From an optimization exercise on the open Yosys and OpenROAD flow, aimed at small area; shortcuts taken in it are not production practice.
Only simulation tests tie the RTL to the original design; equivalence was not proved.
Not every run is shown, and edits may drop behaviour that the tests do not exercise.

--- design/flow/design.v ---
module DFF_2( clk, reset, D, Q);
	output logic Q;
	input logic clk, reset, D;
	parameter NumOfDff = 2;
	logic [ NumOfDff - 1 : 0 ] q;
	always_ff @( posedge clk ) begin
		if ( reset == 1'b1 ) begin
			q <= '0;
		end else begin
			q <= { q[ NumOfDff - 2 : 0], D };
		end
	end
	assign Q = q[ NumOfDff - 1 ];
endmodule
module button (clk, reset, inputButton, out);
	input logic clk, reset;
	input logic inputButton;
	output logic out;
	logic tempOut;
	DFF_2 d0 (.clk, .reset, .D(~inputButton), .Q(tempOut));
	enum logic [1:0]{off = 2'b00, semi= 2'b01, on = 2'b11} ps, ns;
	always_comb begin
		case (ps)
			off:
				if(tempOut)	begin											ns = semi;
				end else begin												ns = off;
				end 
			semi:
				if(tempOut)	begin											ns = semi;
				end else begin												ns = on;
				end
			on:
				begin															ns = off;
				end	
			default: ns = off;
		endcase
	end
	assign out = (ps == on);
	always_ff @(posedge clk) begin
		if (reset)				ps <= off;						
		else 		 				ps <= ns;						
	end
endmodule
module counters (clk, reset, up, topRow, HEX0);
	input logic clk, reset, up;
	input logic [15:0] topRow;
	output logic [6:0] HEX0;
	logic [3:0] ps, ns;
	parameter zero = 5'b00000, one = 5'b00001, two = 5'b00010, three = 5'b00011, four = 5'b00100, five = 5'b00101, six = 5'b00110, seven = 5'b00111, eight = 5'b01000, nine = 5'b01001,
	          ten = 5'b01010 , eleven = 5'b01011, twelve = 5'b01100, thirteen = 5'b01101, fourteen = 5'b01110, fifteen = 5'b01111,
				 sixteen = 5'b10000, seventeen = 5'b10001;
	logic increase;
	assign increase = up & (topRow != 16'b0000000000000000);  
	always_comb begin
		if ((ps == seventeen) & (increase)) begin		ns = zero;
		end
		else if ((ps == zero) & increase) begin	   ns = one;
		end
		else if ((ps == one) & increase) begin		   ns = two;
		end
		else if ((ps == two) & increase) begin		   ns = three;
		end
		else if ((ps == three) & increase) begin	ns = four;
		end
		else if ((ps == four) & increase) begin	ns = five;
		end
		else if ((ps == five) & increase) begin	ns = six;
		end
		else if ((ps == six) & increase) begin		ns = seven;
		end
		else if ((ps == seven) & increase) begin	ns = eight;
		end
		else if ((ps == eight) & increase) begin	ns = nine;
		end
	   else if ((ps == nine) & increase) begin	ns = ten;
		end
		else if ((ps == ten) & increase) begin	ns = eleven;
		end
		else if ((ps == eleven) & increase) begin	ns = twelve;
		end
		else if ((ps == twelve) & increase) begin	ns = thirteen;
		end
		else if ((ps == thirteen) & increase) begin	ns = fourteen;
		end
		else if ((ps == fourteen) & increase) begin	ns = fifteen;
		end
		else if ((ps == fifteen) & increase) begin	ns = sixteen;
		end
		else if ((ps == sixteen) & increase) begin	ns = seventeen;
		end
		else begin											ns = ps;
		end
	end
	HEXDisplay score (.state(ps), .HEX0);
   always_ff @(posedge clk) begin
    	if (reset) begin
            ps <= zero;
      end
      else begin
				ps <= ns;
      end
	end
endmodule
module HEXDisplay (state, HEX0);
	input [3:0] state;
	output logic [6:0] HEX0;
	parameter zero = 4'b0000, one = 4'b0001, two = 4'b0010, three = 4'b0011, four = 4'b0100, five = 4'b0101, six = 4'b0110, seven = 4'b0111, eight = 4'b1000, nine = 4'b1001;
	logic [6:0] off, ZERO, ONE, TWO, THREE, FOUR, FIVE, SIX, SEVEN, EIGHT, NINE;
	assign off  = 7'b1111111; 
	assign ZERO = 7'b1000000;
	assign ONE  = 7'b1111001;
	assign TWO  = 7'b0100100;
	assign THREE= 7'b0110000;
	assign FOUR = 7'b0011001;
	assign FIVE = 7'b0010010;
	assign SIX  = 7'b0000010;
	assign SEVEN= 7'b1111000;
	assign EIGHT= 7'b0000000;
	assign NINE = 7'b0010000;
	always_comb begin
		case (state)
			zero    : HEX0 = ZERO;
			one     : HEX0 = ONE;
			two     : HEX0 = TWO;
			three   : HEX0 = THREE;
			four    : HEX0 = FOUR;
			five    : HEX0 = FIVE;
			six     : HEX0 = SIX;
			seven   : HEX0 = SEVEN;
			eight   : HEX0 = EIGHT;
			nine    : HEX0 = NINE;
			default : HEX0 = off;
		endcase
	end
endmodule
module collision (clk, gA, rA, resetgame);
	input logic clk;
	input logic [15:0][15:0] gA, rA;
	output logic resetgame;
	always_ff @(posedge clk) begin
		if (((gA[0] & rA[0])  != 16'b0000000000000000) | ((gA[1] & rA[1]) != 16'b0000000000000000)  | ((gA[2] & rA[2]) != 16'b0000000000000000)
			|((gA[3] & rA[3])  != 16'b0000000000000000) | ((gA[4] & rA[4]) != 16'b0000000000000000)  | ((gA[5] & rA[5]) != 16'b0000000000000000) 
			|((gA[6] & rA[6])  != 16'b0000000000000000) | ((gA[7] & rA[7]) != 16'b0000000000000000)  | ((gA[8] & rA[8]) != 16'b0000000000000000)
			|((gA[9] & rA[9])  != 16'b0000000000000000) | ((gA[10] & rA[10]) != 16'b0000000000000000)| ((gA[11] & rA[11]) != 16'b0000000000000000)
			|((gA[12] & rA[12]) != 16'b0000000000000000)| ((gA[13] & rA[13]) != 16'b0000000000000000)| ((gA[14] & rA[14]) != 16'b0000000000000000)
			|((gA[15] & rA[15]) != 16'b0000000000000000)) begin
			resetgame <= 1'b1;
		end else begin
			resetgame <= 1'b0;
		end
	end
endmodule
module frog(clk, reset, resetField, pause, left, right, up, down , currentArray, greenArray );
	input logic clk, left, right, up, down, reset, resetField, pause;
	input logic [15:0][15:0] currentArray;
	output logic [15:0][15:0] greenArray;
	always_ff @(posedge clk) begin
    	if (reset | resetField | (up & currentArray[15] != 16'b0000000000000000)) begin
          greenArray <= {{16'b0000000000000000},
								{16'b00000000000000000},
								{16'b00000000000000000},
								{16'b00000000000000000},
								{16'b00000000000000000},
								{16'b00000000000000000},
								{16'b00000000000000000},
								{16'b00000000000000000},
								{16'b00000000000000000},
								{16'b00000000000000000},
								{16'b00000000000000000},
								{16'b00000000000000000},
								{16'b00000000000000000},
								{16'b00000000000000000},
								{16'b00000000000000000},
								{16'b00000001000000000}
								};
		end else if (down & currentArray[0] != 16'b0000000000000000) begin  
			greenArray <= currentArray;
		end else if (down) begin   
			greenArray[15] <= 16'b0000000000000000;
			greenArray[14:0] <= currentArray[15:1];
		end else if (up) begin
			greenArray[15:1] <= currentArray[14:0];
			greenArray[0] <= 16'b0000000000000000;
		end else if (right & (currentArray[0][0] == 1'b1 | currentArray[1][0] == 1'b1 | currentArray[2][0] == 1'b1 | currentArray[3][0] == 1'b1 | currentArray[4][0] == 1'b1 |
					currentArray[5][0] == 1'b1  | currentArray[6][0] == 1'b1 | currentArray[7][0] == 1'b1  |
					currentArray[8][0] == 1'b1  | currentArray[9][0] == 1'b1  | currentArray[10][0] == 1'b1 |
					currentArray[11][0] == 1'b1 | currentArray[12][0] == 1'b1 | currentArray[13][0] == 1'b1 |
					currentArray[14][0] == 1'b1 | currentArray[15][0] == 1'b1)) begin   
			greenArray[0] <= {currentArray[0][0], currentArray[0][15:1]};
			greenArray[1] <= {currentArray[1][0], currentArray[1][15:1]};
			greenArray[2] <= {currentArray[2][0], currentArray[2][15:1]};
			greenArray[3] <= {currentArray[3][0], currentArray[3][15:1]};
			greenArray[4] <= {currentArray[4][0], currentArray[4][15:1]};
			greenArray[5] <= {currentArray[5][0], currentArray[5][15:1]};
			greenArray[6] <= {currentArray[6][0], currentArray[6][15:1]};
			greenArray[7] <= {currentArray[7][0], currentArray[7][15:1]};
			greenArray[8] <= {currentArray[8][0], currentArray[8][15:1]};
			greenArray[9] <= {currentArray[9][0], currentArray[9][15:1]};
			greenArray[10] <= {currentArray[10][0], currentArray[10][15:1]};
			greenArray[11] <= {currentArray[11][0], currentArray[11][15:1]};
			greenArray[12] <= {currentArray[12][0], currentArray[12][15:1]};
			greenArray[13] <= {currentArray[13][0], currentArray[13][15:1]};
			greenArray[14] <= {currentArray[14][0], currentArray[14][15:1]};
			greenArray[15] <= {currentArray[15][0], currentArray[15][15:1]};
		end else if (right) begin   
			greenArray[0] <= {1'b0, currentArray[0][15:1]};
			greenArray[1] <= {1'b0, currentArray[1][15:1]};
			greenArray[2] <= {1'b0, currentArray[2][15:1]};
			greenArray[3] <= {1'b0, currentArray[3][15:1]};
			greenArray[4] <= {1'b0, currentArray[4][15:1]};
			greenArray[5] <= {1'b0, currentArray[5][15:1]};
			greenArray[6] <= {1'b0, currentArray[6][15:1]};
			greenArray[7] <= {1'b0, currentArray[7][15:1]};
			greenArray[8] <= {1'b0, currentArray[8][15:1]};
			greenArray[9] <= {1'b0, currentArray[9][15:1]};
			greenArray[10] <= {1'b0, currentArray[10][15:1]};
			greenArray[11] <= {1'b0, currentArray[11][15:1]};
			greenArray[12] <= {1'b0, currentArray[12][15:1]};
			greenArray[13] <= {1'b0, currentArray[13][15:1]};
			greenArray[14] <= {1'b0, currentArray[14][15:1]};
			greenArray[15] <= {1'b0, currentArray[15][15:1]};
		end else if (left & (currentArray[0][15] == 1'b1 | currentArray[1][15] == 1'b1 | currentArray[2][15] == 1'b1 | currentArray[3][15] == 1'b1 | currentArray[4][15] == 1'b1 |
					currentArray[5][15] == 1'b1 | currentArray[6][15] == 1'b1 | currentArray[7][15] == 1'b1 | currentArray[8][15] == 1'b1 | currentArray[9][15] == 1'b1 | 
					currentArray[10][15] == 1'b1| currentArray[11][15] == 1'b1| currentArray[12][15] == 1'b1| currentArray[13][15] == 1'b1| currentArray[14][15] == 1'b1| currentArray[15][15] == 1'b1)) begin  
			greenArray[0] <= {currentArray[0][14:0], currentArray[0][15]};
			greenArray[1] <= {currentArray[1][14:0], currentArray[1][15]};
			greenArray[2] <= {currentArray[2][14:0], currentArray[2][15]};
			greenArray[3] <= {currentArray[3][14:0], currentArray[3][15]};
			greenArray[4] <= {currentArray[4][14:0], currentArray[4][15]};
			greenArray[5] <= {currentArray[5][14:0], currentArray[5][15]};
			greenArray[6] <= {currentArray[6][14:0], currentArray[6][15]};
			greenArray[7] <= {currentArray[7][14:0], currentArray[7][15]};
			greenArray[8] <= {currentArray[8][14:0], currentArray[8][15]};
			greenArray[9] <= {currentArray[9][14:0], currentArray[9][15]};
			greenArray[10] <= {currentArray[10][14:0], currentArray[10][15]};
			greenArray[11] <= {currentArray[11][14:0], currentArray[11][15]};
			greenArray[12] <= {currentArray[12][14:0], currentArray[12][15]};
			greenArray[13] <= {currentArray[13][14:0], currentArray[13][15]};
			greenArray[14] <= {currentArray[14][14:0], currentArray[14][15]};
			greenArray[15] <= {currentArray[15][14:0], currentArray[15][15]};
		end else if (left) begin
			greenArray[0] <= {currentArray[0][14:0], 1'b0};
			greenArray[1] <= {currentArray[1][14:0], 1'b0};
			greenArray[2] <= {currentArray[2][14:0], 1'b0};
			greenArray[3] <= {currentArray[3][14:0], 1'b0};
			greenArray[4] <= {currentArray[4][14:0], 1'b0};
			greenArray[5] <= {currentArray[5][14:0], 1'b0};
			greenArray[6] <= {currentArray[6][14:0], 1'b0};
			greenArray[7] <= {currentArray[7][14:0], 1'b0};
			greenArray[8] <= {currentArray[8][14:0], 1'b0};
			greenArray[9] <= {currentArray[9][14:0], 1'b0};
			greenArray[10] <= {currentArray[10][14:0], 1'b0};
			greenArray[11] <= {currentArray[11][14:0], 1'b0};
			greenArray[12] <= {currentArray[12][14:0], 1'b0};
			greenArray[13] <= {currentArray[13][14:0], 1'b0};
			greenArray[14] <= {currentArray[14][14:0], 1'b0};
			greenArray[15] <= {currentArray[15][14:0], 1'b0};
		end else if (pause) begin
			greenArray <= currentArray;
		end else begin
			greenArray <= currentArray;
		end
	end
endmodule
module enable1 (clk, reset, enable);
	input clk, reset;
	output reg enable;
	reg [13:0] num;
	always @(posedge clk)
		if (reset) begin
			enable <= 1'b0;
			num <= 0;
		end
		else if (num == 14'b00000000000000) begin
			enable <= 1'b1;
			num <= 14'b00000000000001;
		end
		else begin
			enable <= 1'b0;
			num <= num + 14'b00000000000001;
		end
endmodule
module enable2 (clk, reset, enable);
	input clk, reset;
	output reg enable;
	reg [12:0] num;
	always @(posedge clk)
		if (reset) begin
			enable <= 1'b0;
			num <= 0;
		end
		else if (num == 13'b0000000000000) begin
			enable <= 1'b1;
			num <= 13'b0000000000001;
		end
		else begin
			enable <= 1'b0;
			num <= num + 13'b0000000000001;
		end
endmodule
module enable3 (clk, reset, enable);
	input clk, reset;
	output reg enable;
	reg [11:0] num;
	always @(posedge clk)
		if (reset) begin
			enable <= 1'b0;
			num <= 0;
		end
		else if (num == 12'b000000000000) begin
			enable <= 1'b1;
			num <= 12'b000000000001;
		end
		else begin
			enable <= 1'b0;
			num <= num + 12'b000000000001;
		end
endmodule
module enable4 (clk, reset, enable);
	input clk, reset;
	output reg enable;
	reg [10:0] num;
	always @(posedge clk)
		if (reset) begin
			enable <= 1'b0;
			num <= 0;
		end
		else if (num == 11'b00000000000) begin
			enable <= 1'b1;
			num <= 11'b00000000001;
		end
		else begin
			enable <= 1'b0;
			num <= num + 11'b00000000001;
		end
endmodule
module cars (clk, reset, resetField, pause, currentArray, redArray, level);
	input logic clk, reset, resetField, pause;
	input logic [15:0][15:0] currentArray;
	output logic [15:0][15:0] redArray;
	input logic [3:0] level;
	logic enable, level1, level2, level3, level4;
   always_comb begin
		if (level == 4'b0010) begin
			enable = level2;
		end else if (level == 4'b0100) begin
			enable = level3;
		end else if (level == 4'b1000) begin
			enable = level4;
		end else begin
			enable = level1;
		end
	end
	enable1 lev1(.clk(clk), .reset(reset), .enable(level1));
	enable2 lev2(.clk(clk), .reset(reset), .enable(level2));
	enable3 lev3(.clk(clk), .reset(reset), .enable(level3));
	enable4 lev4(.clk(clk), .reset(reset), .enable(level4));
	always_ff @(posedge clk) begin
		if (reset || resetField) begin
			redArray <= {  {16'b1001100101100110},
								{16'b1001000001001100},
								{16'b0101100110001101},
								{16'b1010000100100100},
								{16'b1010001100101100},
								{16'b1011000110101100},
								{16'b1010001100101000},
								{16'b1011001100101101},
								{16'b1010101000101100},
								{16'b1011101100100100},
								{16'b1011000100101100},
								{16'b1011001100111100},
								{16'b0010011001101110},
								{16'b1011001100101000},
								{16'b1010101100101100},
								{16'b0000000000000000}
							  };
		end else if (pause) begin
			redArray <= currentArray;
		end else if (enable == 1'b1) begin 
			redArray[0] <= {currentArray[0][14:0], currentArray[0][15]};
			redArray[1] <= {currentArray[1][14:0], currentArray[2][15]};
			redArray[2] <= {currentArray[2][14:0], currentArray[3][15]};
			redArray[3] <= {currentArray[3][14:0], currentArray[6][15]};
			redArray[4] <= {currentArray[4][14:0], currentArray[8][15]};
			redArray[5] <= {currentArray[5][14:0], currentArray[10][15]};
			redArray[6] <= {currentArray[6][14:0], currentArray[12][15]};
			redArray[7] <= {currentArray[7][14:0], currentArray[13][15]};
			redArray[8] <= {currentArray[8][14:0], currentArray[14][15]};
			redArray[9] <= {currentArray[9][14:0], currentArray[15][15]};
			redArray[10] <= {currentArray[10][14:0], currentArray[13][15]};
			redArray[11] <= {currentArray[11][14:0], currentArray[11][15]};
			redArray[12] <= {currentArray[12][14:0], currentArray[9][15]};
			redArray[13] <= {currentArray[13][14:0], currentArray[7][15]};
			redArray[14] <= {currentArray[14][14:0], currentArray[4][15]};
			redArray[15] <= {currentArray[15][14:0], currentArray[1][15]};
		end else begin
			redArray <= currentArray;
		end
	end
endmodule
module LEDDriver #(parameter FREQDIV = 0) (GPIO_1, RedPixels, GrnPixels, EnableCount, CLK, RST);
    output logic [35:0] GPIO_1;
    input logic [15:0][15:0] RedPixels ;
    input logic [15:0][15:0] GrnPixels ;
    input logic EnableCount, CLK, RST;
    reg [(FREQDIV + 3):0] Counter;
    logic [3:0] RowSelect;
    assign RowSelect = Counter[(FREQDIV + 3):FREQDIV];
    always_ff @(posedge CLK)
    begin
        if(RST) Counter <= 'b0;
        else if(EnableCount) Counter <= Counter + 1'b1;
    end
    assign GPIO_1[35:32] = RowSelect;
    assign GPIO_1[31:16] = { GrnPixels[RowSelect][0], GrnPixels[RowSelect][1], GrnPixels[RowSelect][2], GrnPixels[RowSelect][3], GrnPixels[RowSelect][4], GrnPixels[RowSelect][5], GrnPixels[RowSelect][6], GrnPixels[RowSelect][7], GrnPixels[RowSelect][8], GrnPixels[RowSelect][9], GrnPixels[RowSelect][10], GrnPixels[RowSelect][11], GrnPixels[RowSelect][12], GrnPixels[RowSelect][13], GrnPixels[RowSelect][14], GrnPixels[RowSelect][15] };
    assign GPIO_1[15:0] = { RedPixels[RowSelect][0], RedPixels[RowSelect][1], RedPixels[RowSelect][2], RedPixels[RowSelect][3], RedPixels[RowSelect][4], RedPixels[RowSelect][5], RedPixels[RowSelect][6], RedPixels[RowSelect][7], RedPixels[RowSelect][8], RedPixels[RowSelect][9], RedPixels[RowSelect][10], RedPixels[RowSelect][11], RedPixels[RowSelect][12], RedPixels[RowSelect][13], RedPixels[RowSelect][14], RedPixels[RowSelect][15] };
endmodule
module DE1_SoC (CLOCK_50, GPIO_1, HEX0, KEY, SW);
	input logic				CLOCK_50;  
	output logic [6:0] HEX0;
	input logic [3:0] KEY;
	input logic [9:0] SW;
	output logic	[35:0] GPIO_1;
	logic clk;
	assign clk = CLOCK_50;
	logic [15:0][15:0] greenArray, redArray;
	logic L, R, up, down;
	logic resetGame;
	logic level1, level2, level3, level4, pause, reset, k1, k2, k3, k4;
	assign level1 = SW[3];
	assign level2 = SW[4];
	assign level3 = SW[5];
	assign level4 = SW[6];
	assign pause = SW[0];
	assign reset = SW[9];
	always_comb begin
		if (!SW[1]) begin
			k1 = KEY[1];
			k2 = KEY[3];
			k3 = KEY[2];
			k4 = KEY[0];
		end else begin
			k1 = KEY[3];
			k2 = KEY[2];
			k3 = KEY[1];
			k4 = KEY[0];
		end
	end
	button butLeft(.clk(clk), .reset, .inputButton(k1), .out(L));
	button butUp(.clk(clk), .reset, .inputButton(k2), .out(up));
	button butDown(.clk(clk), .reset, .inputButton(k3), .out(down));
	button butRight(.clk(clk), .reset, .inputButton(k4), .out(R));
	counters score(.clk(clk), .reset(reset), .up(up), .topRow(greenArray[15]), .HEX0);
	collision c(.clk(clk), .gA(greenArray), .rA(redArray), .resetgame(resetGame));
	frog f(.clk(clk), .reset(reset), .resetField(resetGame), .pause(pause), .left(L), .right(R), .up(up), .down(down) , .currentArray(greenArray), .greenArray);
	cars car(.clk(clk), .reset(reset), .resetField(resetGame), .pause(pause), .currentArray(redArray), .redArray, .level({level4, level3, level2, level1}));
	LEDDriver test (.GPIO_1, .RedPixels(redArray), .GrnPixels(greenArray), .EnableCount(1'b1), .CLK(clk), .RST(reset | resetGame));
endmodule
--- design/flow/constraint.sdc ---
create_clock -name core_clock -period 10.0 [get_ports {CLOCK_50}]
set_input_delay 2.0000 -clock core_clock [delete_from_list [all_inputs] [get_ports {CLOCK_50}]]
set_output_delay 2.0000 -clock core_clock [all_outputs]
set_load 0.01 [all_outputs]
--- design/flow/config.mk ---
export PLATFORM = sky130hd
export DESIGN_NAME = DE1_SoC
export DESIGN_NICKNAME = DE1_SoC
export VERILOG_FILES = /design/flow/design.v
export SDC_FILE = /design/flow/constraint.sdc
export NUM_CORES = 4
export LEC_CHECK = 0
export CAP_MARGIN = 20
export CORE_MARGIN = 2
export CORE_UTILIZATION = 40
export SLEW_MARGIN = 20
--- design/flow/run.sh ---
#!/bin/bash
# synth_recipe.tcl (not shown) runs the flow's synth.tcl, then flattens the netlist and writes it again
# the make line also repeats each setting of config.mk as NAME=value (left out here)
make -C /OpenROAD-flow-scripts/flow DESIGN_CONFIG=/design/flow/config.mk WORK_HOME=/design/flow/orfs CLKGATE_MAP_FILE= SYNTH_SCRIPT=/design/flow/synth_recipe.tcl finish
==> run_1/met3.png <==
Scale bar: 100 um.
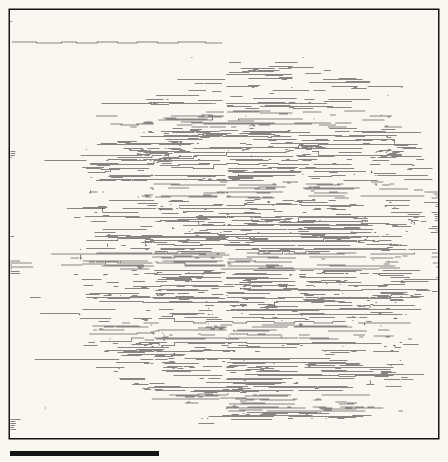
The longest straight run is 128 um. The layer holds 13% of the routed length. 581 nets have wire on it. The layer carries 17900 um of wire.
final WL: 138.1 mm
grt met3 use: 8.444%
Vias: 32671

==> run_1/final_all.png <==
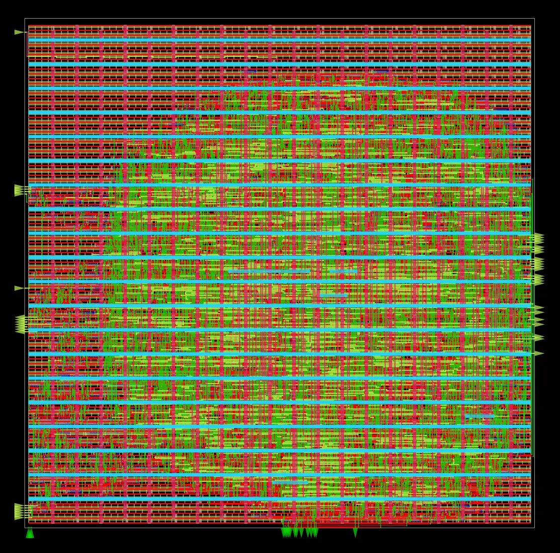
Util after Layout: 44.26%
die area: 82330 sq um
Finished Layout Cells: 4968
die height: 286.9 um

==> impl_results.md, run 1 <==
* Outcome: no timing/DRC/antenna violations
* Mean cell area of the mapped netlist at 7.869 sq um
* DP Area at 32640 sq um
* Commonest non-fill, non-tap cell in the layout: nand2_1
* Post-route DRC at 0
* Row cnt at 103
* Final period util at 59.34%
* CTS clock-pin slew for the worst setup and hold paths at 0.06 ns
* P&R area growth vs syn at 9.366%
* Yosys top cell by area: dfxtp_1
* Grt ovf at 0
* Cells on worst reg2reg path at 7
* Slew @ Worst Pin at 1.226 ns
* Worst Setup Slack, final at 4.066 ns
* First-pass GRT wire length at 202.1 mm
* Number of buffers created by CTS at 68
* Hold-fix buffers, CTS at 0
* Post-Syn Area at 32020 sq um
* Hold Crit Depth at 1
* Syn_nets at 4098
* Clk buf depth at 3
* Post-Place Worst Slack at 4.526 ns
* CTS H-tree depth at 3
* Fill count at 7899
* Critical path fanouts, max at 44
* Hold Slack at 0.4180 ns
* Post-synth EDFFs at 0
* Max reg flops at 256
* Startpoint types: register
* Detailed placement HPWL at 89.60 mm
* Final hold vios at 0
* R2R setup slack at 5.80 ns
* WL met2 at 58.86 mm
* Ys flop type: dfxtp_1
* Met1 Usage GRT at 45.35%
* Clock root cell: clkbuf_16
* M1 WL at 53.76 mm
* Cells taking the most area after synthesis: dfxtp_1 (37%), nand2_1 (12%), mux4_2 (11%)
* GRT Total Usage at 32.71%
* Commonest cells after routing, fill and taps aside: nand2_1 (1046), a21oi_1 (631), dfxtp_1 (580), nor2_1 (286), a311oi_1 (199)
* Slew HR at 18.28%
* DRT iter0 DRCs at 5914
* Ys async rst share at 0%
* Tmin final at 5.934 ns
* Worst Clk Skew at 0.02319 ns
* Final Max Slew Viols at 0
* Most flops, register: f.greenArray
* Setup Crit Path Kind: register to output port
* GR peak layer: met2
* Yosys reg bits at 584
* Top Metal Used: met5
* Max cap viols at 0
* Grt met2 use at 46.99%
* Hold Crit Class: register to register
* Initial Util at 40.47%
* CTS tree: done
* TritonRoute pass-1 iters at 6
* # nets final at 3891
* WP data arrival at 3.93 ns
* Top post-synthesis cells by count: nand2_1 (1048), a21oi_1 (632), dfxtp_1 (584), nor2_1 (288), clkbuf_1 (228)
* Launch point of the critical path: test.Counter[0]
* CP Capture Point: GPIO_1[18]
* Yosys cell types at 52
* HP Start: butUp.d0.q[1]
* Port bufs at 54
* Initial antenna violation count at 9
* Placeable Area at 79130 sq um
* Cells after synthesis at 4069
* FMAX at 168.5 MHz
* Finish-stage setup viols at 0
* Layout cells sized above 1 at 8.566%
* Post-route cell area at 35020 sq um
* CTS Sinks at 584
* Count leader, synth: nand2_1
* Metal3 WL at 17.92 mm
* Post-CTS Setup Repair Bufs at 0
* Yosys warnings at 13
* R2r endpoint: f.greenArray[247]
* Worst EP required at 8.00 ns
* RSZ-0062 raised after global routing: false
* R2r startpoint: f.greenArray[10]
* WL per Instance at 27.81 um
* Largest net degree at the start of global routing at 249
* Share of the synthesized area in the top cell type at 36.51%
* Inst Count DP at 4841
* Sequential share of the synthesized area at 36.51%
* Post-route ant nets at 0
* Worst Hold End: butUp.ps[1]
* Crit end category: output port
* Vias/cell at 6.576
* DIE WIDTH at 286.9 um
* Setup_tns at 0 ns
* Io pins at 58
* Clock Latency Late Sink at 0.63 ns
* CTS-repair resized insts at 0
* Vias in the first global route at 28640
* Placer Congestion at 1.009
==> run_1/cell_classes.png <==
Scale bar: 100 um.
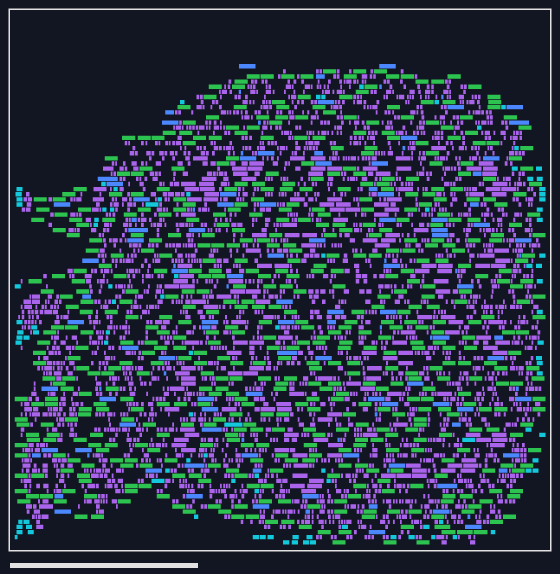
Key: flip-flops = green [cells 584]; clock drivers and dummy loads = blue [cells 119]; all other logic = purple [cells 3109]; other buffers and delay cells = cyan [cells 99]

==> run 1: layout make-up <==
class	count	area (sq um)	area share, %
Clock inverter	20	281.5	0.8039
Clock buffer	99	2042	5.831
Timing Repair Buffer	99	930.9	2.658
Antenna cell	7	17.52	0.05002
Inverter	17	63.81	0.1822
Tap cell	1050	1314	3.751
Sequential cell	584	11700	33.41
Multi-Input combinational cell	3092	18670	53.31
==> run 1: cell families (layout without fill, tap and decap cells) <==
kind of cell,after synthesis,in the layout,share of synthesized area (%)
AO/OA/AOI/OAI,1258,1258,24.46
XOR/XNOR,44,44,1.204
adder cells (fa/ha/maj),14,14,0.5471
buffers and inverters,393,235,5.470
flip-flops,584,584,36.51
multiplexers,160,160,11.25
other,0,7,0
AND/OR/NAND/NOR,1616,1616,20.55
==> run 1: critical path, cell delays in order, from the launching register on <==
cell	delay, ns
dfxtp_4	0.70
buf_4	0.77
mux4_2	0.60
mux4_2	0.64
clkdlybuf4s50_1	0.54
## Run 2: files that changed since run 1, shown whole
==> design/flow/design.v <==
module DFF_2 (clk, reset, D, Q);
	output logic Q;
	input logic clk, reset, D;
	logic [1:0] q;
	always_ff @(posedge clk) begin
		if (reset) q <= 2'b00;
		else       q <= {q[0], D};
	end
	assign Q = q[1];
endmodule
module button (clk, reset, inputButton, out);
	input logic clk, reset;
	input logic inputButton;
	output logic out;
	logic tempOut;
	DFF_2 d0 (.clk, .reset, .D(~inputButton), .Q(tempOut));
	logic [1:0] ps;
	always_ff @(posedge clk) begin
		if (reset) ps <= 2'b00;
		else begin
			ps[0] <= ~ps[1] & (tempOut | ps[0]);
			ps[1] <= ps[0] & ~ps[1] & ~tempOut;
		end
	end
	assign out = ps[1];
endmodule
module counters (clk, reset, increase, HEX0);
	input logic clk, reset, increase;
	output logic [6:0] HEX0;
	logic [3:0] ps;
	always_ff @(posedge clk) begin
		if (reset)         ps <= 4'd0;
		else if (increase) ps <= ps + 4'd1;
	end
	always_comb begin
		case (ps)
			4'd0:    HEX0 = 7'b1000000;
			4'd1:    HEX0 = 7'b1111001;
			4'd2:    HEX0 = 7'b0100100;
			4'd3:    HEX0 = 7'b0110000;
			4'd4:    HEX0 = 7'b0011001;
			4'd5:    HEX0 = 7'b0010010;
			4'd6:    HEX0 = 7'b0000010;
			4'd7:    HEX0 = 7'b1111000;
			4'd8:    HEX0 = 7'b0000000;
			4'd9:    HEX0 = 7'b0010000;
			default: HEX0 = 7'b1111111;
		endcase
	end
endmodule
module collision (clk, hit, resetgame);
	input logic clk, hit;
	output logic resetgame;
	always_ff @(posedge clk) resetgame <= hit;
endmodule
module frog (clk, reset, resetField, left, right, up, down, fr, fc);
	input logic clk, reset, resetField, left, right, up, down;
	output logic [3:0] fr, fc;
	always_ff @(posedge clk) begin
		if (reset | resetField | (up & (fr == 4'd15))) begin
			fr <= 4'd0;
			fc <= 4'd9;
		end else if (down) begin
			if (fr != 4'd0) fr <= fr - 4'd1;
		end else if (up) begin
			fr <= fr + 4'd1;
		end else if (right) begin
			fc <= fc - 4'd1;
		end else if (left) begin
			fc <= fc + 4'd1;
		end
	end
endmodule
module speedEnable (clk, reset, level, enable);
	input logic clk, reset;
	input logic [3:0] level;
	output logic enable;
	logic [13:0] num;
	always_ff @(posedge clk) begin
		if (reset) num <= '0;
		else       num <= num + 14'd1;
	end
	logic e4, e3, e2, e1;
	assign e4 = (num[10:0] == 11'd1);
	assign e3 = e4 & ~num[11];
	assign e2 = e3 & ~num[12];
	assign e1 = e2 & ~num[13];
	always_comb begin
		if (level == 4'b0010)      enable = e2;
		else if (level == 4'b0100) enable = e3;
		else if (level == 4'b1000) enable = e4;
		else                       enable = e1;
	end
endmodule
module cars (clk, reset, resetField, pause, level, row, redRow, fr, fc, hit);
	input logic clk, reset, resetField, pause;
	input logic [3:0] level;
	input logic [3:0] row, fr, fc;
	output logic [15:0] redRow;
	output logic hit;
	logic enable;
	speedEnable sp(.clk, .reset, .level, .enable);
	logic [3:0] s;
	logic [2:0] q7;
	logic [1:0] q3;
	logic q2, t0, t1;
	always_ff @(posedge clk) begin
		if (reset || resetField) begin
			s <= 4'd0; q7 <= 3'd0; q3 <= 2'd0; q2 <= 1'b0; t0 <= 1'b1; t1 <= 1'b0;
		end else if (!pause && enable) begin
			s <= s + 4'd1;
			if (s == 4'd15) begin
				q7 <= (q7 >= 3'd6) ? 3'd0 : q7 + 3'd1;
				q3 <= (q3 >= 2'd2) ? 2'd0 : q3 + 2'd1;
				q2 <= ~q2;
				t0 <= 1'b0;
				t1 <= t0;
			end
		end
	end
	function automatic logic [15:0] pat7(input logic [2:0] a);
		case (a)
			3'd0: pat7 = 16'b1010101100101100;
			3'd1: pat7 = 16'b1011001100101000;
			3'd2: pat7 = 16'b0010011001101110;
			3'd3: pat7 = 16'b1011101100100100;
			3'd4: pat7 = 16'b1010000100100100;
			3'd5: pat7 = 16'b1010001100101000;
			3'd6: pat7 = 16'b1001100101100110;
			default: pat7 = 16'b1010101100101100;
		endcase
	endfunction
	function automatic logic [15:0] pat3(input logic [1:0] a);
		case (a)
			2'd0: pat3 = 16'b1011001100111100;
			2'd1: pat3 = 16'b1011001100101101;
			2'd2: pat3 = 16'b1001000001001100;
			default: pat3 = 16'b1011001100111100;
		endcase
	endfunction
	function automatic logic [15:0] pat2(input logic a);
		pat2 = a ? 16'b0101100110001101 : 16'b1010101000101100;
	endfunction
	function automatic logic [2:0] place7(input logic [3:0] r);
		case (r)
			4'd1: place7 = 3'd0;
			4'd2: place7 = 3'd1;
			4'd3: place7 = 3'd2;
			4'd6: place7 = 3'd3;
			4'd9: place7 = 3'd5;
			4'd12: place7 = 3'd4;
			4'd15: place7 = 3'd6;
			default: place7 = 3'd0;
		endcase
	endfunction
	function automatic logic [1:0] place3(input logic [3:0] r);
		case (r)
			4'd4: place3 = 2'd0;
			4'd8: place3 = 2'd1;
			4'd14: place3 = 2'd2;
			default: place3 = 2'd0;
		endcase
	endfunction
	function automatic logic place2(input logic [3:0] r);
		place2 = (r == 4'd13) || (r == 4'd5);
	endfunction
	function automatic logic [2:0] add7(input logic [2:0] a, input logic [2:0] b);
		logic [3:0] t;
		t = a + b;
		add7 = (t >= 4'd7) ? 3'(t - 4'd7) : t[2:0];
	endfunction
	function automatic logic [1:0] add3(input logic [1:0] a, input logic [1:0] b);
		logic [2:0] t;
		t = a + b;
		add3 = (t >= 3'd3) ? 2'(t - 3'd3) : t[1:0];
	endfunction
	function automatic logic is7(input logic [3:0] r);
		is7 = (r == 4'd1) || (r == 4'd2) || (r == 4'd3) || (r == 4'd6) || (r == 4'd12) || (r == 4'd9) || (r == 4'd15);
	endfunction
	function automatic logic is3(input logic [3:0] r);
		is3 = (r == 4'd4) || (r == 4'd8) || (r == 4'd14);
	endfunction
	function automatic logic is2(input logic [3:0] r);
		is2 = (r == 4'd5) || (r == 4'd7) || (r == 4'd10) || (r == 4'd13);
	endfunction
	logic [15:0] hi, z7, z3, z2, z;
	logic [2:0] a7; logic [1:0] a3; logic a2;
	assign a7 = add7(place7(row), q7);
	assign a3 = add3(place3(row), q3);
	assign a2 = place2(row) ^ q2;
	genvar k;
	generate
		for (k = 0; k < 16; k++) begin : th
			assign hi[k] = ({1'b0, s} + 5'(k)) >= 5'd16;
		end
	endgenerate
	assign z7 = (hi & pat7(add7(a7, 3'd1))) | (~hi & pat7(a7));
	assign z3 = (hi & pat3(add3(a3, 2'd1))) | (~hi & pat3(a3));
	assign z2 = (hi & pat2(~a2)) | (~hi & pat2(a2));
	always_comb begin
		if (((row == 4'd10) && t0) || ((row == 4'd5) && t1))
			z = (hi & 16'b0101100110001101) | (~hi & 16'b1011000110101100);
		else if ((row == 4'd5) && t0)
			z = (hi & 16'b1011000110101100) | (~hi & 16'b1011000100101100);
		else if (is7(row)) z = z7;
		else if (is3(row)) z = z3;
		else if (is2(row)) z = z2;
		else if (row == 4'd11) z = 16'b1010001100101100;
		else z = 16'd0;
	end
	logic [31:0] zz;
	assign zz = {z, z} << s;
	assign redRow = zz[31:16];
	logic [3:0] d; logic b;
	assign d = fc - s;
	assign b = fc < s;
	logic [2:0] f7; logic [1:0] f3; logic f2;
	assign f7 = add7(place7(fr), q7 + {2'b00, b});
	assign f3 = add3(place3(fr), q3 + {1'b0, b});
	assign f2 = place2(fr) ^ q2 ^ b;
	logic [15:0] zf;
	always_comb begin
		if (((fr == 4'd10) && t0) || ((fr == 4'd5) && t1))
			zf = b ? 16'b0101100110001101 : 16'b1011000110101100;
		else if ((fr == 4'd5) && t0)
			zf = b ? 16'b1011000110101100 : 16'b1011000100101100;
		else if (is7(fr)) zf = pat7(f7);
		else if (is3(fr)) zf = pat3(f3);
		else if (is2(fr)) zf = pat2(f2);
		else if (fr == 4'd11) zf = 16'b1010001100101100;
		else zf = 16'd0;
	end
	assign hit = zf[d];
endmodule
module LEDDriver (CLK, RST, RowSelect);
	input logic CLK, RST;
	output logic [3:0] RowSelect;
	always_ff @(posedge CLK) begin
		if (RST) RowSelect <= 4'd0;
		else     RowSelect <= RowSelect + 4'd1;
	end
endmodule
module DE1_SoC (CLOCK_50, GPIO_1, HEX0, KEY, SW);
	input logic				CLOCK_50;  
	output logic [6:0] HEX0;
	input logic [3:0] KEY;
	input logic [9:0] SW;
	output logic	[35:0] GPIO_1;
	logic clk;
	assign clk = CLOCK_50;
	logic reset, pause;
	assign reset = SW[9];
	assign pause = SW[0];
	logic k1, k2, k3, k4;
	always_comb begin
		if (!SW[1]) begin
			k1 = KEY[1];
			k2 = KEY[3];
			k3 = KEY[2];
			k4 = KEY[0];
		end else begin
			k1 = KEY[3];
			k2 = KEY[2];
			k3 = KEY[1];
			k4 = KEY[0];
		end
	end
	logic L, R, up, down;
	button butLeft(.clk, .reset, .inputButton(k1), .out(L));
	button butUp(.clk, .reset, .inputButton(k2), .out(up));
	button butDown(.clk, .reset, .inputButton(k3), .out(down));
	button butRight(.clk, .reset, .inputButton(k4), .out(R));
	logic resetGame;
	logic [3:0] fr, fc;
	frog f(.clk, .reset, .resetField(resetGame), .left(L), .right(R), .up, .down, .fr, .fc);
	counters score(.clk, .reset, .increase(up & (fr == 4'd15)), .HEX0);
	logic [3:0] row;
	LEDDriver scan(.CLK(clk), .RST(reset | resetGame), .RowSelect(row));
	logic [15:0] redRow;
	logic hit;
	cars car(.clk, .reset, .resetField(resetGame), .pause, .level(SW[6:3]),
	         .row, .redRow, .fr, .fc, .hit);
	collision c(.clk, .hit, .resetgame(resetGame));
	assign GPIO_1[35:32] = row;
	genvar k;
	generate
		for (k = 0; k < 16; k++) begin : px
			assign GPIO_1[31-k] = (row == fr) && (fc == k);
			assign GPIO_1[15-k] = redRow[k];
		end
	endgenerate
endmodule
==> design/flow/config.mk <==
export PLATFORM = sky130hd
export DESIGN_NAME = DE1_SoC
export DESIGN_NICKNAME = DE1_SoC
export VERILOG_FILES = /design/flow/design.v
export SDC_FILE = /design/flow/constraint.sdc
export NUM_CORES = 4
export LEC_CHECK = 0
export ABC_AREA = 1
export CAP_MARGIN = 20
export CORE_MARGIN = 2
export CORE_UTILIZATION = 40
export SLEW_MARGIN = 20
==> run_2/met3.png <==
Scale bar: 50 um.
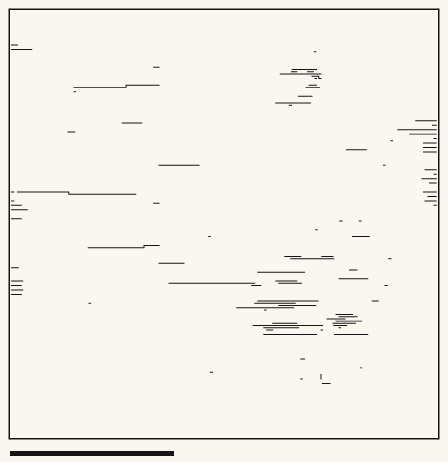
72 nets have wire on it. The layer carries 535 um of wire. The wires run mostly horizontal. The layer holds 3.3% of the routed length. The longest straight run is 26.2 um.
final WL: 16.36 mm
grt met3 use: 2.402%
Vias: 6548

==> run_2/registers.png <==
Scale bar: 50 um. Other sequential cells in the stronger gray, the rest of the logic in the fainter gray.
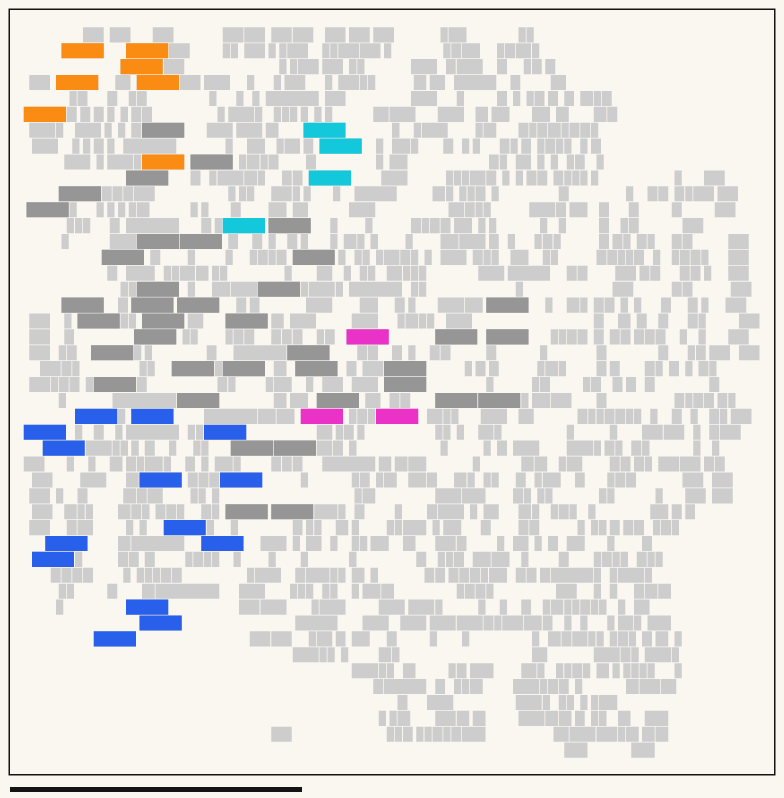
Key: `f.fc` = cyan [placed flops 4, where top center]; `car.sp.num` = blue [placed flops 14]; `HEX0` = orange [placed flops 7, where upper left]; `car.q7` = magenta [placed flops 3]
Util after Layout: 47.32%
Seq. cell area: 1321 sq um
Seq/total area: 17.71%

==> run 2 against run 1 <==
Non-clock buffer count fell by 42; critical endpoint is now GPIO_1[9]; cell count is 75% lower; register-to-register slack worse by 1.5 ns; clock skew decreased by 0.018 ns; still clean; critical path depth increased by 23.
==> impl_results.md, run 2 <==
* Final hold vios at 0 (unchanged)
* Max incr delay on CP at 0.54 ns (-0.23 ns)
* Inverters at 133 (+116)
* CTS-repair resized insts at 0 (unchanged)
* Sequential share of the synthesized area at 20.56% (-16 points)
* Multi-input gate share of total cell area at 59.99% (+6.7 points)
* Number of buffers created by CTS at 9 (-87%)
* Placeable Area at 15770 sq um (-80%)
* Clk buf depth at 2 (-1)
* HP Start: butLeft.d0.q[0]
* Cells on worst reg2reg path at 22 (+15)
* Ys flop type: dfxtp_1
* GRT Total Usage at 19.93% (-13 points)
* Yosys warnings at 9 (-4)
* DIE WIDTH at 130.7 um (-54%)
* WL met2 at 7.713 mm (-87%)
* WL per Instance at 12.97 um (-53%)
* Grt met2 use at 34.13% (-13 points)
* Metal3 WL at 534 um (-97%)
* Hold-fix buffers, CTS at 0 (unchanged)
* Post-Place Worst Slack at 3.215 ns (-1.311 ns)
* Finish-stage setup viols at 0 (unchanged)
* R2r endpoint: c.resetgame
* RSZ-0062 raised after global routing: false
* Max reg flops at 14 (-95%)
* Area share of xor/xnor cells in the synthesized design at 2.999% (+1.8 points)
* Layout clock area frac at 4.410% (-2.2 points)
* TritonRoute pass-1 iters at 6 (unchanged)
* FMAX at 140.5 MHz (-17%)
* Final Max Slew Viols at 0 (unchanged)
* Port bufs at 54 (unchanged)
* Post-synthesis adder-cell area fraction at 12.07% (+12 points)
* GR peak layer: met2
* Seq_cells at 66 (-89%)
* Tmin final at 7.116 ns (+1.183 ns)
* Vias in the first global route at 5981 (-79%)
* Worst Clk Skew at 0.005124 ns (-0.01806 ns)
* Post-route ant nets at 0 (unchanged)
* Detailed placement HPWL at 13.00 mm (-85%)
* Top post-synthesis cells by count: nand2_1 (180), nand3_1 (132), inv_1 (116), nor2_1 (112), dfxtp_1 (66)
* Grt ovf at 0 (unchanged)
* Post-CTS Setup Repair Bufs at 0 (unchanged)
* Hold Crit Class: register to register
* Share of the synthesized area in the top cell type at 20.56% (-16 points)
* Outcome: no timing/DRC/antenna violations
* Non-CTS buffers at 57 (-42%)
* Clock root cell: clkbuf_16
* CTS Sinks at 66 (-89%)
* Hold Crit Depth at 2 (+1)
* M1 WL at 7.658 mm (-86%)
* Post-synthesis compound-gate area fraction at 15.44% (-9.0 points)
* Slew HR at 40.68% (+22 points)
* Clock buffers at 10 (-90%)
* Crit path max-delay family: simple AND/OR/NAND/NOR gates
* Slew @ Worst Pin at 0.8889 ns (-0.3369 ns)
* Clock Latency Late Sink at 0.33 ns (-0.30 ns)
==> run_2/met1.png <==
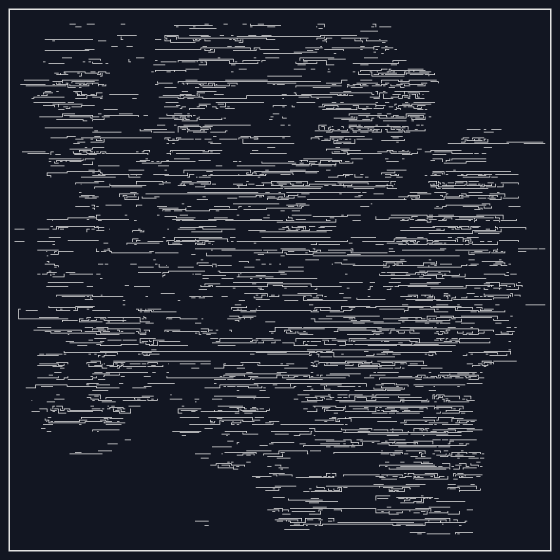
The longest straight run is 52.0 um. 1021 nets have wire on it. The layer carries 7660 um of wire.
met1 Usage GRT: 25.82%

==> run_2/final_all.png <==
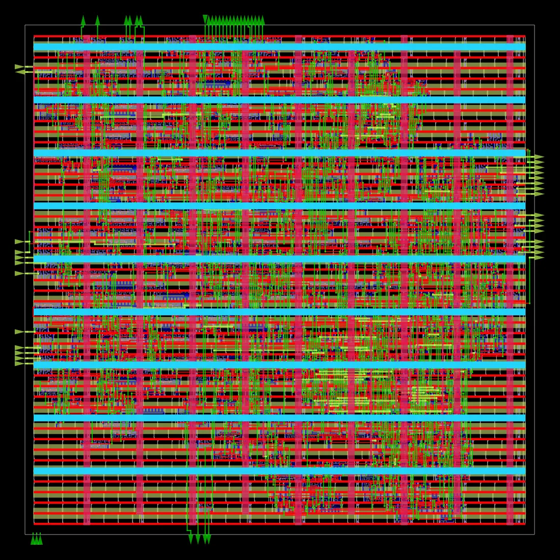
post-route cell area: 7462 sq um
die area: 17090 sq um
row cnt: 46
io pins: 58

run 2: worst reg2reg max path: stages, from the launching register on:
cell and delay (ns):
dfxtp_1 0.90, inv_1 0.63, ha_1 0.52, a31oi_1 0.55, ha_1 0.36, ha_1 0.21, inv_1 0.07, fa_1 0.43
inv_1 0.07, ha_1 0.16, inv_1 0.04, nor2_1 0.14, nor2_1 0.09, o21ai_0 0.44, nor2_2 0.12, o21ai_0 0.22
nand3_1 0.10, nand3_1 0.08, nand2_1 0.07, o21ai_1 0.14, nand3_1 0.08, nand2_1 0.12, inv_1 0.05
run 2: how the worst max path moves through the flow:
stage                      start    endpoint  slack [ns]  cells past startpoint
3_3_place_gp   scan.RowSelect[0]   GPIO_1[9]        3.23                     27
3_5_place_dp   scan.RowSelect[0]  GPIO_1[10]        3.21                     27
5_1_grt        scan.RowSelect[0]  GPIO_1[13]        2.47                     27
4_1_cts        scan.RowSelect[0]  GPIO_1[13]        2.85                     27
2_1_floorplan  scan.RowSelect[0]  GPIO_1[11]        4.29                     26
6_report       scan.RowSelect[0]   GPIO_1[9]        2.88                     27
==> run 3, diff against run 2 <==
--- a/design/flow/design.v
+++ b/design/flow/design.v
@@ -33,19 +33,17 @@
 		else if (increase) ps <= ps + 4'd1;
 	end
 	always_comb begin
-		case (ps)
-			4'd0:    HEX0 = 7'b1000000;
-			4'd1:    HEX0 = 7'b1111001;
-			4'd2:    HEX0 = 7'b0100100;
-			4'd3:    HEX0 = 7'b0110000;
-			4'd4:    HEX0 = 7'b0011001;
-			4'd5:    HEX0 = 7'b0010010;
-			4'd6:    HEX0 = 7'b0000010;
-			4'd7:    HEX0 = 7'b1111000;
-			4'd8:    HEX0 = 7'b0000000;
-			4'd9:    HEX0 = 7'b0010000;
-			default: HEX0 = 7'b1111111;
-		endcase
+		if (ps == 4'd0) HEX0 = 7'b1000000;
+		else if (ps == 4'd1) HEX0 = 7'b1111001;
+		else if (ps == 4'd2) HEX0 = 7'b0100100;
+		else if (ps == 4'd3) HEX0 = 7'b0110000;
+		else if (ps == 4'd4) HEX0 = 7'b0011001;
+		else if (ps == 4'd5) HEX0 = 7'b0010010;
+		else if (ps == 4'd6) HEX0 = 7'b0000010;
+		else if (ps == 4'd7) HEX0 = 7'b1111000;
+		else if (ps == 4'd8) HEX0 = 7'b0000000;
+		else if (ps == 4'd9) HEX0 = 7'b0010000;
+		else HEX0 = 7'b1111111;
 	end
 endmodule
 module collision (clk, hit, resetgame);
==> design/flow/flow/run.sh (new file) <==
#!/bin/bash
# Own flow: the standard layout (standard.sh) with two changes.
#  - Synthesis is synth_recipe.tcl, but Yosys's abc runs a stronger area script
#    (flow/abc_deep.script, via flow/abc_override.tcl), and adders are left to
#    abc instead of being mapped to half/full adder cells first
#    (ADDER_MAP_FILE empty). Flip-flops are mapped before abc runs, so the
#    registers, their names and their cells are those of the standard synthesis.
#  - Every port still gets a buffer, of the smallest buffer cell.
#  - The clock tree uses small clock buffers and no dummy loads.
# Each tool's full output is in the ORFS logs under orfs/logs; make's output
# is in own_flow.log.
set -euo pipefail
cd "$(dirname "$0")/.."
W=$(pwd)
export OWN_ABC_SCRIPT=$W/flow/abc_deep.script
{ echo "source $W/flow/abc_override.tcl"; cat synth_recipe.tcl; } > own_synth.tcl
sed "s#$W/synth_recipe.tcl#$W/own_synth.tcl#" standard.sh > own_standard.sh
grep -q own_synth.tcl own_standard.sh
CTS="-sink_clustering_enable -repair_clock_nets -dont_use_dummy_load -sink_clustering_size 8 -root_buf sky130_fd_sc_hd__clkbuf_8 -buf_list {sky130_fd_sc_hd__clkbuf_4 sky130_fd_sc_hd__clkbuf_8}"
bash own_standard.sh "ADDER_MAP_FILE=" "BUFFER_PORTS_ARGS=-buffer_cell sky130_fd_sc_hd__buf_1" "CTS_ARGS=$CTS" finish > own_flow.log 2>&1
==> design/flow/flow/abc_deep.script (new file) <==
strash
&get -n
&deepsyn -T 120
&put
dch -f
amap -F 4 -A 8
==> design/flow/flow/abc_override.tcl (new file) <==
# Run Yosys's abc with this flow's area script in place of the one ORFS picks.
# Only the combinational logic changes: the flip-flops are already mapped.
proc abc {args} {
  set i [lsearch -exact $args -script]
  if {$i >= 0} {
    lset args [expr {$i + 1}] $::env(OWN_ABC_SCRIPT)
  }
  set j [lsearch -exact $args -D]
  if {$j >= 0} {
    set args [lreplace $args $j [expr {$j + 1}]]
  }
  yosys abc {*}$args
}
==> design/flow/standard.sh (new file) <==
#!/bin/bash
# synth_recipe.tcl (not shown) runs the flow's synth.tcl, then flattens the netlist and writes it again
# the make line also repeats each setting of config.mk as NAME=value (left out here)
make -C /OpenROAD-flow-scripts/flow DESIGN_CONFIG=/design/flow/config.mk WORK_HOME=/design/flow/orfs CLKGATE_MAP_FILE= SYNTH_SCRIPT=/design/flow/synth_recipe.tcl "${@:-finish}"
--- a/design/flow/config.mk
+++ b/design/flow/config.mk
@@ -8,5 +8,5 @@
 export ABC_AREA = 1
 export CAP_MARGIN = 20
 export CORE_MARGIN = 2
-export CORE_UTILIZATION = 40
+export CORE_UTILIZATION = 75
 export SLEW_MARGIN = 20
removed: design/flow/run.sh
==> run_3/cell_classes.png <==
Scale bar: 20 um.
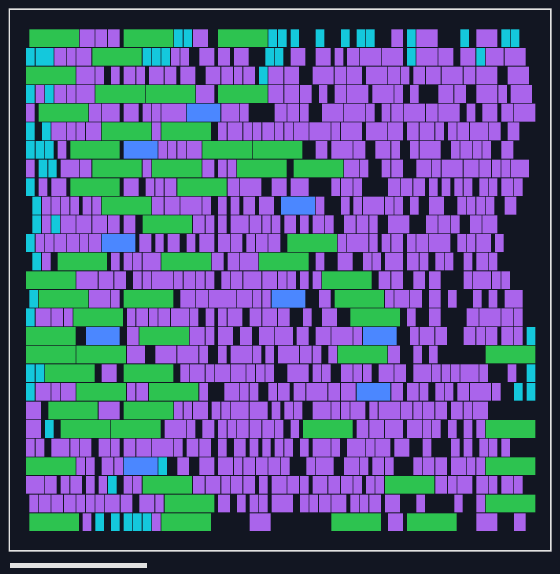
Key: all other logic = purple [cells 593]; flip-flops = green [cells 59]; cells driving clock nets = blue [cells 9]; other buffers and delay cells = cyan [cells 55]

==> run_3/met3.png <==
Scale bar: 20 um.
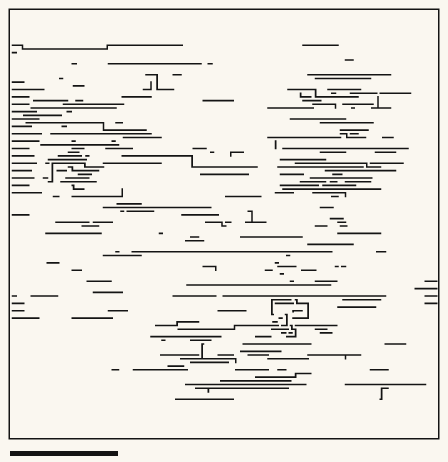
145 nets have wire on it. The layer holds 10% of the routed length. The wires run mostly horizontal. The layer carries 1270 um of wire.

==> run 3 against run 2 <==
Still clean; cell count down 38%; clock skew up 0.020 ns; synthesized cell count down 35%; utilization up 37 points; flip-flop and latch count down 7; count of clock-buffer cells in the layout down 1; sequential share of layout area up 7.8 points; register-to-register slack worse by 0.82 ns; critical path type unchanged.
==> impl_results.md, run 3 <==
* Sequential share of the synthesized area at 28.05% (+7.5 points)
* Row cnt at 27 (-41%)
* R2R setup slack at 3.50 ns
* Die height at 78.93 um
* Post-synthesis compound-gate area fraction at 35.84% (+20 points)
* WL per Instance at 16.10 um (+24%)
* Layout cells sized above 1 at 1.397%
* Clock buffers at 9 (-1)
* Die area at 6229 sq um (-64%)
* Outcome: no timing/DRC/antenna violations
* R2r endpoint: c.resetgame
* FMAX at 133.2 MHz (-5.2%)
* Finish-stage setup viols at 0 (unchanged)
* Ys async rst share at 0%
* Post-route DRC at 0
* N_taps at 72
* Yosys top cell by area: dfxtp_1
* Cells on worst reg2reg path at 26 (+18%)
* Layout clock area frac at 2.673% (-1.7 points)
* CTS Sinks at 59 (-11%)
* Post-synth EDFFs at 0
* Worst Clk Skew at 0.02504 ns (+0.01991 ns)
* Placeable Area at 5473 sq um (-65%)
* Launch point of the critical path: scan.RowSelect[0]
* Yosys reg bits at 59
* Mean cell area of the mapped netlist at 6.457 sq um
* Hold Crit Class: register to register
* Number of buffers created by CTS at 9 (unchanged)
* Setup_tns at 0 ns
* Cells after synthesis at 652
* Ant diodes at 0
* CP Capture Point: GPIO_1[15]
* Clock Latency Late Sink at 0.35 ns (+0.02 ns)
* Multiplexer share of the synthesized area at 0%
* Largest net degree at the start of global routing at 31
* Post-synthesis adder-cell area fraction at 0% (-12 points)
* Final Max Slew Viols at 0 (unchanged)
* CTS clock-pin slew for the worst setup and hold paths at 0.06 ns
* CTS H-tree depth at 3
* Max incr delay on CP at 0.55 ns (about the same)
* Share of the synthesized area in the top cell type at 28.05% (+7.5 points)
* Vias in the first global route at 4663 (-22%)
* Count leader, synth: nor2_1
* Port bufs at 54 (unchanged)
* Slew @ Worst Pin at 0.9243 ns (+0.03538 ns)
* Grt ovf at 0 (unchanged)
* DRT iter0 DRCs at 631
* Worst path depth at 23 (-15%)
* Cells taking the most area after synthesis: dfxtp_1 (28%), nor2_1 (13%), clkinv_1 (7.5%)
* Crit-path cells: clkinv_1, o21ai_0, a21oi_1, nor2b_1, o22ai_1, clkinv_1, o221ai_1, nor2_1, a21oi_1, clkinv_1, o21ai_0, nor2_1, a21oi_1, nor2_1, nand2_1, clkinv_1, o32ai_1, o22a_1, o22a_1, o22ai_1, a21oi_1, o22ai_1, buf_1
* Io pins at 58 (unchanged)
* CTS-repair resized insts at 0 (unchanged)
* Non-CTS buffers at 55 (-3.5%)
* Hold Crit Depth at 1 (-1)
* Multi-input logic area at 2714 sq um
* Crit path max-delay family: compound AO/OA/AOI/OAI gates
* Worst EP required at 8.00 ns
* Post-CTS Setup Repair Bufs at 0 (unchanged)
* Slew HR at 37.73% (-2.9 points)
* R2r startpoint: car.s[1]
* DIE WIDTH at 78.93 um (-40%)
* Seq/total area at 25.49% (+7.8 points)
* Max reg flops at 14 (unchanged)
* Area share of xor/xnor cells in the synthesized design at 0% (-3.0 points)
* TritonRoute pass-1 iters at 6 (unchanged)
* Yosys warnings at 9 (unchanged)
* Biggest Area Class: multi-input combinational cells
* Tmin final at 7.510 ns (+0.3933 ns)
* Max cap viols at 0
* Inverters at 84 (-37%)
* Clk buf depth at 2 (unchanged)
* Final period util at 75.10%
* Critical path fanouts, max at 10
* Post-Syn Area at 4210 sq um
* HP Start: butLeft.d0.q[1]
* GRT Total Usage at 41.29% (+21 points)
* Commonest non-fill, non-tap cell in the layout: nor2_1
* Vias at 5324 (-19%)
* Final WL at 12.69 mm (-22%)
* Hold-fix buffers, CTS at 0 (unchanged)
* Multi-input gate share of total cell area at 58.56% (-1.4 points)
* First-pass GRT wire length at 20.96 mm
* Detailed placement HPWL at 8.929 mm (-31%)
* Post-route ant nets at 0 (unchanged)
* Slowest-stage cell, CP: dfxtp_1
* Final hold vios at 0 (unchanged)
* RSZ-0062 raised after global routing: false
* Initial Util at 76.93%
* Top post-synthesis cells by count: nor2_1 (145), clkinv_1 (84), dfxtp_1 (59), a21oi_1 (58), o21ai_0 (53)
* Seq. cell area at 1181 sq um (-11%)
* Ys flop type: dfxtp_1
* Seq_cells at 59 (-11%)
* Yosys cell types at 36
* CTS tree: done
* Clock root cell: clkbuf_8
==> run_3/met1.png <==
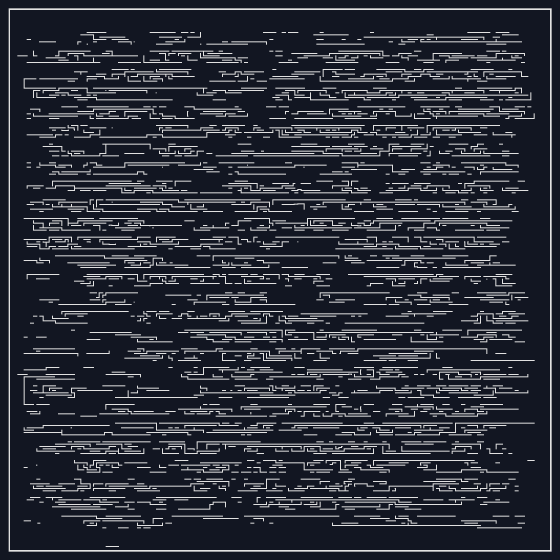
The wires run mostly horizontal. The layer holds 38% of the routed length. 686 nets have wire on it. The layer carries 4880 um of wire. The longest straight run is 24.4 um.

==> run_3/registers.png <==
Scale bar: 20 um. Other sequential cells in the stronger gray, the rest of the logic in the fainter gray.
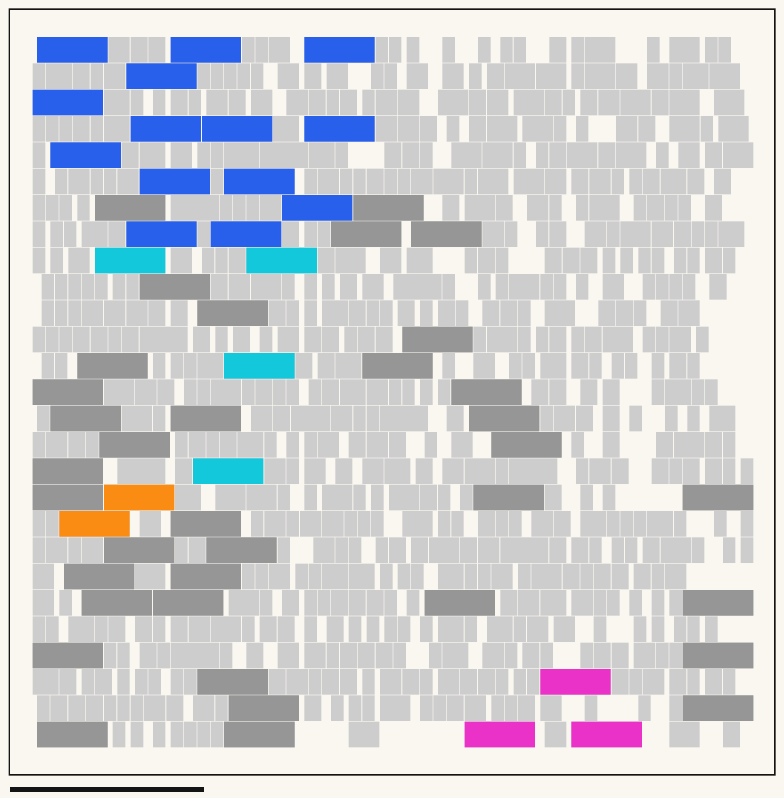
Key: `f.fc` = cyan [placed flops 4]; `butUp.d0.q` = orange [placed flops 2]; `car.q7` = magenta [placed flops 3]; `car.sp.num` = blue [placed flops 14]
Another 36 sequential cells are not colored.

## run 3: cell types whose count changed after synthesis, sizes merged, moves of 21 or more
| cell | change |
|---|---|
| nand3 | -141 |
| o22a | +25 |
| clkinv | +81 |
| o22ai | +43 |
| nand2 | -166 |
| inv | -130 |
| ha | -54 |
| nor2 | +21 |
## run 3: metal layers
| layer | up-vias | GRT usage, % | part of all wire, % |
|---|---|---|---|
| met5 | - | 0 | 0 |
| met4 | 0 | 22.07 | 4.5 |
| met3 | 80 | 6.591 | 10 |
| met2 | 359 | 68.97 | 47 |
| met1 | 2358 | 51.18 | 38 |
| li1 | 2527 | - | - |
## run 3: through the flow
| step | hold slack (ns) | cell area (sq um) | cells | utilization (%) | worst slack, ns |
|---|---|---|---|---|---|
| 3_3_place_gp | 0.3999 | 4511 | 779 | 82.42 | 3.172 |
| 4_1_cts | 0.4204 | 4634 | 788 | 84.68 | 2.624 |
| 2_1_floorplan | 0.3988 | 4210 | 652 | - | 3.950 |
| 5_1_grt | 0.4370 | 4634 | 788 | 84.68 | 1.915 |
| 6_report | 0.4241 | 4634 | 788 | 84.68 | 2.490 |
| 3_5_place_dp | 0.4184 | 4511 | 779 | 82.42 | 3.041 |
==> run 4, diff against run 3 <==
--- a/design/flow/flow/run.sh
+++ b/design/flow/flow/run.sh
@@ -16,5 +16,5 @@
 { echo "source $W/flow/abc_override.tcl"; cat synth_recipe.tcl; } > own_synth.tcl
 sed "s#$W/synth_recipe.tcl#$W/own_synth.tcl#" standard.sh > own_standard.sh
 grep -q own_synth.tcl own_standard.sh
-CTS="-sink_clustering_enable -repair_clock_nets -dont_use_dummy_load -sink_clustering_size 8 -root_buf sky130_fd_sc_hd__clkbuf_8 -buf_list {sky130_fd_sc_hd__clkbuf_4 sky130_fd_sc_hd__clkbuf_8}"
+CTS="-sink_clustering_enable -repair_clock_nets -dont_use_dummy_load -sink_clustering_size 6 -buf_list sky130_fd_sc_hd__clkbuf_4"
 bash own_standard.sh "ADDER_MAP_FILE=" "BUFFER_PORTS_ARGS=-buffer_cell sky130_fd_sc_hd__buf_1" "CTS_ARGS=$CTS" finish > own_flow.log 2>&1
==> run_4/final_all.png <==
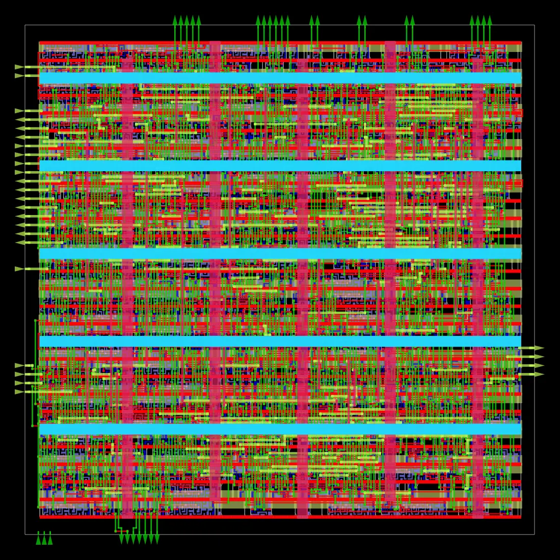
row cnt: 27
die height: 78.93 um
Util after Layout: 83.65%
die area: 6229 sq um
Finished Layout Cells: 788

==> run_4/met3.png <==
Scale bar: 20 um.
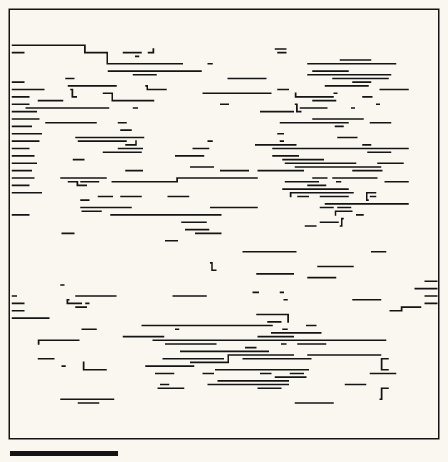
The longest straight run is 42.8 um. 144 nets have wire on it. The layer carries 1110 um of wire. The layer holds 9.1% of the routed length.

==> run 4 against run 3 <==
Cell count did not move; first-iteration DRC count shrank 11%; still clean on timing, DRC and antenna; via count shrank 0.66%; sequential share of layout area increased by 0.31 points; count of clock-buffer cells in the layout did not move; design area fell by 1.2%; flip-flop and latch count stayed put; setup slack got worse by 0.061 ns.
==> impl_results.md, run 4 <==
* WL per Instance at 15.53 um (-3.5%)
* RSZ-0062 raised after global routing: false
* Yosys cell types at 36 (unchanged)
* Ys async rst share at 0% (unchanged)
* CTS tree: done
* Hold-fix buffers, CTS at 0 (unchanged)
* Cells on worst reg2reg path at 26 (unchanged)
* Crit end category: output port
* Vias/cell at 6.712
* TritonRoute pass-1 iters at 6 (unchanged)
* Hold Crit Depth at 1 (unchanged)
* R2R setup slack at 3.53 ns (+0.03 ns)
* Worst Setup Slack, final at 2.430 ns (-0.06059 ns)
* Share of the synthesized area in the top cell type at 28.05% (unchanged)
* DIE WIDTH at 78.93 um (unchanged)
* Metal3 WL at 1.111 mm (-12%)
* WP data arrival at 5.57 ns
* Setup Crit Path Kind: register to output port
* Post-Syn Area at 4210 sq um (unchanged)
* GRT Total Usage at 39.62% (-1.7 points)
* Vias in the first global route at 4581 (-1.8%)
* CTS Sinks at 59 (unchanged)
* Max cap viols at 0 (unchanged)
* Buffers plus inverters on the worst setup path at 5
* WL met2 at 5.913 mm (-0.79%)
* Setup_tns at 0 ns (unchanged)
* Crit path max-delay family: compound AO/OA/AOI/OAI gates
* Cells taking the most area after synthesis: dfxtp_1 (28%), nor2_1 (13%), clkinv_1 (7.5%)
* Final Max Slew Viols at 0 (unchanged)
* Worst Clk Skew at 0.03787 ns (+0.01283 ns)
* Largest net degree at the start of global routing at 31 (unchanged)
* Post-route DRC at 0 (unchanged)
* Tmin final at 7.570 ns (+0.06059 ns)
* Port bufs at 54 (unchanged)
* Area share of xor/xnor cells in the synthesized design at 0% (unchanged)
* Commonest non-fill, non-tap cell in the layout: nor2_1
* # nets final at 733
* R2r startpoint: car.s[1]
* Slowest-stage cell, CP: dfxtp_1
* Detailed placement HPWL at 8.929 mm (unchanged)
* Io pins at 58 (unchanged)
* Critical path fanouts, max at 10 (unchanged)
* Yosys warnings at 9 (unchanged)
* Hold Crit Class: register to register
* Post-route ant nets at 0 (unchanged)
* Final hold vios at 0 (unchanged)
* Vias at 5289 (-0.66%)
* DP Area at 4511 sq um (unchanged)
* Hold Slack at 0.4387 ns (+0.01463 ns)
* Layout cells sized above 1 at 1.397% (unchanged)
* Inst Count DP at 779 (unchanged)
* Ant diodes at 0 (unchanged)
* Yosys top cell by area: dfxtp_1
* Post-synthesis compound-gate area fraction at 35.84% (unchanged)
* Synth Area in Simple Gates at 28.62%
* Slew @ Worst Pin at 0.9325 ns (+0.008273 ns)
* CTS H-tree depth at 3 (unchanged)
* Initial Util at 76.93% (unchanged)
* P&R area growth vs syn at 8.737%
* Grt met3 use at 5.682% (-0.91 points)
* Count leader, synth: nor2_1
* Initial antenna violation count at 0
* M1 WL at 4.813 mm (-1.4%)
* Top Metal Used: met4
* Final period util at 75.70% (+0.61 points)
* Clk buf depth at 2 (unchanged)
* Sequential share of the synthesized area at 28.05% (unchanged)
* Worst EP required at 8.00 ns (about the same)
* Max incr delay on CP at 0.55 ns (about the same)
* Mean cell area of the mapped netlist at 6.457 sq um (unchanged)
* Post-synthesis adder-cell area fraction at 0% (unchanged)
* Most flops, register: car.sp.num
* Grt met2 use at 68.03% (-0.94 points)
* Number of buffers created by CTS at 9 (unchanged)
* Ys flop type: dfxtp_1
* Multi-input logic area at 2714 sq um (unchanged)
* Cells after synthesis at 652 (unchanged)
* CTS clock-pin slew for the worst setup and hold paths at 0.10 ns (+0.04 ns)
* Met1 Usage GRT at 49.11% (-2.1 points)
* Crit-path cells: clkinv_1, o21ai_0, a21oi_1, nor2b_1, o22ai_1, clkinv_1, o221ai_1, nor2_1, a21oi_1, clkinv_1, o21ai_0, nor2_1, a21oi_1, nor2_1, nand2_1, clkinv_1, o32ai_1, o22a_1, o22a_1, o22ai_1, a21oi_1, o22ai_1, buf_1
* Worst path depth at 23 (unchanged)
* Largest family of logic cells by synthesized area: compound AO/OA/AOI/OAI gates
* Clock root cell: clkbuf_4
* Commonest cells after routing, fill and taps aside: nor2_1 (145), clkinv_1 (84), dfxtp_1 (59), a21oi_1 (58), buf_1 (54)
* Final WL at 12.24 mm (-3.5%)
* Placer Congestion at 1.004
* Outcome: no timing/DRC/antenna violations
* CTS-repair resized insts at 0 (unchanged)
* Finish-stage setup viols at 0 (unchanged)
* Top post-synthesis cells by count: nor2_1 (145), clkinv_1 (84), dfxtp_1 (59), a21oi_1 (58), o21ai_0 (53)
* Post-synth EDFFs at 0 (unchanged)
* Post-CTS Setup Repair Bufs at 0 (unchanged)
* DRT iter0 DRCs at 562 (-11%)
* Yosys reg bits at 59 (unchanged)
* FMAX at 132.1 MHz (-0.80%)
* First-pass GRT wire length at 20.07 mm (-4.3%)
* Startpoint types: register
* Worst Hold End: butLeft.ps[1]
* Clock Latency Late Sink at 0.41 ns (+0.06 ns)
* R2r endpoint: c.resetgame
* GR peak layer: met2
* Max reg flops at 14 (unchanged)
* Syn_nets at 667
* Multiplexer share of the synthesized area at 0% (unchanged)
* HP Start: butLeft.d0.q[1]
* Slew HR at 37.17% (-0.56 points)
* Fill count at 364
* Post-Place Worst Slack at 3.041 ns (unchanged)
* Grt ovf at 0 (unchanged)
==> run_4/registers.png <==
Scale bar: 20 um. Other sequential cells in the stronger gray, the rest of the logic in the fainter gray.
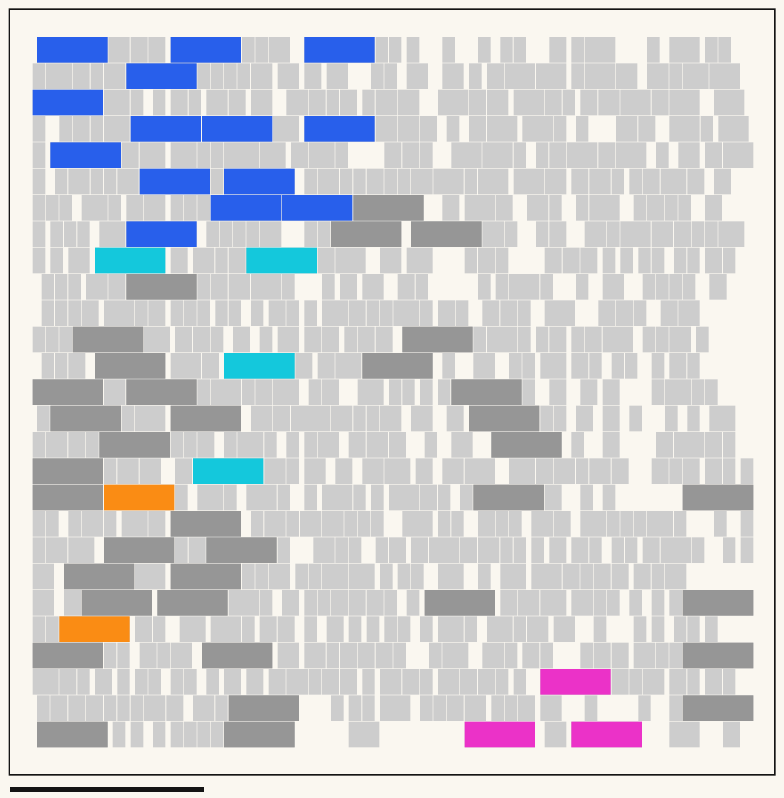
Key: `car.q7` = magenta [placed flops 3]; `f.fc` = cyan [placed flops 4]; `butUp.d0.q` = orange [placed flops 2]; `car.sp.num` = blue [placed flops 14]
Another 36 sequential cells are not colored.
Seq. cell area: 1181 sq um
Seq/total area: 25.80%

==> run_4/cell_classes.png <==
Scale bar: 20 um.
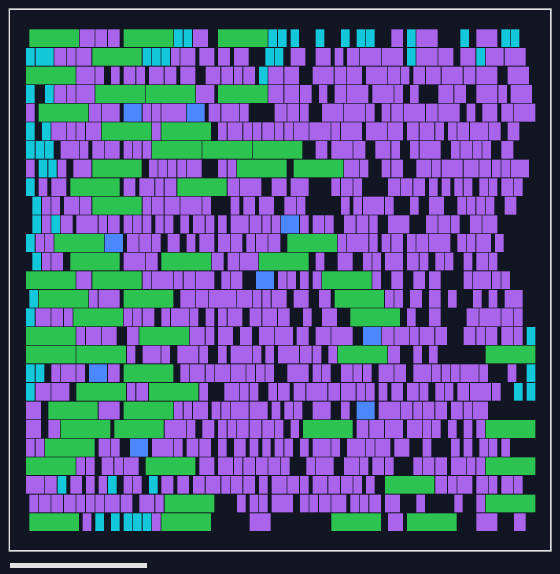
Key: cells driving clock nets = blue [cells 9]; all other logic = purple [cells 593]; flip-flops = green [cells 59]; other buffers and delay cells = cyan [cells 55]
post-route cell area: 4578 sq um
Placeable Area: 5473 sq um

-- run 4: cell counts after synthesis --
No cell type changed its count.
-- run 4: worst max-delay path by stage --
stage                 end              start  slack (ns)
4_1_cts         GPIO_1[0]  scan.RowSelect[0]        2.55
2_1_floorplan   GPIO_1[0]  scan.RowSelect[0]        3.95
3_5_place_dp    GPIO_1[0]  scan.RowSelect[0]        3.04
6_report       GPIO_1[15]  scan.RowSelect[0]        2.43
3_3_place_gp    GPIO_1[0]  scan.RowSelect[0]        3.17
5_1_grt         GPIO_1[3]  scan.RowSelect[0]        1.88
-- run 4: layout make-up --
| class | instances | area share [%] |
|---|---|---|
| multi-input cells | 509 | 59.28 |
| clock buffers | 9 | 1.476 |
| flip-flops and latches | 59 | 25.80 |
| well taps | 72 | 1.968 |
| inverters | 84 | 6.887 |
| repair buffers | 55 | 4.591 |
==> run 5, diff against run 4 <==
==> design/flow/flow/run.sh (replaced) <==
#!/bin/bash
# Own flow: the standard layout (standard.sh) with two changes.
#  - Synthesis is synth_recipe.tcl, but Yosys's abc runs a stronger area script
#    (flow/abc_deep.script, via flow/abc_override.tcl), and adders are left to
#    abc instead of being mapped to half/full adder cells first
#    (ADDER_MAP_FILE empty). Flip-flops are mapped before abc runs, so the
#    registers, their names and their cells are those of the standard synthesis.
#  - Every port still gets a buffer, of the smallest buffer cell.
# Each tool's full output is in the ORFS logs under orfs/logs; make's output
# is in own_flow.log.
set -euo pipefail
cd "$(dirname "$0")/.."
W=$(pwd)
export OWN_ABC_SCRIPT=$W/flow/abc_deep.script
{ echo "source $W/flow/abc_override.tcl"; cat synth_recipe.tcl; } > own_synth.tcl
sed "s#$W/synth_recipe.tcl#$W/own_synth.tcl#" standard.sh > own_standard.sh
grep -q own_synth.tcl own_standard.sh
bash own_standard.sh "ADDER_MAP_FILE=" "BUFFER_PORTS_ARGS=-buffer_cell sky130_fd_sc_hd__buf_1" finish > own_flow.log 2>&1
==> design/flow/flow/abc_deep.script (replaced) <==
strash
&get -n
&deepsyn -T 90
&put
dch -f
map -a
topo
--- a/design/flow/config.mk
+++ b/design/flow/config.mk
@@ -8,5 +8,7 @@
 export ABC_AREA = 1
 export CAP_MARGIN = 20
 export CORE_MARGIN = 2
-export CORE_UTILIZATION = 75
+export CORE_UTILIZATION = 70
+export CTS_BUF_LIST = sky130_fd_sc_hd__clkbuf_4
+export CTS_CLUSTER_SIZE = 8
 export SLEW_MARGIN = 20
==> run_5/final_all.png <==
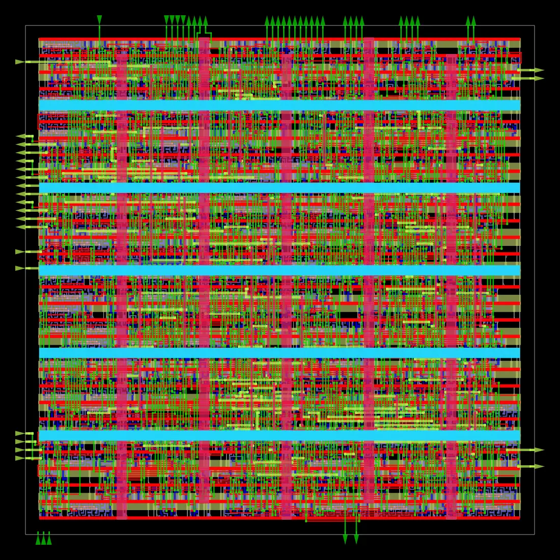
Finished Layout Cells: 935
die height: 83.86 um

==> run_5/met1.png <==
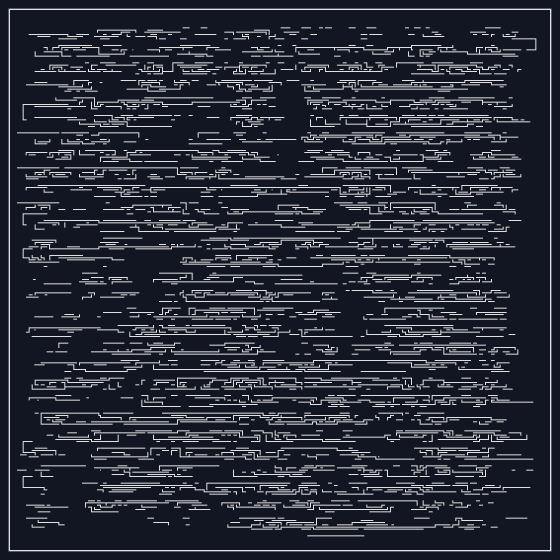
The wires run mostly horizontal. The layer holds 41% of the routed length.

==> run 5 against run 4 <==
Area after synthesis up 6.0%; count of clock-buffer cells in the layout did not move; clock skew down 0.020 ns; non-clock buffer count is 1 higher; global-route usage down 3.1 points; still clean on timing, DRC and antenna.
==> impl_results.md, run 5 <==
* Outcome: no timing/DRC/antenna violations
* Final Max Slew Viols at 0 (unchanged)
* Finish-stage setup viols at 0 (unchanged)
* Yosys warnings at 9 (unchanged)
* Final hold vios at 0 (unchanged)
* Cells on worst reg2reg path at 29 (+12%)
* WL per Instance at 13.41 um (-14%)
* Initial antenna violation count at 0 (unchanged)
* Commonest cells after routing, fill and taps aside: nor2_1 (167), nand2_1 (155), clkinv_1 (121), o21ai_0 (108), dfxtp_1 (59)
* HP Start: butDown.d0.q[0]
* Tmin final at 7.050 ns (-0.5204 ns)
* Sequential share of the synthesized area at 26.46% (-1.6 points)
* Max reg flops at 14 (unchanged)
* Setup Crit Path Kind: register to output port
* R2R setup slack at 3.58 ns (+0.05 ns)
* Final period util at 70.50% (-5.2 points)
* Max cap viols at 0 (unchanged)
* Setup_tns at 0 ns (unchanged)
* Count leader, synth: nor2_1
* Worst Setup Slack, final at 2.950 ns (+0.5204 ns)
* Cells taking the most area after synthesis: dfxtp_1 (26%), nor2_1 (14%), nand2_1 (13%)
* Ys flop type: dfxtp_1
* Post-Place Worst Slack at 3.528 ns (+0.4870 ns)
* Seq. cell area at 1181 sq um (unchanged)
* WP data arrival at 5.05 ns (-0.52 ns)
* Cells after synthesis at 786 (+21%)
* CTS tree: done
* Worst path depth at 25 (+8.7%)
* Clock Latency Late Sink at 0.43 ns (+0.02 ns)
* Crit end category: output port
* Vias in the first global route at 5023 (+9.6%)
* Most Frequent Cell on Critical Path: o21ai_0
* Port bufs at 54 (unchanged)
* RSZ-0062 raised after global routing: false
* Ys async rst share at 0% (unchanged)
* CTS Sinks at 59 (unchanged)
* Hold Slack at 0.4030 ns (-0.03568 ns)
* Most flops, register: car.sp.num
* R2r endpoint: c.resetgame
* CTS clock-pin slew for the worst setup and hold paths at 0.12 ns (+0.02 ns)
* Hold Crit Class: register to register
* Post-synth EDFFs at 0 (unchanged)
* Mean cell area of the mapped netlist at 5.680 sq um (-12%)
* CP Capture Point: GPIO_1[1]
* Startpoint types: register
* Slew @ Worst Pin at 0.8281 ns (-0.1044 ns)
* Number of buffers created by CTS at 9 (unchanged)
* Yosys cell types at 32 (-11%)
* Layout cells sized above 1 at 3.846% (+2.4 points)
* Post-synthesis adder-cell area fraction at 0% (unchanged)
* Multiplexer share of the synthesized area at 0.6726% (+0.67 points)
* Worst EP required at 8.00 ns (about the same)
* CTS H-tree depth at 3 (unchanged)
* Top post-synthesis cells by count: nor2_1 (167), nand2_1 (155), clkinv_1 (121), o21ai_0 (108), dfxtp_1 (59)
* Hold Crit Depth at 2 (+1)
* R2r startpoint: car.s[0]
* Clk buf depth at 2 (unchanged)
* Launch point of the critical path: scan.RowSelect[0]
* Slowest-stage cell, CP: dfxtp_1
* First-pass GRT wire length at 21.42 mm (+6.8%)
* P&R area growth vs syn at 10.29%
* Hold-fix buffers, CTS at 0 (unchanged)
* Post-route ant nets at 0 (unchanged)
* GRT Total Usage at 36.50% (-3.1 points)
* Buffers plus inverters on the worst setup path at 5 (unchanged)
* Vias at 5475 (+3.5%)
* Final WL at 12.54 mm (+2.5%)
* Post-CTS Setup Repair Bufs at 0 (unchanged)
* FMAX at 141.8 MHz (+7.4%)
* Synth Area in Simple Gates at 35.34% (+6.7 points)
* Largest net degree at the start of global routing at 27 (-13%)
* TritonRoute pass-1 iters at 5 (-1)
* Row cnt at 29 (+7.4%)
* Post-route DRC at 0 (unchanged)
* Worst Hold End: butDown.d0.q[1]
* Post-synthesis compound-gate area fraction at 24.41% (-11 points)
* Yosys top cell by area: dfxtp_1
* Syn_nets at 801 (+20%)
* Share of the synthesized area in the top cell type at 26.46% (-1.6 points)
* Die area at 7033 sq um (+13%)
* Detailed placement HPWL at 9.462 mm (+6.0%)
* Critical path fanouts, max at 11 (+1)
* Vias/cell at 5.856 (-13%)
* DIE WIDTH at 83.86 um (+6.3%)
* Multi-input logic area at 2829 sq um (+4.2%)
* Worst Clk Skew at 0.01746 ns (-0.02041 ns)
* DP Area at 4778 sq um (+5.9%)
* Commonest non-fill, non-tap cell in the layout: nor2_1
* Placer Congestion at 0.9448 (-5.8%)
* Clock root cell: clkbuf_4
* Crit path max-delay family: compound AO/OA/AOI/OAI gates
* Post-Syn Area at 4464 sq um (+6.0%)
* Grt ovf at 0 (unchanged)
* Ant diodes at 0 (unchanged)
* Slew HR at 44.21% (+7.0 points)
* Initial Util at 71.53% (-5.4 points)
* Area share of xor/xnor cells in the synthesized design at 2.943% (+2.9 points)
* # nets final at 868 (+18%)
* Yosys reg bits at 59 (unchanged)
* Io pins at 58 (unchanged)
* Inst Count DP at 919 (+18%)
* CTS-repair resized insts at 0 (unchanged)
* Largest family of logic cells by synthesized area: simple AND/OR/NAND/NOR gates
* Fill count at 503 (+38%)
* Max incr delay on CP at 0.60 ns (+0.05 ns)
* DRT iter0 DRCs at 505 (-10%)
==> run_5/cell_classes.png <==
Scale bar: 20 um.
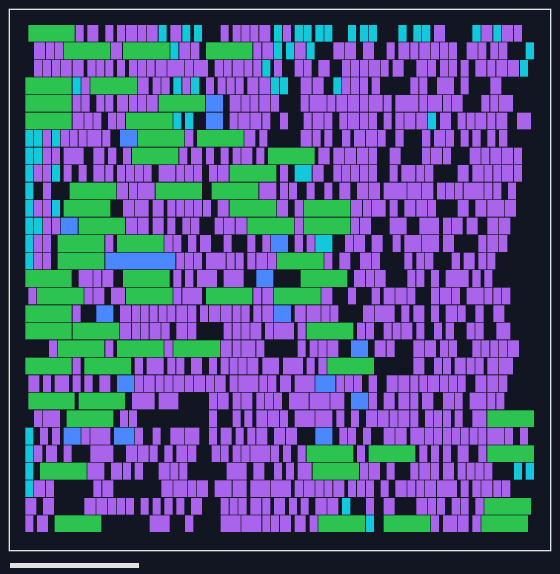
Key: clock drivers and dummy loads = blue [cells 16]; other buffers and delay cells = cyan [cells 56]; flip-flops = green [cells 59]; all other logic = purple [cells 727]
Util after Layout: 78.89%
Placeable Area: 6241 sq um
post-route cell area: 4923 sq um

==> run_5/registers.png <==
Scale bar: 20 um. Other sequential cells in the stronger gray, the rest of the logic in the fainter gray.
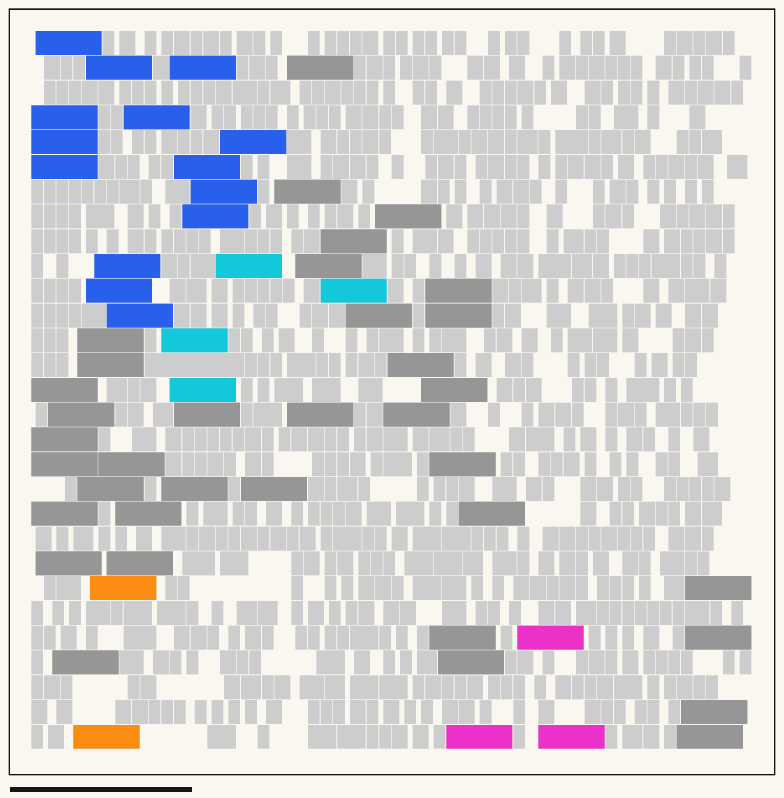
Key: `car.q7` = magenta [placed flops 3]; `car.sp.num` = blue [placed flops 14, where upper left]; `f.fc` = cyan [placed flops 4, where middle left]; `butUp.d0.q` = orange [placed flops 2]
Another 36 sequential cells are not colored.

==> run 5: cell count changes after synthesis, sizes merged, moves of 10 or more <==
| cell | previous run | this run |
|---|---|---|
| clkinv | 84 | 121 |
| nand2 | 37 | 155 |
| nand3 | 5 | 21 |
| nor2 | 145 | 167 |
| nor3 | 36 | 26 |
| o21ai | 53 | 108 |
| o22a | 25 | 0 |
| o22ai | 47 | 3 |
| xor2 | 0 | 11 |
==> run 5: final cells by class <==
type / count / share of cell area (%)
well taps: 77 / 1.957
repair buffers: 56 / 4.422
clock inverters: 7 / 1.576
multi-input cells: 606 / 57.46
inverters: 121 / 9.225
clock buffers: 9 / 1.372
flip-flops and latches: 59 / 23.99
==> run 5: metal layers <==
metal / wire length, um / up-vias / GRT usage (%)
li1: - / 2737 / -
met1: 5166 / 2451 / 43.62
met2: 6225 / 236 / 63.78
met3: 716 / 51 / 5.539
met4: 432 / 0 / 17.60
met5: 0 / - / 0
==> run 5: cells by family (layout without fill, tap and decap cells) <==
family / Yosys count / count (layout)
xor+xnor: 15 / 15
flops: 59 / 59
buf+inv: 121 / 193
compound gates: 199 / 199
simple gates: 389 / 389
mux: 3 / 3
==> run 6, diff against run 5 <==
--- a/design/flow/design.v
+++ b/design/flow/design.v
@@ -73,16 +73,22 @@
 	input logic clk, reset;
 	input logic [3:0] level;
 	output logic enable;
-	logic [13:0] num;
-	always_ff @(posedge clk) begin
-		if (reset) num <= '0;
-		else       num <= num + 14'd1;
+	logic [10:0] lo;    
+	logic [2:0] hi;     
+	always_ff @(posedge clk) begin
+		if (reset) begin
+			lo <= '0;
+			hi <= '0;
+		end else begin
+			lo <= {lo[9:0], lo[10] ^ lo[8] ^ (lo[9:0] == 10'd0)};
+			if (lo == 11'h400) hi <= hi + 3'd1;    
+		end
 	end
 	logic e4, e3, e2, e1;
-	assign e4 = (num[10:0] == 11'd1);
-	assign e3 = e4 & ~num[11];
-	assign e2 = e3 & ~num[12];
-	assign e1 = e2 & ~num[13];
+	assign e4 = (lo == 11'd1);                   
+	assign e3 = e4 & ~hi[0];
+	assign e2 = e3 & ~hi[1];
+	assign e1 = e2 & ~hi[2];
 	always_comb begin
 		if (level == 4'b0010)      enable = e2;
 		else if (level == 4'b0100) enable = e3;
@@ -102,17 +108,17 @@
 	logic [2:0] q7;
 	logic [1:0] q3;
 	logic q2, t0, t1;
+	assign t0 = (q7 == 3'd7);
+	assign t1 = (q3 == 2'd3);
 	always_ff @(posedge clk) begin
 		if (reset || resetField) begin
-			s <= 4'd0; q7 <= 3'd0; q3 <= 2'd0; q2 <= 1'b0; t0 <= 1'b1; t1 <= 1'b0;
+			s <= 4'd0; q7 <= 3'd7; q3 <= 2'd0; q2 <= 1'b0;
 		end else if (!pause && enable) begin
 			s <= s + 4'd1;
 			if (s == 4'd15) begin
-				q7 <= (q7 >= 3'd6) ? 3'd0 : q7 + 3'd1;
-				q3 <= (q3 >= 2'd2) ? 2'd0 : q3 + 2'd1;
+				q7 <= (q7 == 3'd6) ? 3'd0 : (q7 == 3'd7) ? 3'd1 : q7 + 3'd1;
+				q3 <= t0 ? 2'd3 : (q3 == 2'd3) ? 2'd2 : (q3 == 2'd2) ? 2'd0 : q3 + 2'd1;
 				q2 <= ~q2;
-				t0 <= 1'b0;
-				t1 <= t0;
 			end
 		end
 	end
@@ -172,6 +178,8 @@
 		t = a + b;
 		add3 = (t >= 3'd3) ? 2'(t - 3'd3) : t[1:0];
 	endfunction
+	logic [1:0] q3e;
+	assign q3e = t1 ? 2'd1 : q3;
 	function automatic logic is7(input logic [3:0] r);
 		is7 = (r == 4'd1) || (r == 4'd2) || (r == 4'd3) || (r == 4'd6) || (r == 4'd12) || (r == 4'd9) || (r == 4'd15);
 	endfunction
@@ -184,7 +192,7 @@
 	logic [15:0] hi, z7, z3, z2, z;
 	logic [2:0] a7; logic [1:0] a3; logic a2;
 	assign a7 = add7(place7(row), q7);
-	assign a3 = add3(place3(row), q3);
+	assign a3 = add3(place3(row), q3e);
 	assign a2 = place2(row) ^ q2;
 	genvar k;
 	generate
@@ -213,8 +221,8 @@
 	assign d = fc - s;
 	assign b = fc < s;
 	logic [2:0] f7; logic [1:0] f3; logic f2;
-	assign f7 = add7(place7(fr), q7 + {2'b00, b});
-	assign f3 = add3(place3(fr), q3 + {1'b0, b});
+	assign f7 = add7(place7(fr), t0 ? {2'b00, b} : q7 + {2'b00, b});
+	assign f3 = add3(place3(fr), q3e + {1'b0, b});
 	assign f2 = place2(fr) ^ q2 ^ b;
 	logic [15:0] zf;
 	always_comb begin
--- a/design/flow/flow/run.sh
+++ b/design/flow/flow/run.sh
@@ -6,6 +6,7 @@
 #    (ADDER_MAP_FILE empty). Flip-flops are mapped before abc runs, so the
 #    registers, their names and their cells are those of the standard synthesis.
 #  - Every port still gets a buffer, of the smallest buffer cell.
+#  - The clock tree uses small clock buffers and no dummy loads.
 # Each tool's full output is in the ORFS logs under orfs/logs; make's output
 # is in own_flow.log.
 set -euo pipefail
@@ -15,4 +16,5 @@
 { echo "source $W/flow/abc_override.tcl"; cat synth_recipe.tcl; } > own_synth.tcl
 sed "s#$W/synth_recipe.tcl#$W/own_synth.tcl#" standard.sh > own_standard.sh
 grep -q own_synth.tcl own_standard.sh
-bash own_standard.sh "ADDER_MAP_FILE=" "BUFFER_PORTS_ARGS=-buffer_cell sky130_fd_sc_hd__buf_1" finish > own_flow.log 2>&1
+CTS="-sink_clustering_enable -repair_clock_nets -dont_use_dummy_load -sink_clustering_size 6 -buf_list sky130_fd_sc_hd__clkbuf_4"
+bash own_standard.sh "ADDER_MAP_FILE=" "BUFFER_PORTS_ARGS=-buffer_cell sky130_fd_sc_hd__buf_1" "CTS_ARGS=$CTS" finish > own_flow.log 2>&1
==> design/flow/flow/abc_deep.script (replaced) <==
strash
&get -n
&deepsyn -T 120
&put
dch -f
amap -F 4 -A 8
--- a/design/flow/config.mk
+++ b/design/flow/config.mk
@@ -8,7 +8,5 @@
 export ABC_AREA = 1
 export CAP_MARGIN = 20
 export CORE_MARGIN = 2
-export CORE_UTILIZATION = 70
-export CTS_BUF_LIST = sky130_fd_sc_hd__clkbuf_4
-export CTS_CLUSTER_SIZE = 8
+export CORE_UTILIZATION = 75
 export SLEW_MARGIN = 20
==> run_6/met3.png <==
Scale bar: 20 um.
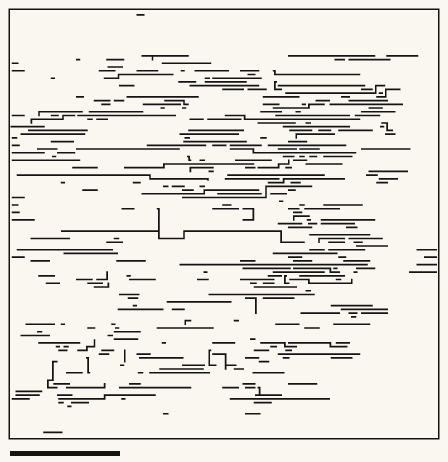
The longest straight run is 34.0 um. The layer holds 12% of the routed length. 212 nets have wire on it. The layer carries 1600 um of wire.

==> run_6/cell_classes.png <==
Scale bar: 20 um.
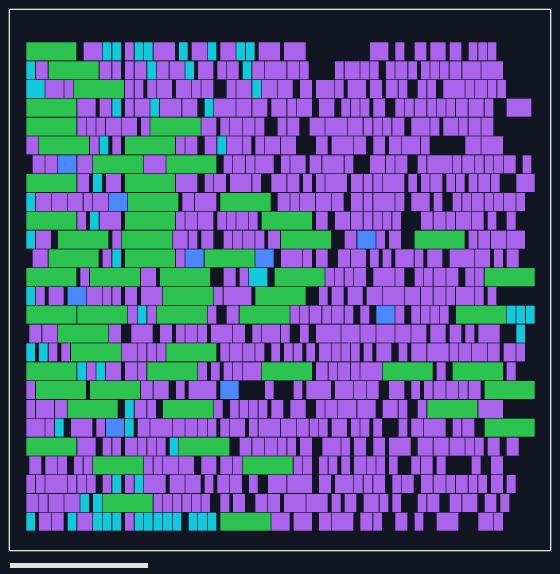
Key: other buffers and delay cells = cyan [cells 56]; flip-flops = green [cells 57]; all other logic = purple [cells 586]; cells driving clock nets = blue [cells 9]

==> run 6 against run 5 <==
Sequential share of layout area grew 1.4 points; critical path type unchanged; flip-flop and latch count decreased by 2; area after synthesis fell by 7.8%; global-route usage increased by 8.5 points; register-to-register slack got worse by 0.33 ns; synthesized cell count down 18%; largest cell class unchanged; utilization up 7.3 points; via count grew 0.86%; highest routed layer unchanged; cell count shrank 17%.
==> impl_results.md, run 6 <==
* Post-CTS Setup Repair Bufs at 0 (unchanged)
* Commonest cells after routing, fill and taps aside: nor2_1 (149), clkinv_1 (86), o21ai_0 (64), dfxtp_1 (57), a21oi_1 (56)
* Max incr delay on CP at 0.50 ns (-0.10 ns)
* Yosys cell types at 41 (+28%)
* RSZ-0062 raised after global routing: false
* Ys flop type: dfxtp_1
* Ant diodes at 0 (unchanged)
* R2R setup slack at 3.25 ns (-0.33 ns)
* Grt ovf at 0 (unchanged)
* Setup_tns at 0 ns (unchanged)
* Worst Clk Skew at 0.03360 ns (+0.01614 ns)
* Mean cell area of the mapped netlist at 6.398 sq um (+13%)
* Startpoint types: register
* CTS-repair resized insts at 0 (unchanged)
* CTS tree: done
* Inst Count DP at 769 (-16%)
* Outcome: no timing/DRC/antenna violations
* Hold Crit Class: register to register
* Most Frequent Cell on Critical Path: nor2_1
* Initial Util at 79.04% (+7.5 points)
* Vias/cell at 7.098 (+21%)
* Crit end category: output port
* Sequential share of the synthesized area at 27.74% (+1.3 points)
* Launch point of the critical path: car.q7[0]
* Post-route ant nets at 0 (unchanged)
* Largest net degree at the start of global routing at 31 (+15%)
* DP Area at 4419 sq um (-7.5%)
* WL per Instance at 17.55 um (+31%)
* R2r startpoint: car.s[1]
* Worst Hold End: butDown.ps[1]
* Worst EP required at 8.00 ns (about the same)
* WP data arrival at 6.08 ns (+1.03 ns)
* CP Capture Point: GPIO_1[12]
* Top post-synthesis cells by count: nor2_1 (149), clkinv_1 (86), o21ai_0 (64), dfxtp_1 (57), a21oi_1 (56)
* Post-Place Worst Slack at 2.565 ns (-0.9624 ns)
* Layout cells sized above 1 at 1.554% (-2.3 points)
* Post-route DRC at 0 (unchanged)
* Row cnt at 26 (-10%)
* Tmin final at 8.081 ns (+1.031 ns)
* Hold Crit Depth at 1 (-1)
* Slew HR at 36.32% (-7.9 points)
* HP Start: butDown.d0.q[1]
* FMAX at 123.7 MHz (-13%)
* Setup Crit Path Kind: register to output port
* DRT iter0 DRCs at 994 (+97%)
* Post-synth EDFFs at 0 (unchanged)
* Syn_nets at 658 (-18%)
* Initial antenna violation count at 0 (unchanged)
* Count leader, synth: nor2_1
* Hold Slack at 0.4264 ns (+0.02334 ns)
* Commonest non-fill, non-tap cell in the layout: nor2_1
* Finish-stage setup viols at 0 (unchanged)
* Post-Syn Area at 4114 sq um (-7.8%)
* Yosys warnings at 9 (unchanged)
* Placeable Area at 5205 sq um (-17%)
* Critical path fanouts, max at 8 (-3)
* R2r endpoint: c.resetgame
* CTS clock-pin slew for the worst setup and hold paths at 0.08 ns (-0.04 ns)
* CTS H-tree depth at 3 (unchanged)
* Final hold vios at 0 (unchanged)
* Buffers plus inverters on the worst setup path at 6 (+1)
* Yosys top cell by area: dfxtp_1
* First-pass GRT wire length at 22.36 mm (+4.4%)
==> run_6/registers.png <==
Scale bar: 20 um. Other sequential cells in the stronger gray, the rest of the logic in the fainter gray.
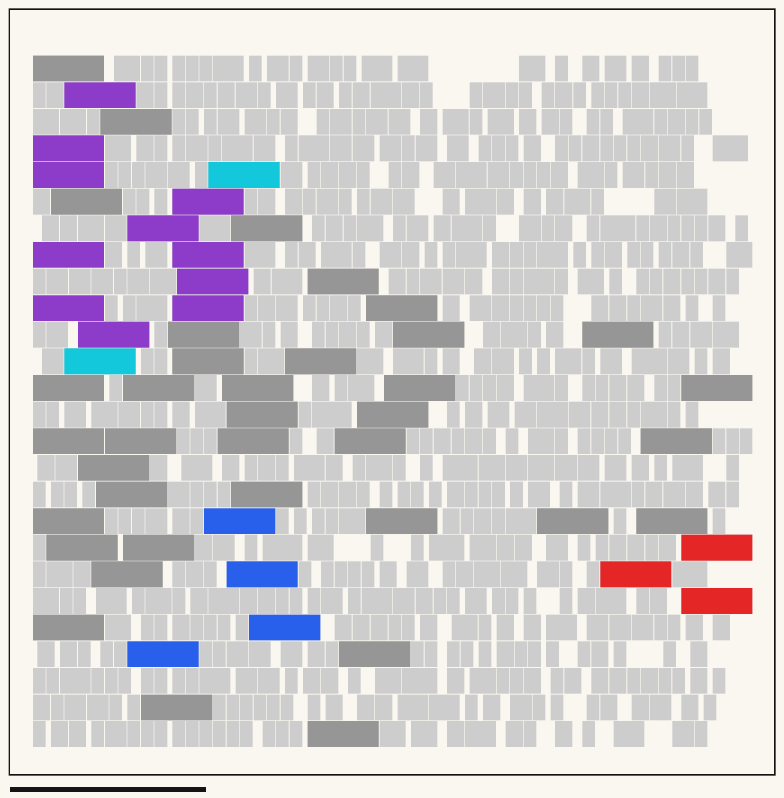
Key: `f.fc` = blue [placed flops 4]; `car.q7` = red [placed flops 3]; `butUp.d0.q` = cyan [placed flops 2]; `car.sp.lo` = purple [placed flops 11]
Seq. cell area: 1141 sq um
Util after Layout: 86.20%
Seq/total area: 25.43%

==> run_6/met1.png <==
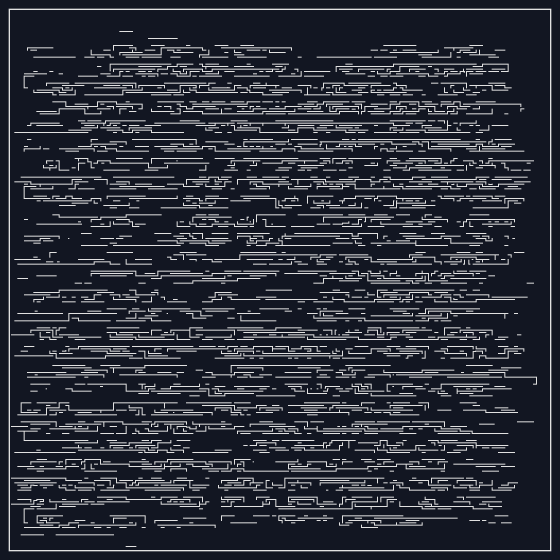
680 nets have wire on it. The layer holds 36% of the routed length. The wires run mostly horizontal. The longest straight run is 22.5 um. The layer carries 4950 um of wire.
final WL: 13.66 mm
Vias: 5522
met1 Usage GRT: 52.94%

run 6: changes by cell type in the layout (fill, tap and decap cells not counted), moves of 10 or more:
cell      before  now
nand2_1      155   38
o22ai_1        3   51
o21ai_0      108   64
clkinv_1     121   86
nor2_1       167  149
nor2b_1        0   16
o22a_1         0   15
nand3_1       21    7
or2_2         10    0
xor2_1        11    1
run 6: area by class of cell:
type	count	share of cell area [%]
Multi-Input combinational cell	500	59.06
Sequential cell	57	25.43
Inverter	86	7.195
Timing Repair Buffer	56	4.852
Tap cell	70	1.952
Clock buffer	9	1.506
run 6: cell families after synthesis:
kind of cell,Yosys count,share of synthesized area (%)
XOR/XNOR,1,0.2129
AND/OR/NAND/NOR,246,25.37
buffers and inverters,86,7.847
flip-flops,57,27.74
AO/OA/AOI/OAI,253,38.84
run 6: per-layer routing:
layer	vias up	track usage [%]	wire length, um
li1	2496	-	-
met1	2379	52.94	4946
met2	514	76.21	6340
met3	133	11.61	1598
met4	0	22.11	771
met5	-	0	0
==> run 7, diff against run 6 <==
--- a/design/flow/flow/run.sh
+++ b/design/flow/flow/run.sh
@@ -1,7 +1,8 @@
 #!/bin/bash
 # Own flow: the standard layout (standard.sh) with two changes.
 #  - Synthesis is synth_recipe.tcl, but Yosys's abc runs a stronger area script
-#    (flow/abc_deep.script, via flow/abc_override.tcl), and adders are left to
+#    (deepsyn from a few seeds, amap, the smallest kept; flow/abc_override.tcl),
+#    and adders are left to
 #    abc instead of being mapped to half/full adder cells first
 #    (ADDER_MAP_FILE empty). Flip-flops are mapped before abc runs, so the
 #    registers, their names and their cells are those of the standard synthesis.
@@ -12,7 +13,10 @@
 set -euo pipefail
 cd "$(dirname "$0")/.."
 W=$(pwd)
-export OWN_ABC_SCRIPT=$W/flow/abc_deep.script
+mkdir -p $W/own_abc
+export OWN_ABC_DIR=$W/own_abc
+export OWN_ABC_SEEDS="1 11 22 33"
+export OWN_ABC_SECONDS=60
 { echo "source $W/flow/abc_override.tcl"; cat synth_recipe.tcl; } > own_synth.tcl
 sed "s#$W/synth_recipe.tcl#$W/own_synth.tcl#" standard.sh > own_standard.sh
 grep -q own_synth.tcl own_standard.sh
==> design/flow/flow/abc_override.tcl (replaced) <==
# Run Yosys's abc with this flow's own area script in place of the one ORFS
# picks: deepsyn from a few seeds, each mapped with amap; the smallest mapped
# netlist is kept. Only the combinational logic changes: the flip-flops are
# already mapped, so registers, their names and their cells stay as they are.
proc abc {args} {
  set i [lsearch -exact $args -script]
  if {$i >= 0} { set args [lreplace $args $i [expr {$i + 1}]] }
  set j [lsearch -exact $args -D]
  if {$j >= 0} { set args [lreplace $args $j [expr {$j + 1}]] }
  set libs {}
  foreach {k v} $args { if {$k eq "-liberty"} { lappend libs -liberty $v } }
  set dir $::env(OWN_ABC_DIR)
  yosys design -save own_preabc
  set best -1
  foreach seed $::env(OWN_ABC_SEEDS) {
    yosys design -load own_preabc
    set f [open $dir/abc_seed$seed.script w]
    puts $f "strash\n&get -n\n&deepsyn -T $::env(OWN_ABC_SECONDS) -S $seed\n&put\ndch -f\namap -F 4 -A 8"
    close $f
    yosys abc -script $dir/abc_seed$seed.script {*}$args
    yosys tee -q -o $dir/abc_seed$seed.stat stat {*}$libs
    set f [open $dir/abc_seed$seed.stat r]
    set txt [read $f]
    close $f
    regexp {Chip area for module[^:]*:\s*([0-9.]+)} $txt -> area
    puts "own abc: seed $seed area $area"
    if {$best < 0 || $area < $best} {
      set best $area
      yosys design -save own_best
    }
  }
  yosys design -load own_best
  puts "own abc: kept area $best"
}
removed: design/flow/flow/abc_deep.script
==> run_7/met3.png <==
Scale bar: 20 um.
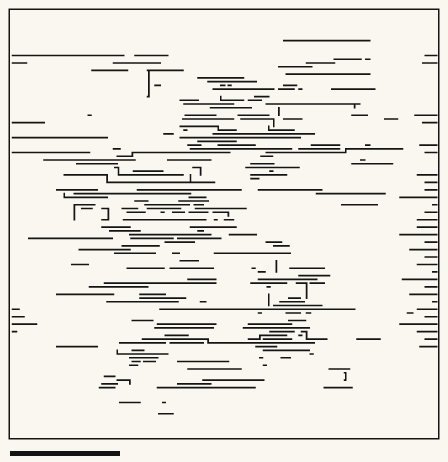
The longest straight run is 35.4 um. The layer carries 1360 um of wire.
grt met3 use: 7.791%
Vias: 5267
final WL: 11.95 mm

==> run_7/cell_classes.png <==
Scale bar: 20 um.
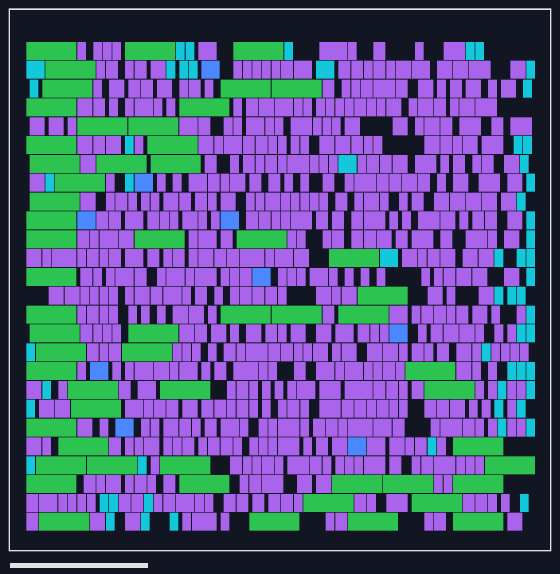
Key: flip-flops = green [cells 57]; other buffers and delay cells = cyan [cells 58]; all other logic = purple [cells 589]; cells driving clock nets = blue [cells 9]
Seq/total area: 25.39%
Util after Layout: 86.35%
Placeable Area: 5205 sq um
row cnt: 26
post-route cell area: 4494 sq um

==> run 7 against run 6 <==
Design area grew 0.17%; first-iteration DRC count down 28%; via count fell by 4.6%; routed wire length shrank 13%; synthesized cell count grew 0.47%; die area shrank 0.17%; critical endpoint is now GPIO_1[7]; area after synthesis decreased by 0.18%; fmax rose by 0.78%.
==> impl_results.md, run 7 <==
* Syn_nets at 661 (+0.46%)
* Outcome: no timing/DRC/antenna violations
* CTS tree: done
* Synth Area in Simple Gates at 28.09% (+2.7 points)
* Mean cell area of the mapped netlist at 6.357 sq um (-0.65%)
* Ys flop type: dfxtp_1
* Post-route ant nets at 0 (unchanged)
* Worst Hold End: butRight.ps[1]
* Post-route DRC at 0 (unchanged)
* Setup_tns at 0 ns (unchanged)
* Worst Clk Skew at 0.02780 ns (-0.005795 ns)
* Yosys warnings at 9 (unchanged)
* HP Start: butRight.d0.q[1]
* Count leader, synth: nor2_1
* Commonest cells after routing, fill and taps aside: nor2_1 (159), clkinv_1 (76), o21ai_0 (68), dfxtp_1 (57), o22ai_1 (55)
* Most Frequent Cell on Critical Path: nor2_1
* Post-CTS Setup Repair Bufs at 0 (unchanged)
* CP Capture Point: GPIO_1[7]
* Largest family of logic cells by synthesized area: compound AO/OA/AOI/OAI gates
* R2r startpoint: car.s[2]
* WL per Instance at 15.26 um (-13%)
* Initial antenna violation count at 0 (unchanged)
* Yosys cell types at 37 (-9.8%)
* Post-Place Worst Slack at 2.662 ns (+0.09666 ns)
* Vias/cell at 6.727 (-5.2%)
* Worst EP required at 8.00 ns (about the same)
* M1 WL at 4.837 mm (-2.2%)
* Sequential share of the synthesized area at 27.79% (+0.051 points)
* Startpoint types: register
* Multiplexer share of the synthesized area at 0% (unchanged)
* DRT iter0 DRCs at 712 (-28%)
* Post-Syn Area at 4106 sq um (-0.18%)
* Largest net degree at the start of global routing at 28 (-9.7%)
* WL met2 at 5.293 mm (-17%)
* GR peak layer: met2
* CTS H-tree depth at 3 (unchanged)
* DP Area at 4427 sq um (+0.17%)
* Yosys top cell by area: dfxtp_1
* R2r endpoint: c.resetgame
* Slew HR at 39.35% (+3.0 points)
* Hold Crit Class: register to register
* First-pass GRT wire length at 20.47 mm (-8.5%)
* CTS clock-pin slew for the worst setup and hold paths at 0.10 ns (+0.02 ns)
* Max incr delay on CP at 0.56 ns (+0.06 ns)
* Commonest non-fill, non-tap cell in the layout: nor2_1
* Post-synthesis compound-gate area fraction at 37.17% (-1.7 points)
* Final hold vios at 0 (unchanged)
* CTS-repair resized insts at 0 (unchanged)
* Initial Util at 78.89% (-0.14 points)
* Buffers plus inverters on the worst setup path at 5 (-1)
* R2R setup slack at 3.24 ns (about the same)
* Setup Crit Path Kind: register to output port
* Metal3 WL at 1.362 mm (-15%)
* Launch point of the critical path: scan.RowSelect[3]
* Crit end category: output port
* Ant diodes at 0 (unchanged)
* Layout cells sized above 1 at 1.823% (+0.27 points)
==> run_7/final_all.png <==
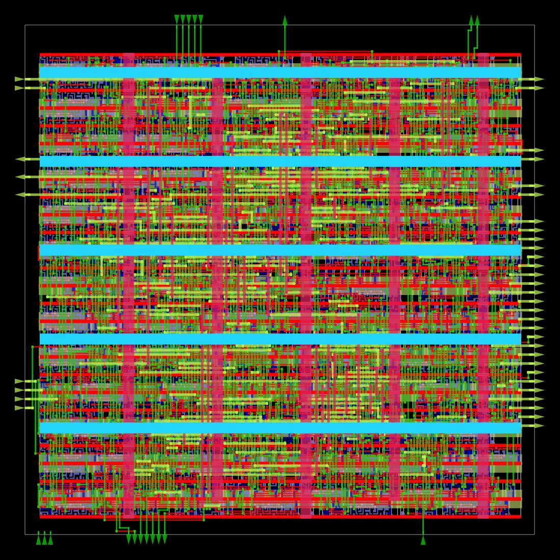
Finished Layout Cells: 783
die area: 6083 sq um
die height: 78.00 um

==> run_7/met1.png <==
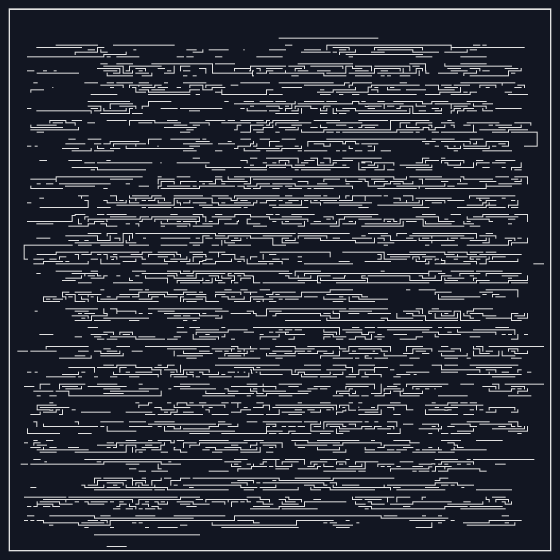
677 nets have wire on it. The layer carries 4840 um of wire.
met1 Usage GRT: 50.00%

-- run 7: cell types whose count changed in the layout (fill, tap and decap cells not counted), sizes merged, moves of 6 or more --
cell,before,now
nor3,20,27
a21oi,56,49
o32ai,9,3
nor2,149,159
or2,4,11
clkinv,86,76
-- run 7: final cells by class --
type | instances | area, sq um | share of cell area (%)
multi-input cells | 513 | 2680 | 59.63
flip-flops and latches | 57 | 1141 | 25.39
inverters | 76 | 285.3 | 6.347
repair buffers | 58 | 232.7 | 5.178
well taps | 70 | 87.58 | 1.949
clock buffers | 9 | 67.56 | 1.503
-- run 7: through the flow --
step                utilization, %  cells  hold slack, ns
floorplan                        -    646          0.3910
global placement             85.05    774          0.3939
detailed placement           85.05    774          0.4027
CTS                          86.35    783          0.4182
global route                 86.35    783          0.4272
finish                       86.35    783          0.4200
## Run 8: large edit since run 7, in outline
design/flow/design.v: 298 -> 695 lines; modules unchanged: 8
  cars: edited, 142 -> 539 lines
--- a/design/flow/config.mk
+++ b/design/flow/config.mk
@@ -10,3 +10,4 @@
 export CORE_MARGIN = 2
 export CORE_UTILIZATION = 75
+export GPL_TIMING_DRIVEN = 0
 export SLEW_MARGIN = 20
==> run_8/final_all.png <==
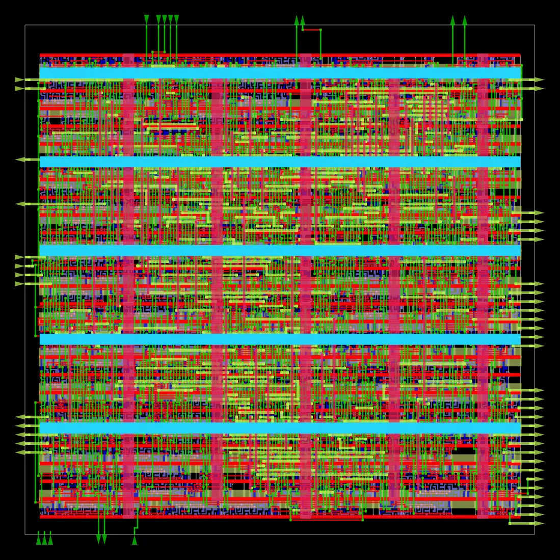
Util after Layout: 85.99%
die height: 78.09 um
final WL: 12.62 mm
die area: 6097 sq um

==> run_8/registers.png <==
Scale bar: 20 um. Other sequential cells in the stronger gray, the rest of the logic in the fainter gray.
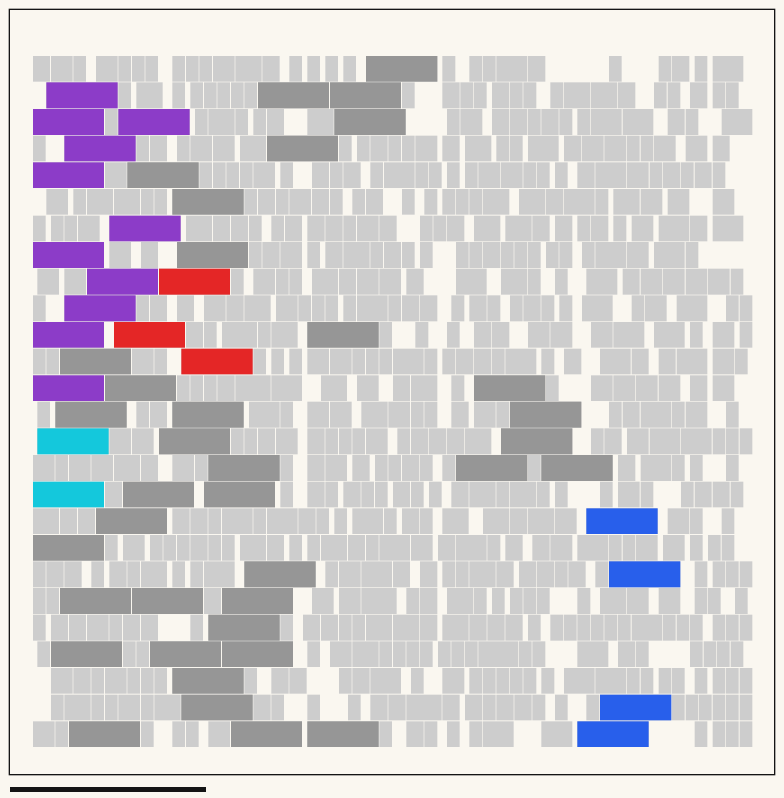
Key: `car.sp.lo` = purple [placed flops 11]; `butUp.d0.q` = cyan [placed flops 2]; `f.fc` = blue [placed flops 4, where lower right]; `car.q7` = red [placed flops 3]
Seq/total area: 25.50%

==> run 8 against run 7 <==
Critical path type unchanged; critical path depth down 6; via count up 0.15%; non-clock buffer count shrank 4; hold slack better by 0.0012 ns; sequential share of layout area up 0.11 points; still clean; synthesized cell count is 0.46% lower.
==> impl_results.md, run 8 <==
* CTS tree: done
* Worst EP required at 8.00 ns (about the same)
* Hold Crit Class: register to register
* DRT iter0 DRCs at 874 (+23%)
* Hold Slack at 0.4212 ns (+0.001152 ns)
* Count leader, synth: nor2_1
* Post-route DRC at 0 (unchanged)
* Inverters at 90 (+18%)
* Most Frequent Cell on Critical Path: a21oi_1
* Layout clock area frac at 1.510% (+0.0063 points)
* M1 WL at 4.716 mm (-2.5%)
* Row cnt at 26 (unchanged)
* CTS H-tree depth at 3 (unchanged)
* Multi-input logic area at 2638 sq um (-1.6%)
* CTS-repair resized insts at 0 (unchanged)
* NonClk Buf Share at 4.557% (-0.62 points)
* Non-CTS buffers at 54 (-6.9%)
* Seq_cells at 57 (unchanged)
* Final hold vios at 0 (unchanged)
* Metal3 WL at 1.420 mm (+4.3%)
* Post-route ant nets at 0 (unchanged)
* R2r endpoint: c.resetgame
* Mean cell area of the mapped netlist at 6.402 sq um (+0.71%)
* Max incr delay on CP at 0.51 ns (-0.05 ns)
* Post-CTS Setup Repair Bufs at 0 (unchanged)
* Met1 Usage GRT at 49.93% (-0.073 points)
* Post-Place Worst Slack at 2.861 ns (+0.1991 ns)
* Buffers plus inverters on the worst setup path at 5 (unchanged)
* Ant diodes at 0 (unchanged)
* R2r startpoint: car.s[1]
* Grt met3 use at 10.11% (+2.3 points)
* Vias/cell at 6.798 (+1.1%)
* Finished Layout Cells at 776 (-0.89%)
* Layout cells sized above 1 at 1.416% (-0.41 points)
* Seq. cell area at 1141 sq um (unchanged)
* R2R setup slack at 3.94 ns (+0.70 ns)
* Launch point of the critical path: car.q7[0]
* Multi-input gate share of total cell area at 58.93% (-0.70 points)
* Placeable Area at 5205 sq um (unchanged)
* Commonest cells after routing, fill and taps aside: nor2_1 (145), clkinv_1 (90), o21ai_0 (60), dfxtp_1 (57), buf_1 (53)
* Outcome: no timing/DRC/antenna violations
* Crit end category: output port
* WL per Instance at 16.26 um (+6.6%)
* Sequential share of the synthesized area at 27.72% (-0.068 points)
* Startpoint types: register
* CTS clock-pin slew for the worst setup and hold paths at 0.09 ns (about the same)
* Yosys warnings at 9 (unchanged)
* Syn_nets at 658 (-0.45%)
* WL met2 at 5.841 mm (+10%)
* Vias at 5275 (+0.15%)
* Worst Clk Skew at 0.02017 ns (-0.007639 ns)
* Initial Util at 79.09% (+0.19 points)
* Clock buffers at 9 (unchanged)
* Multi-input gates at 496 (-3.3%)
* Inst Count DP at 767 (-0.90%)
==> run_8/cell_classes.png <==
Scale bar: 20 um.
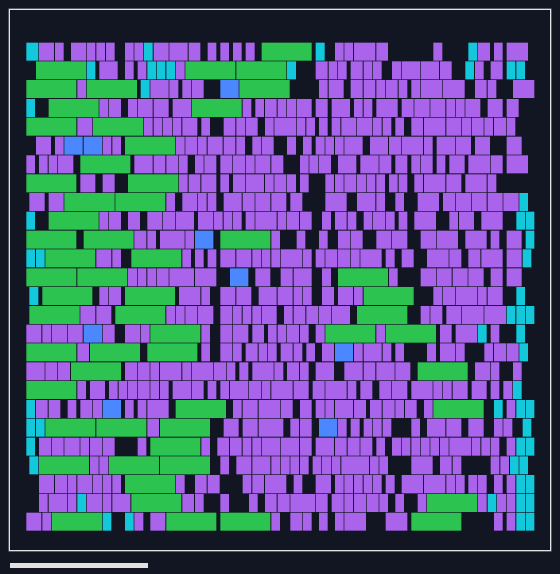
Key: other buffers and delay cells = cyan [cells 54]; flip-flops = green [cells 57]; cells driving clock nets = blue [cells 9]; all other logic = purple [cells 586]

==> run_8/met3.png <==
Scale bar: 20 um.
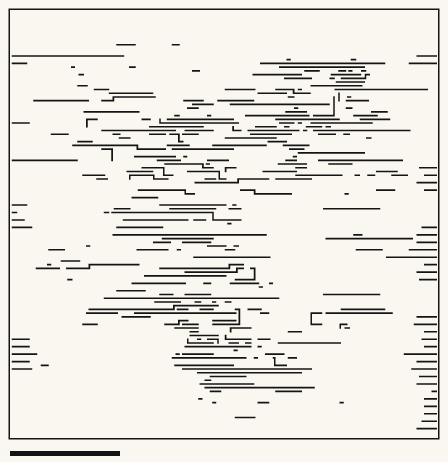
186 nets have wire on it. The wires run mostly horizontal.

[run 8: worst min path at each step]
stage	cells past startpoint	startpoint	end	slack, ns
finish	1	butDown.d0.q[1]	butDown.ps[1]	0.42
floorplan	1	butRight.d0.q[1]	butRight.ps[1]	0.39
global route	1	butDown.d0.q[1]	butDown.ps[1]	0.42
CTS	1	butDown.d0.q[1]	butDown.ps[1]	0.42
global placement	1	butRight.d0.q[1]	butRight.ps[1]	0.39
detailed placement	1	butDown.d0.q[1]	butDown.ps[1]	0.41
[run 8: cell families (layout without fill, tap and decap cells)]
logic type / count (synthesis) / count (layout) / synth area share (%)
compound gates: 251 / 251 / 38.94
buf+inv: 90 / 153 / 8.207
flops: 57 / 57 / 27.72
simple gates: 245 / 245 / 25.14
==> run 9, diff against run 8 <==
--- a/design/flow/config.mk
+++ b/design/flow/config.mk
@@ -8,6 +8,5 @@
 export ABC_AREA = 1
 export CAP_MARGIN = 20
 export CORE_MARGIN = 2
-export CORE_UTILIZATION = 75
-export GPL_TIMING_DRIVEN = 0
+export CORE_UTILIZATION = 85
 export SLEW_MARGIN = 20
==> run 9 against run 8 <==
The run now fails in global placement without I/O; synthesized cell count did not move; area after synthesis did not move.
==> impl_results.md, run 9 <==
* Cells after synthesis at 643
* Die height at 73.59 um (-5.8%)
* Sequential share of the synthesized area at 27.72% (unchanged)
* Ys flop type: dfxtp_1
* Count leader, synth: nor2_1
* Initial Util at 87.73% (+8.6 points)
* Post-synth EDFFs at 0
* Stop Error: [ERROR GPL-0301] Utilization 105.042 % exceeds 100%.
* Post-Syn Area at 4116 sq um
* Yosys reg bits at 57
* Failed at: global placement without I/O
* Yosys cell types at 36
* Share of the synthesized area in the top cell type at 27.72%
* Yosys top cell by area: dfxtp_1
* DIE WIDTH at 73.59 um
* Yosys warnings at 9 (unchanged)
* Row cnt at 25 (-3.8%)
* Outcome: did not finish
* Mean cell area of the mapped netlist at 6.402 sq um (unchanged)
* Ys async rst share at 0%
* Cells taking the most area after synthesis: dfxtp_1 (28%), nor2_1 (13%), clkinv_1 (8.2%)
* Top post-synthesis cells by count: nor2_1 (145), clkinv_1 (90), o21ai_0 (60), dfxtp_1 (57), a21oi_1 (50)
* Syn_nets at 658 (unchanged)
## run 9: cell counts after synthesis
Identical to the previous run, type by type.
## run 9: kinds of logic after synthesis
| logic type | count (synthesis) | synth area share (%) |
|---|---|---|
| AO/OA/AOI/OAI | 251 | 38.94 |
| AND/OR/NAND/NOR | 245 | 25.14 |
| buffers and inverters | 90 | 8.207 |
| flip-flops | 57 | 27.72 |

re-timing with driven ports:
The results above use ideal ports. As a check the final layouts listed here were re-extracted and re-timed, cells and wires unchanged. Step 1: set_driving_cell puts a clkbuf_16 on CLOCK_50 and a buf_2 on each other input, an assumption about the parent block. Step 2 adds t to the input delays and takes it off the output delays; t is the mean of the earliest and latest rising clock arrival at the registers after step 1. Input paths then give back, and output paths get back, about the clock's delay inside the block. Three values: ideal ports, drivers, drivers and shift; two values: the first two.
run	shift t [ns]	slack for setup (ns)	hold WS [ns]	worst setup path at the end
run 1	0.681	4.066 / 3.998 / 4.415	0.418 / 0.418 / 0.418	input to register
run 2	0.361	2.884 / 2.850 / 3.211	0.399 / 0.399 / 0.399	register to output
run 3	0.366	2.490 / 2.457 / 2.824	0.424 / 0.424 / 0.424	register to output
run 4	0.421	2.430 / 2.400 / 2.821	0.439 / 0.439 / 0.439	register to output
run 5	0.448	2.950 / 2.920 / 3.368	0.403 / 0.403 / 0.403	register to output
run 6	0.412	1.919 / 1.892 / 2.304	0.426 / 0.426 / 0.426	register to output
run 7	0.433	1.982 / 1.953 / 2.386	0.420 / 0.420 / 0.420	register to output
run 8	0.423	2.186 / 2.159 / 2.582	0.421 / 0.421 / 0.421	register to output
After both steps setup and hold are still met in every run listed.
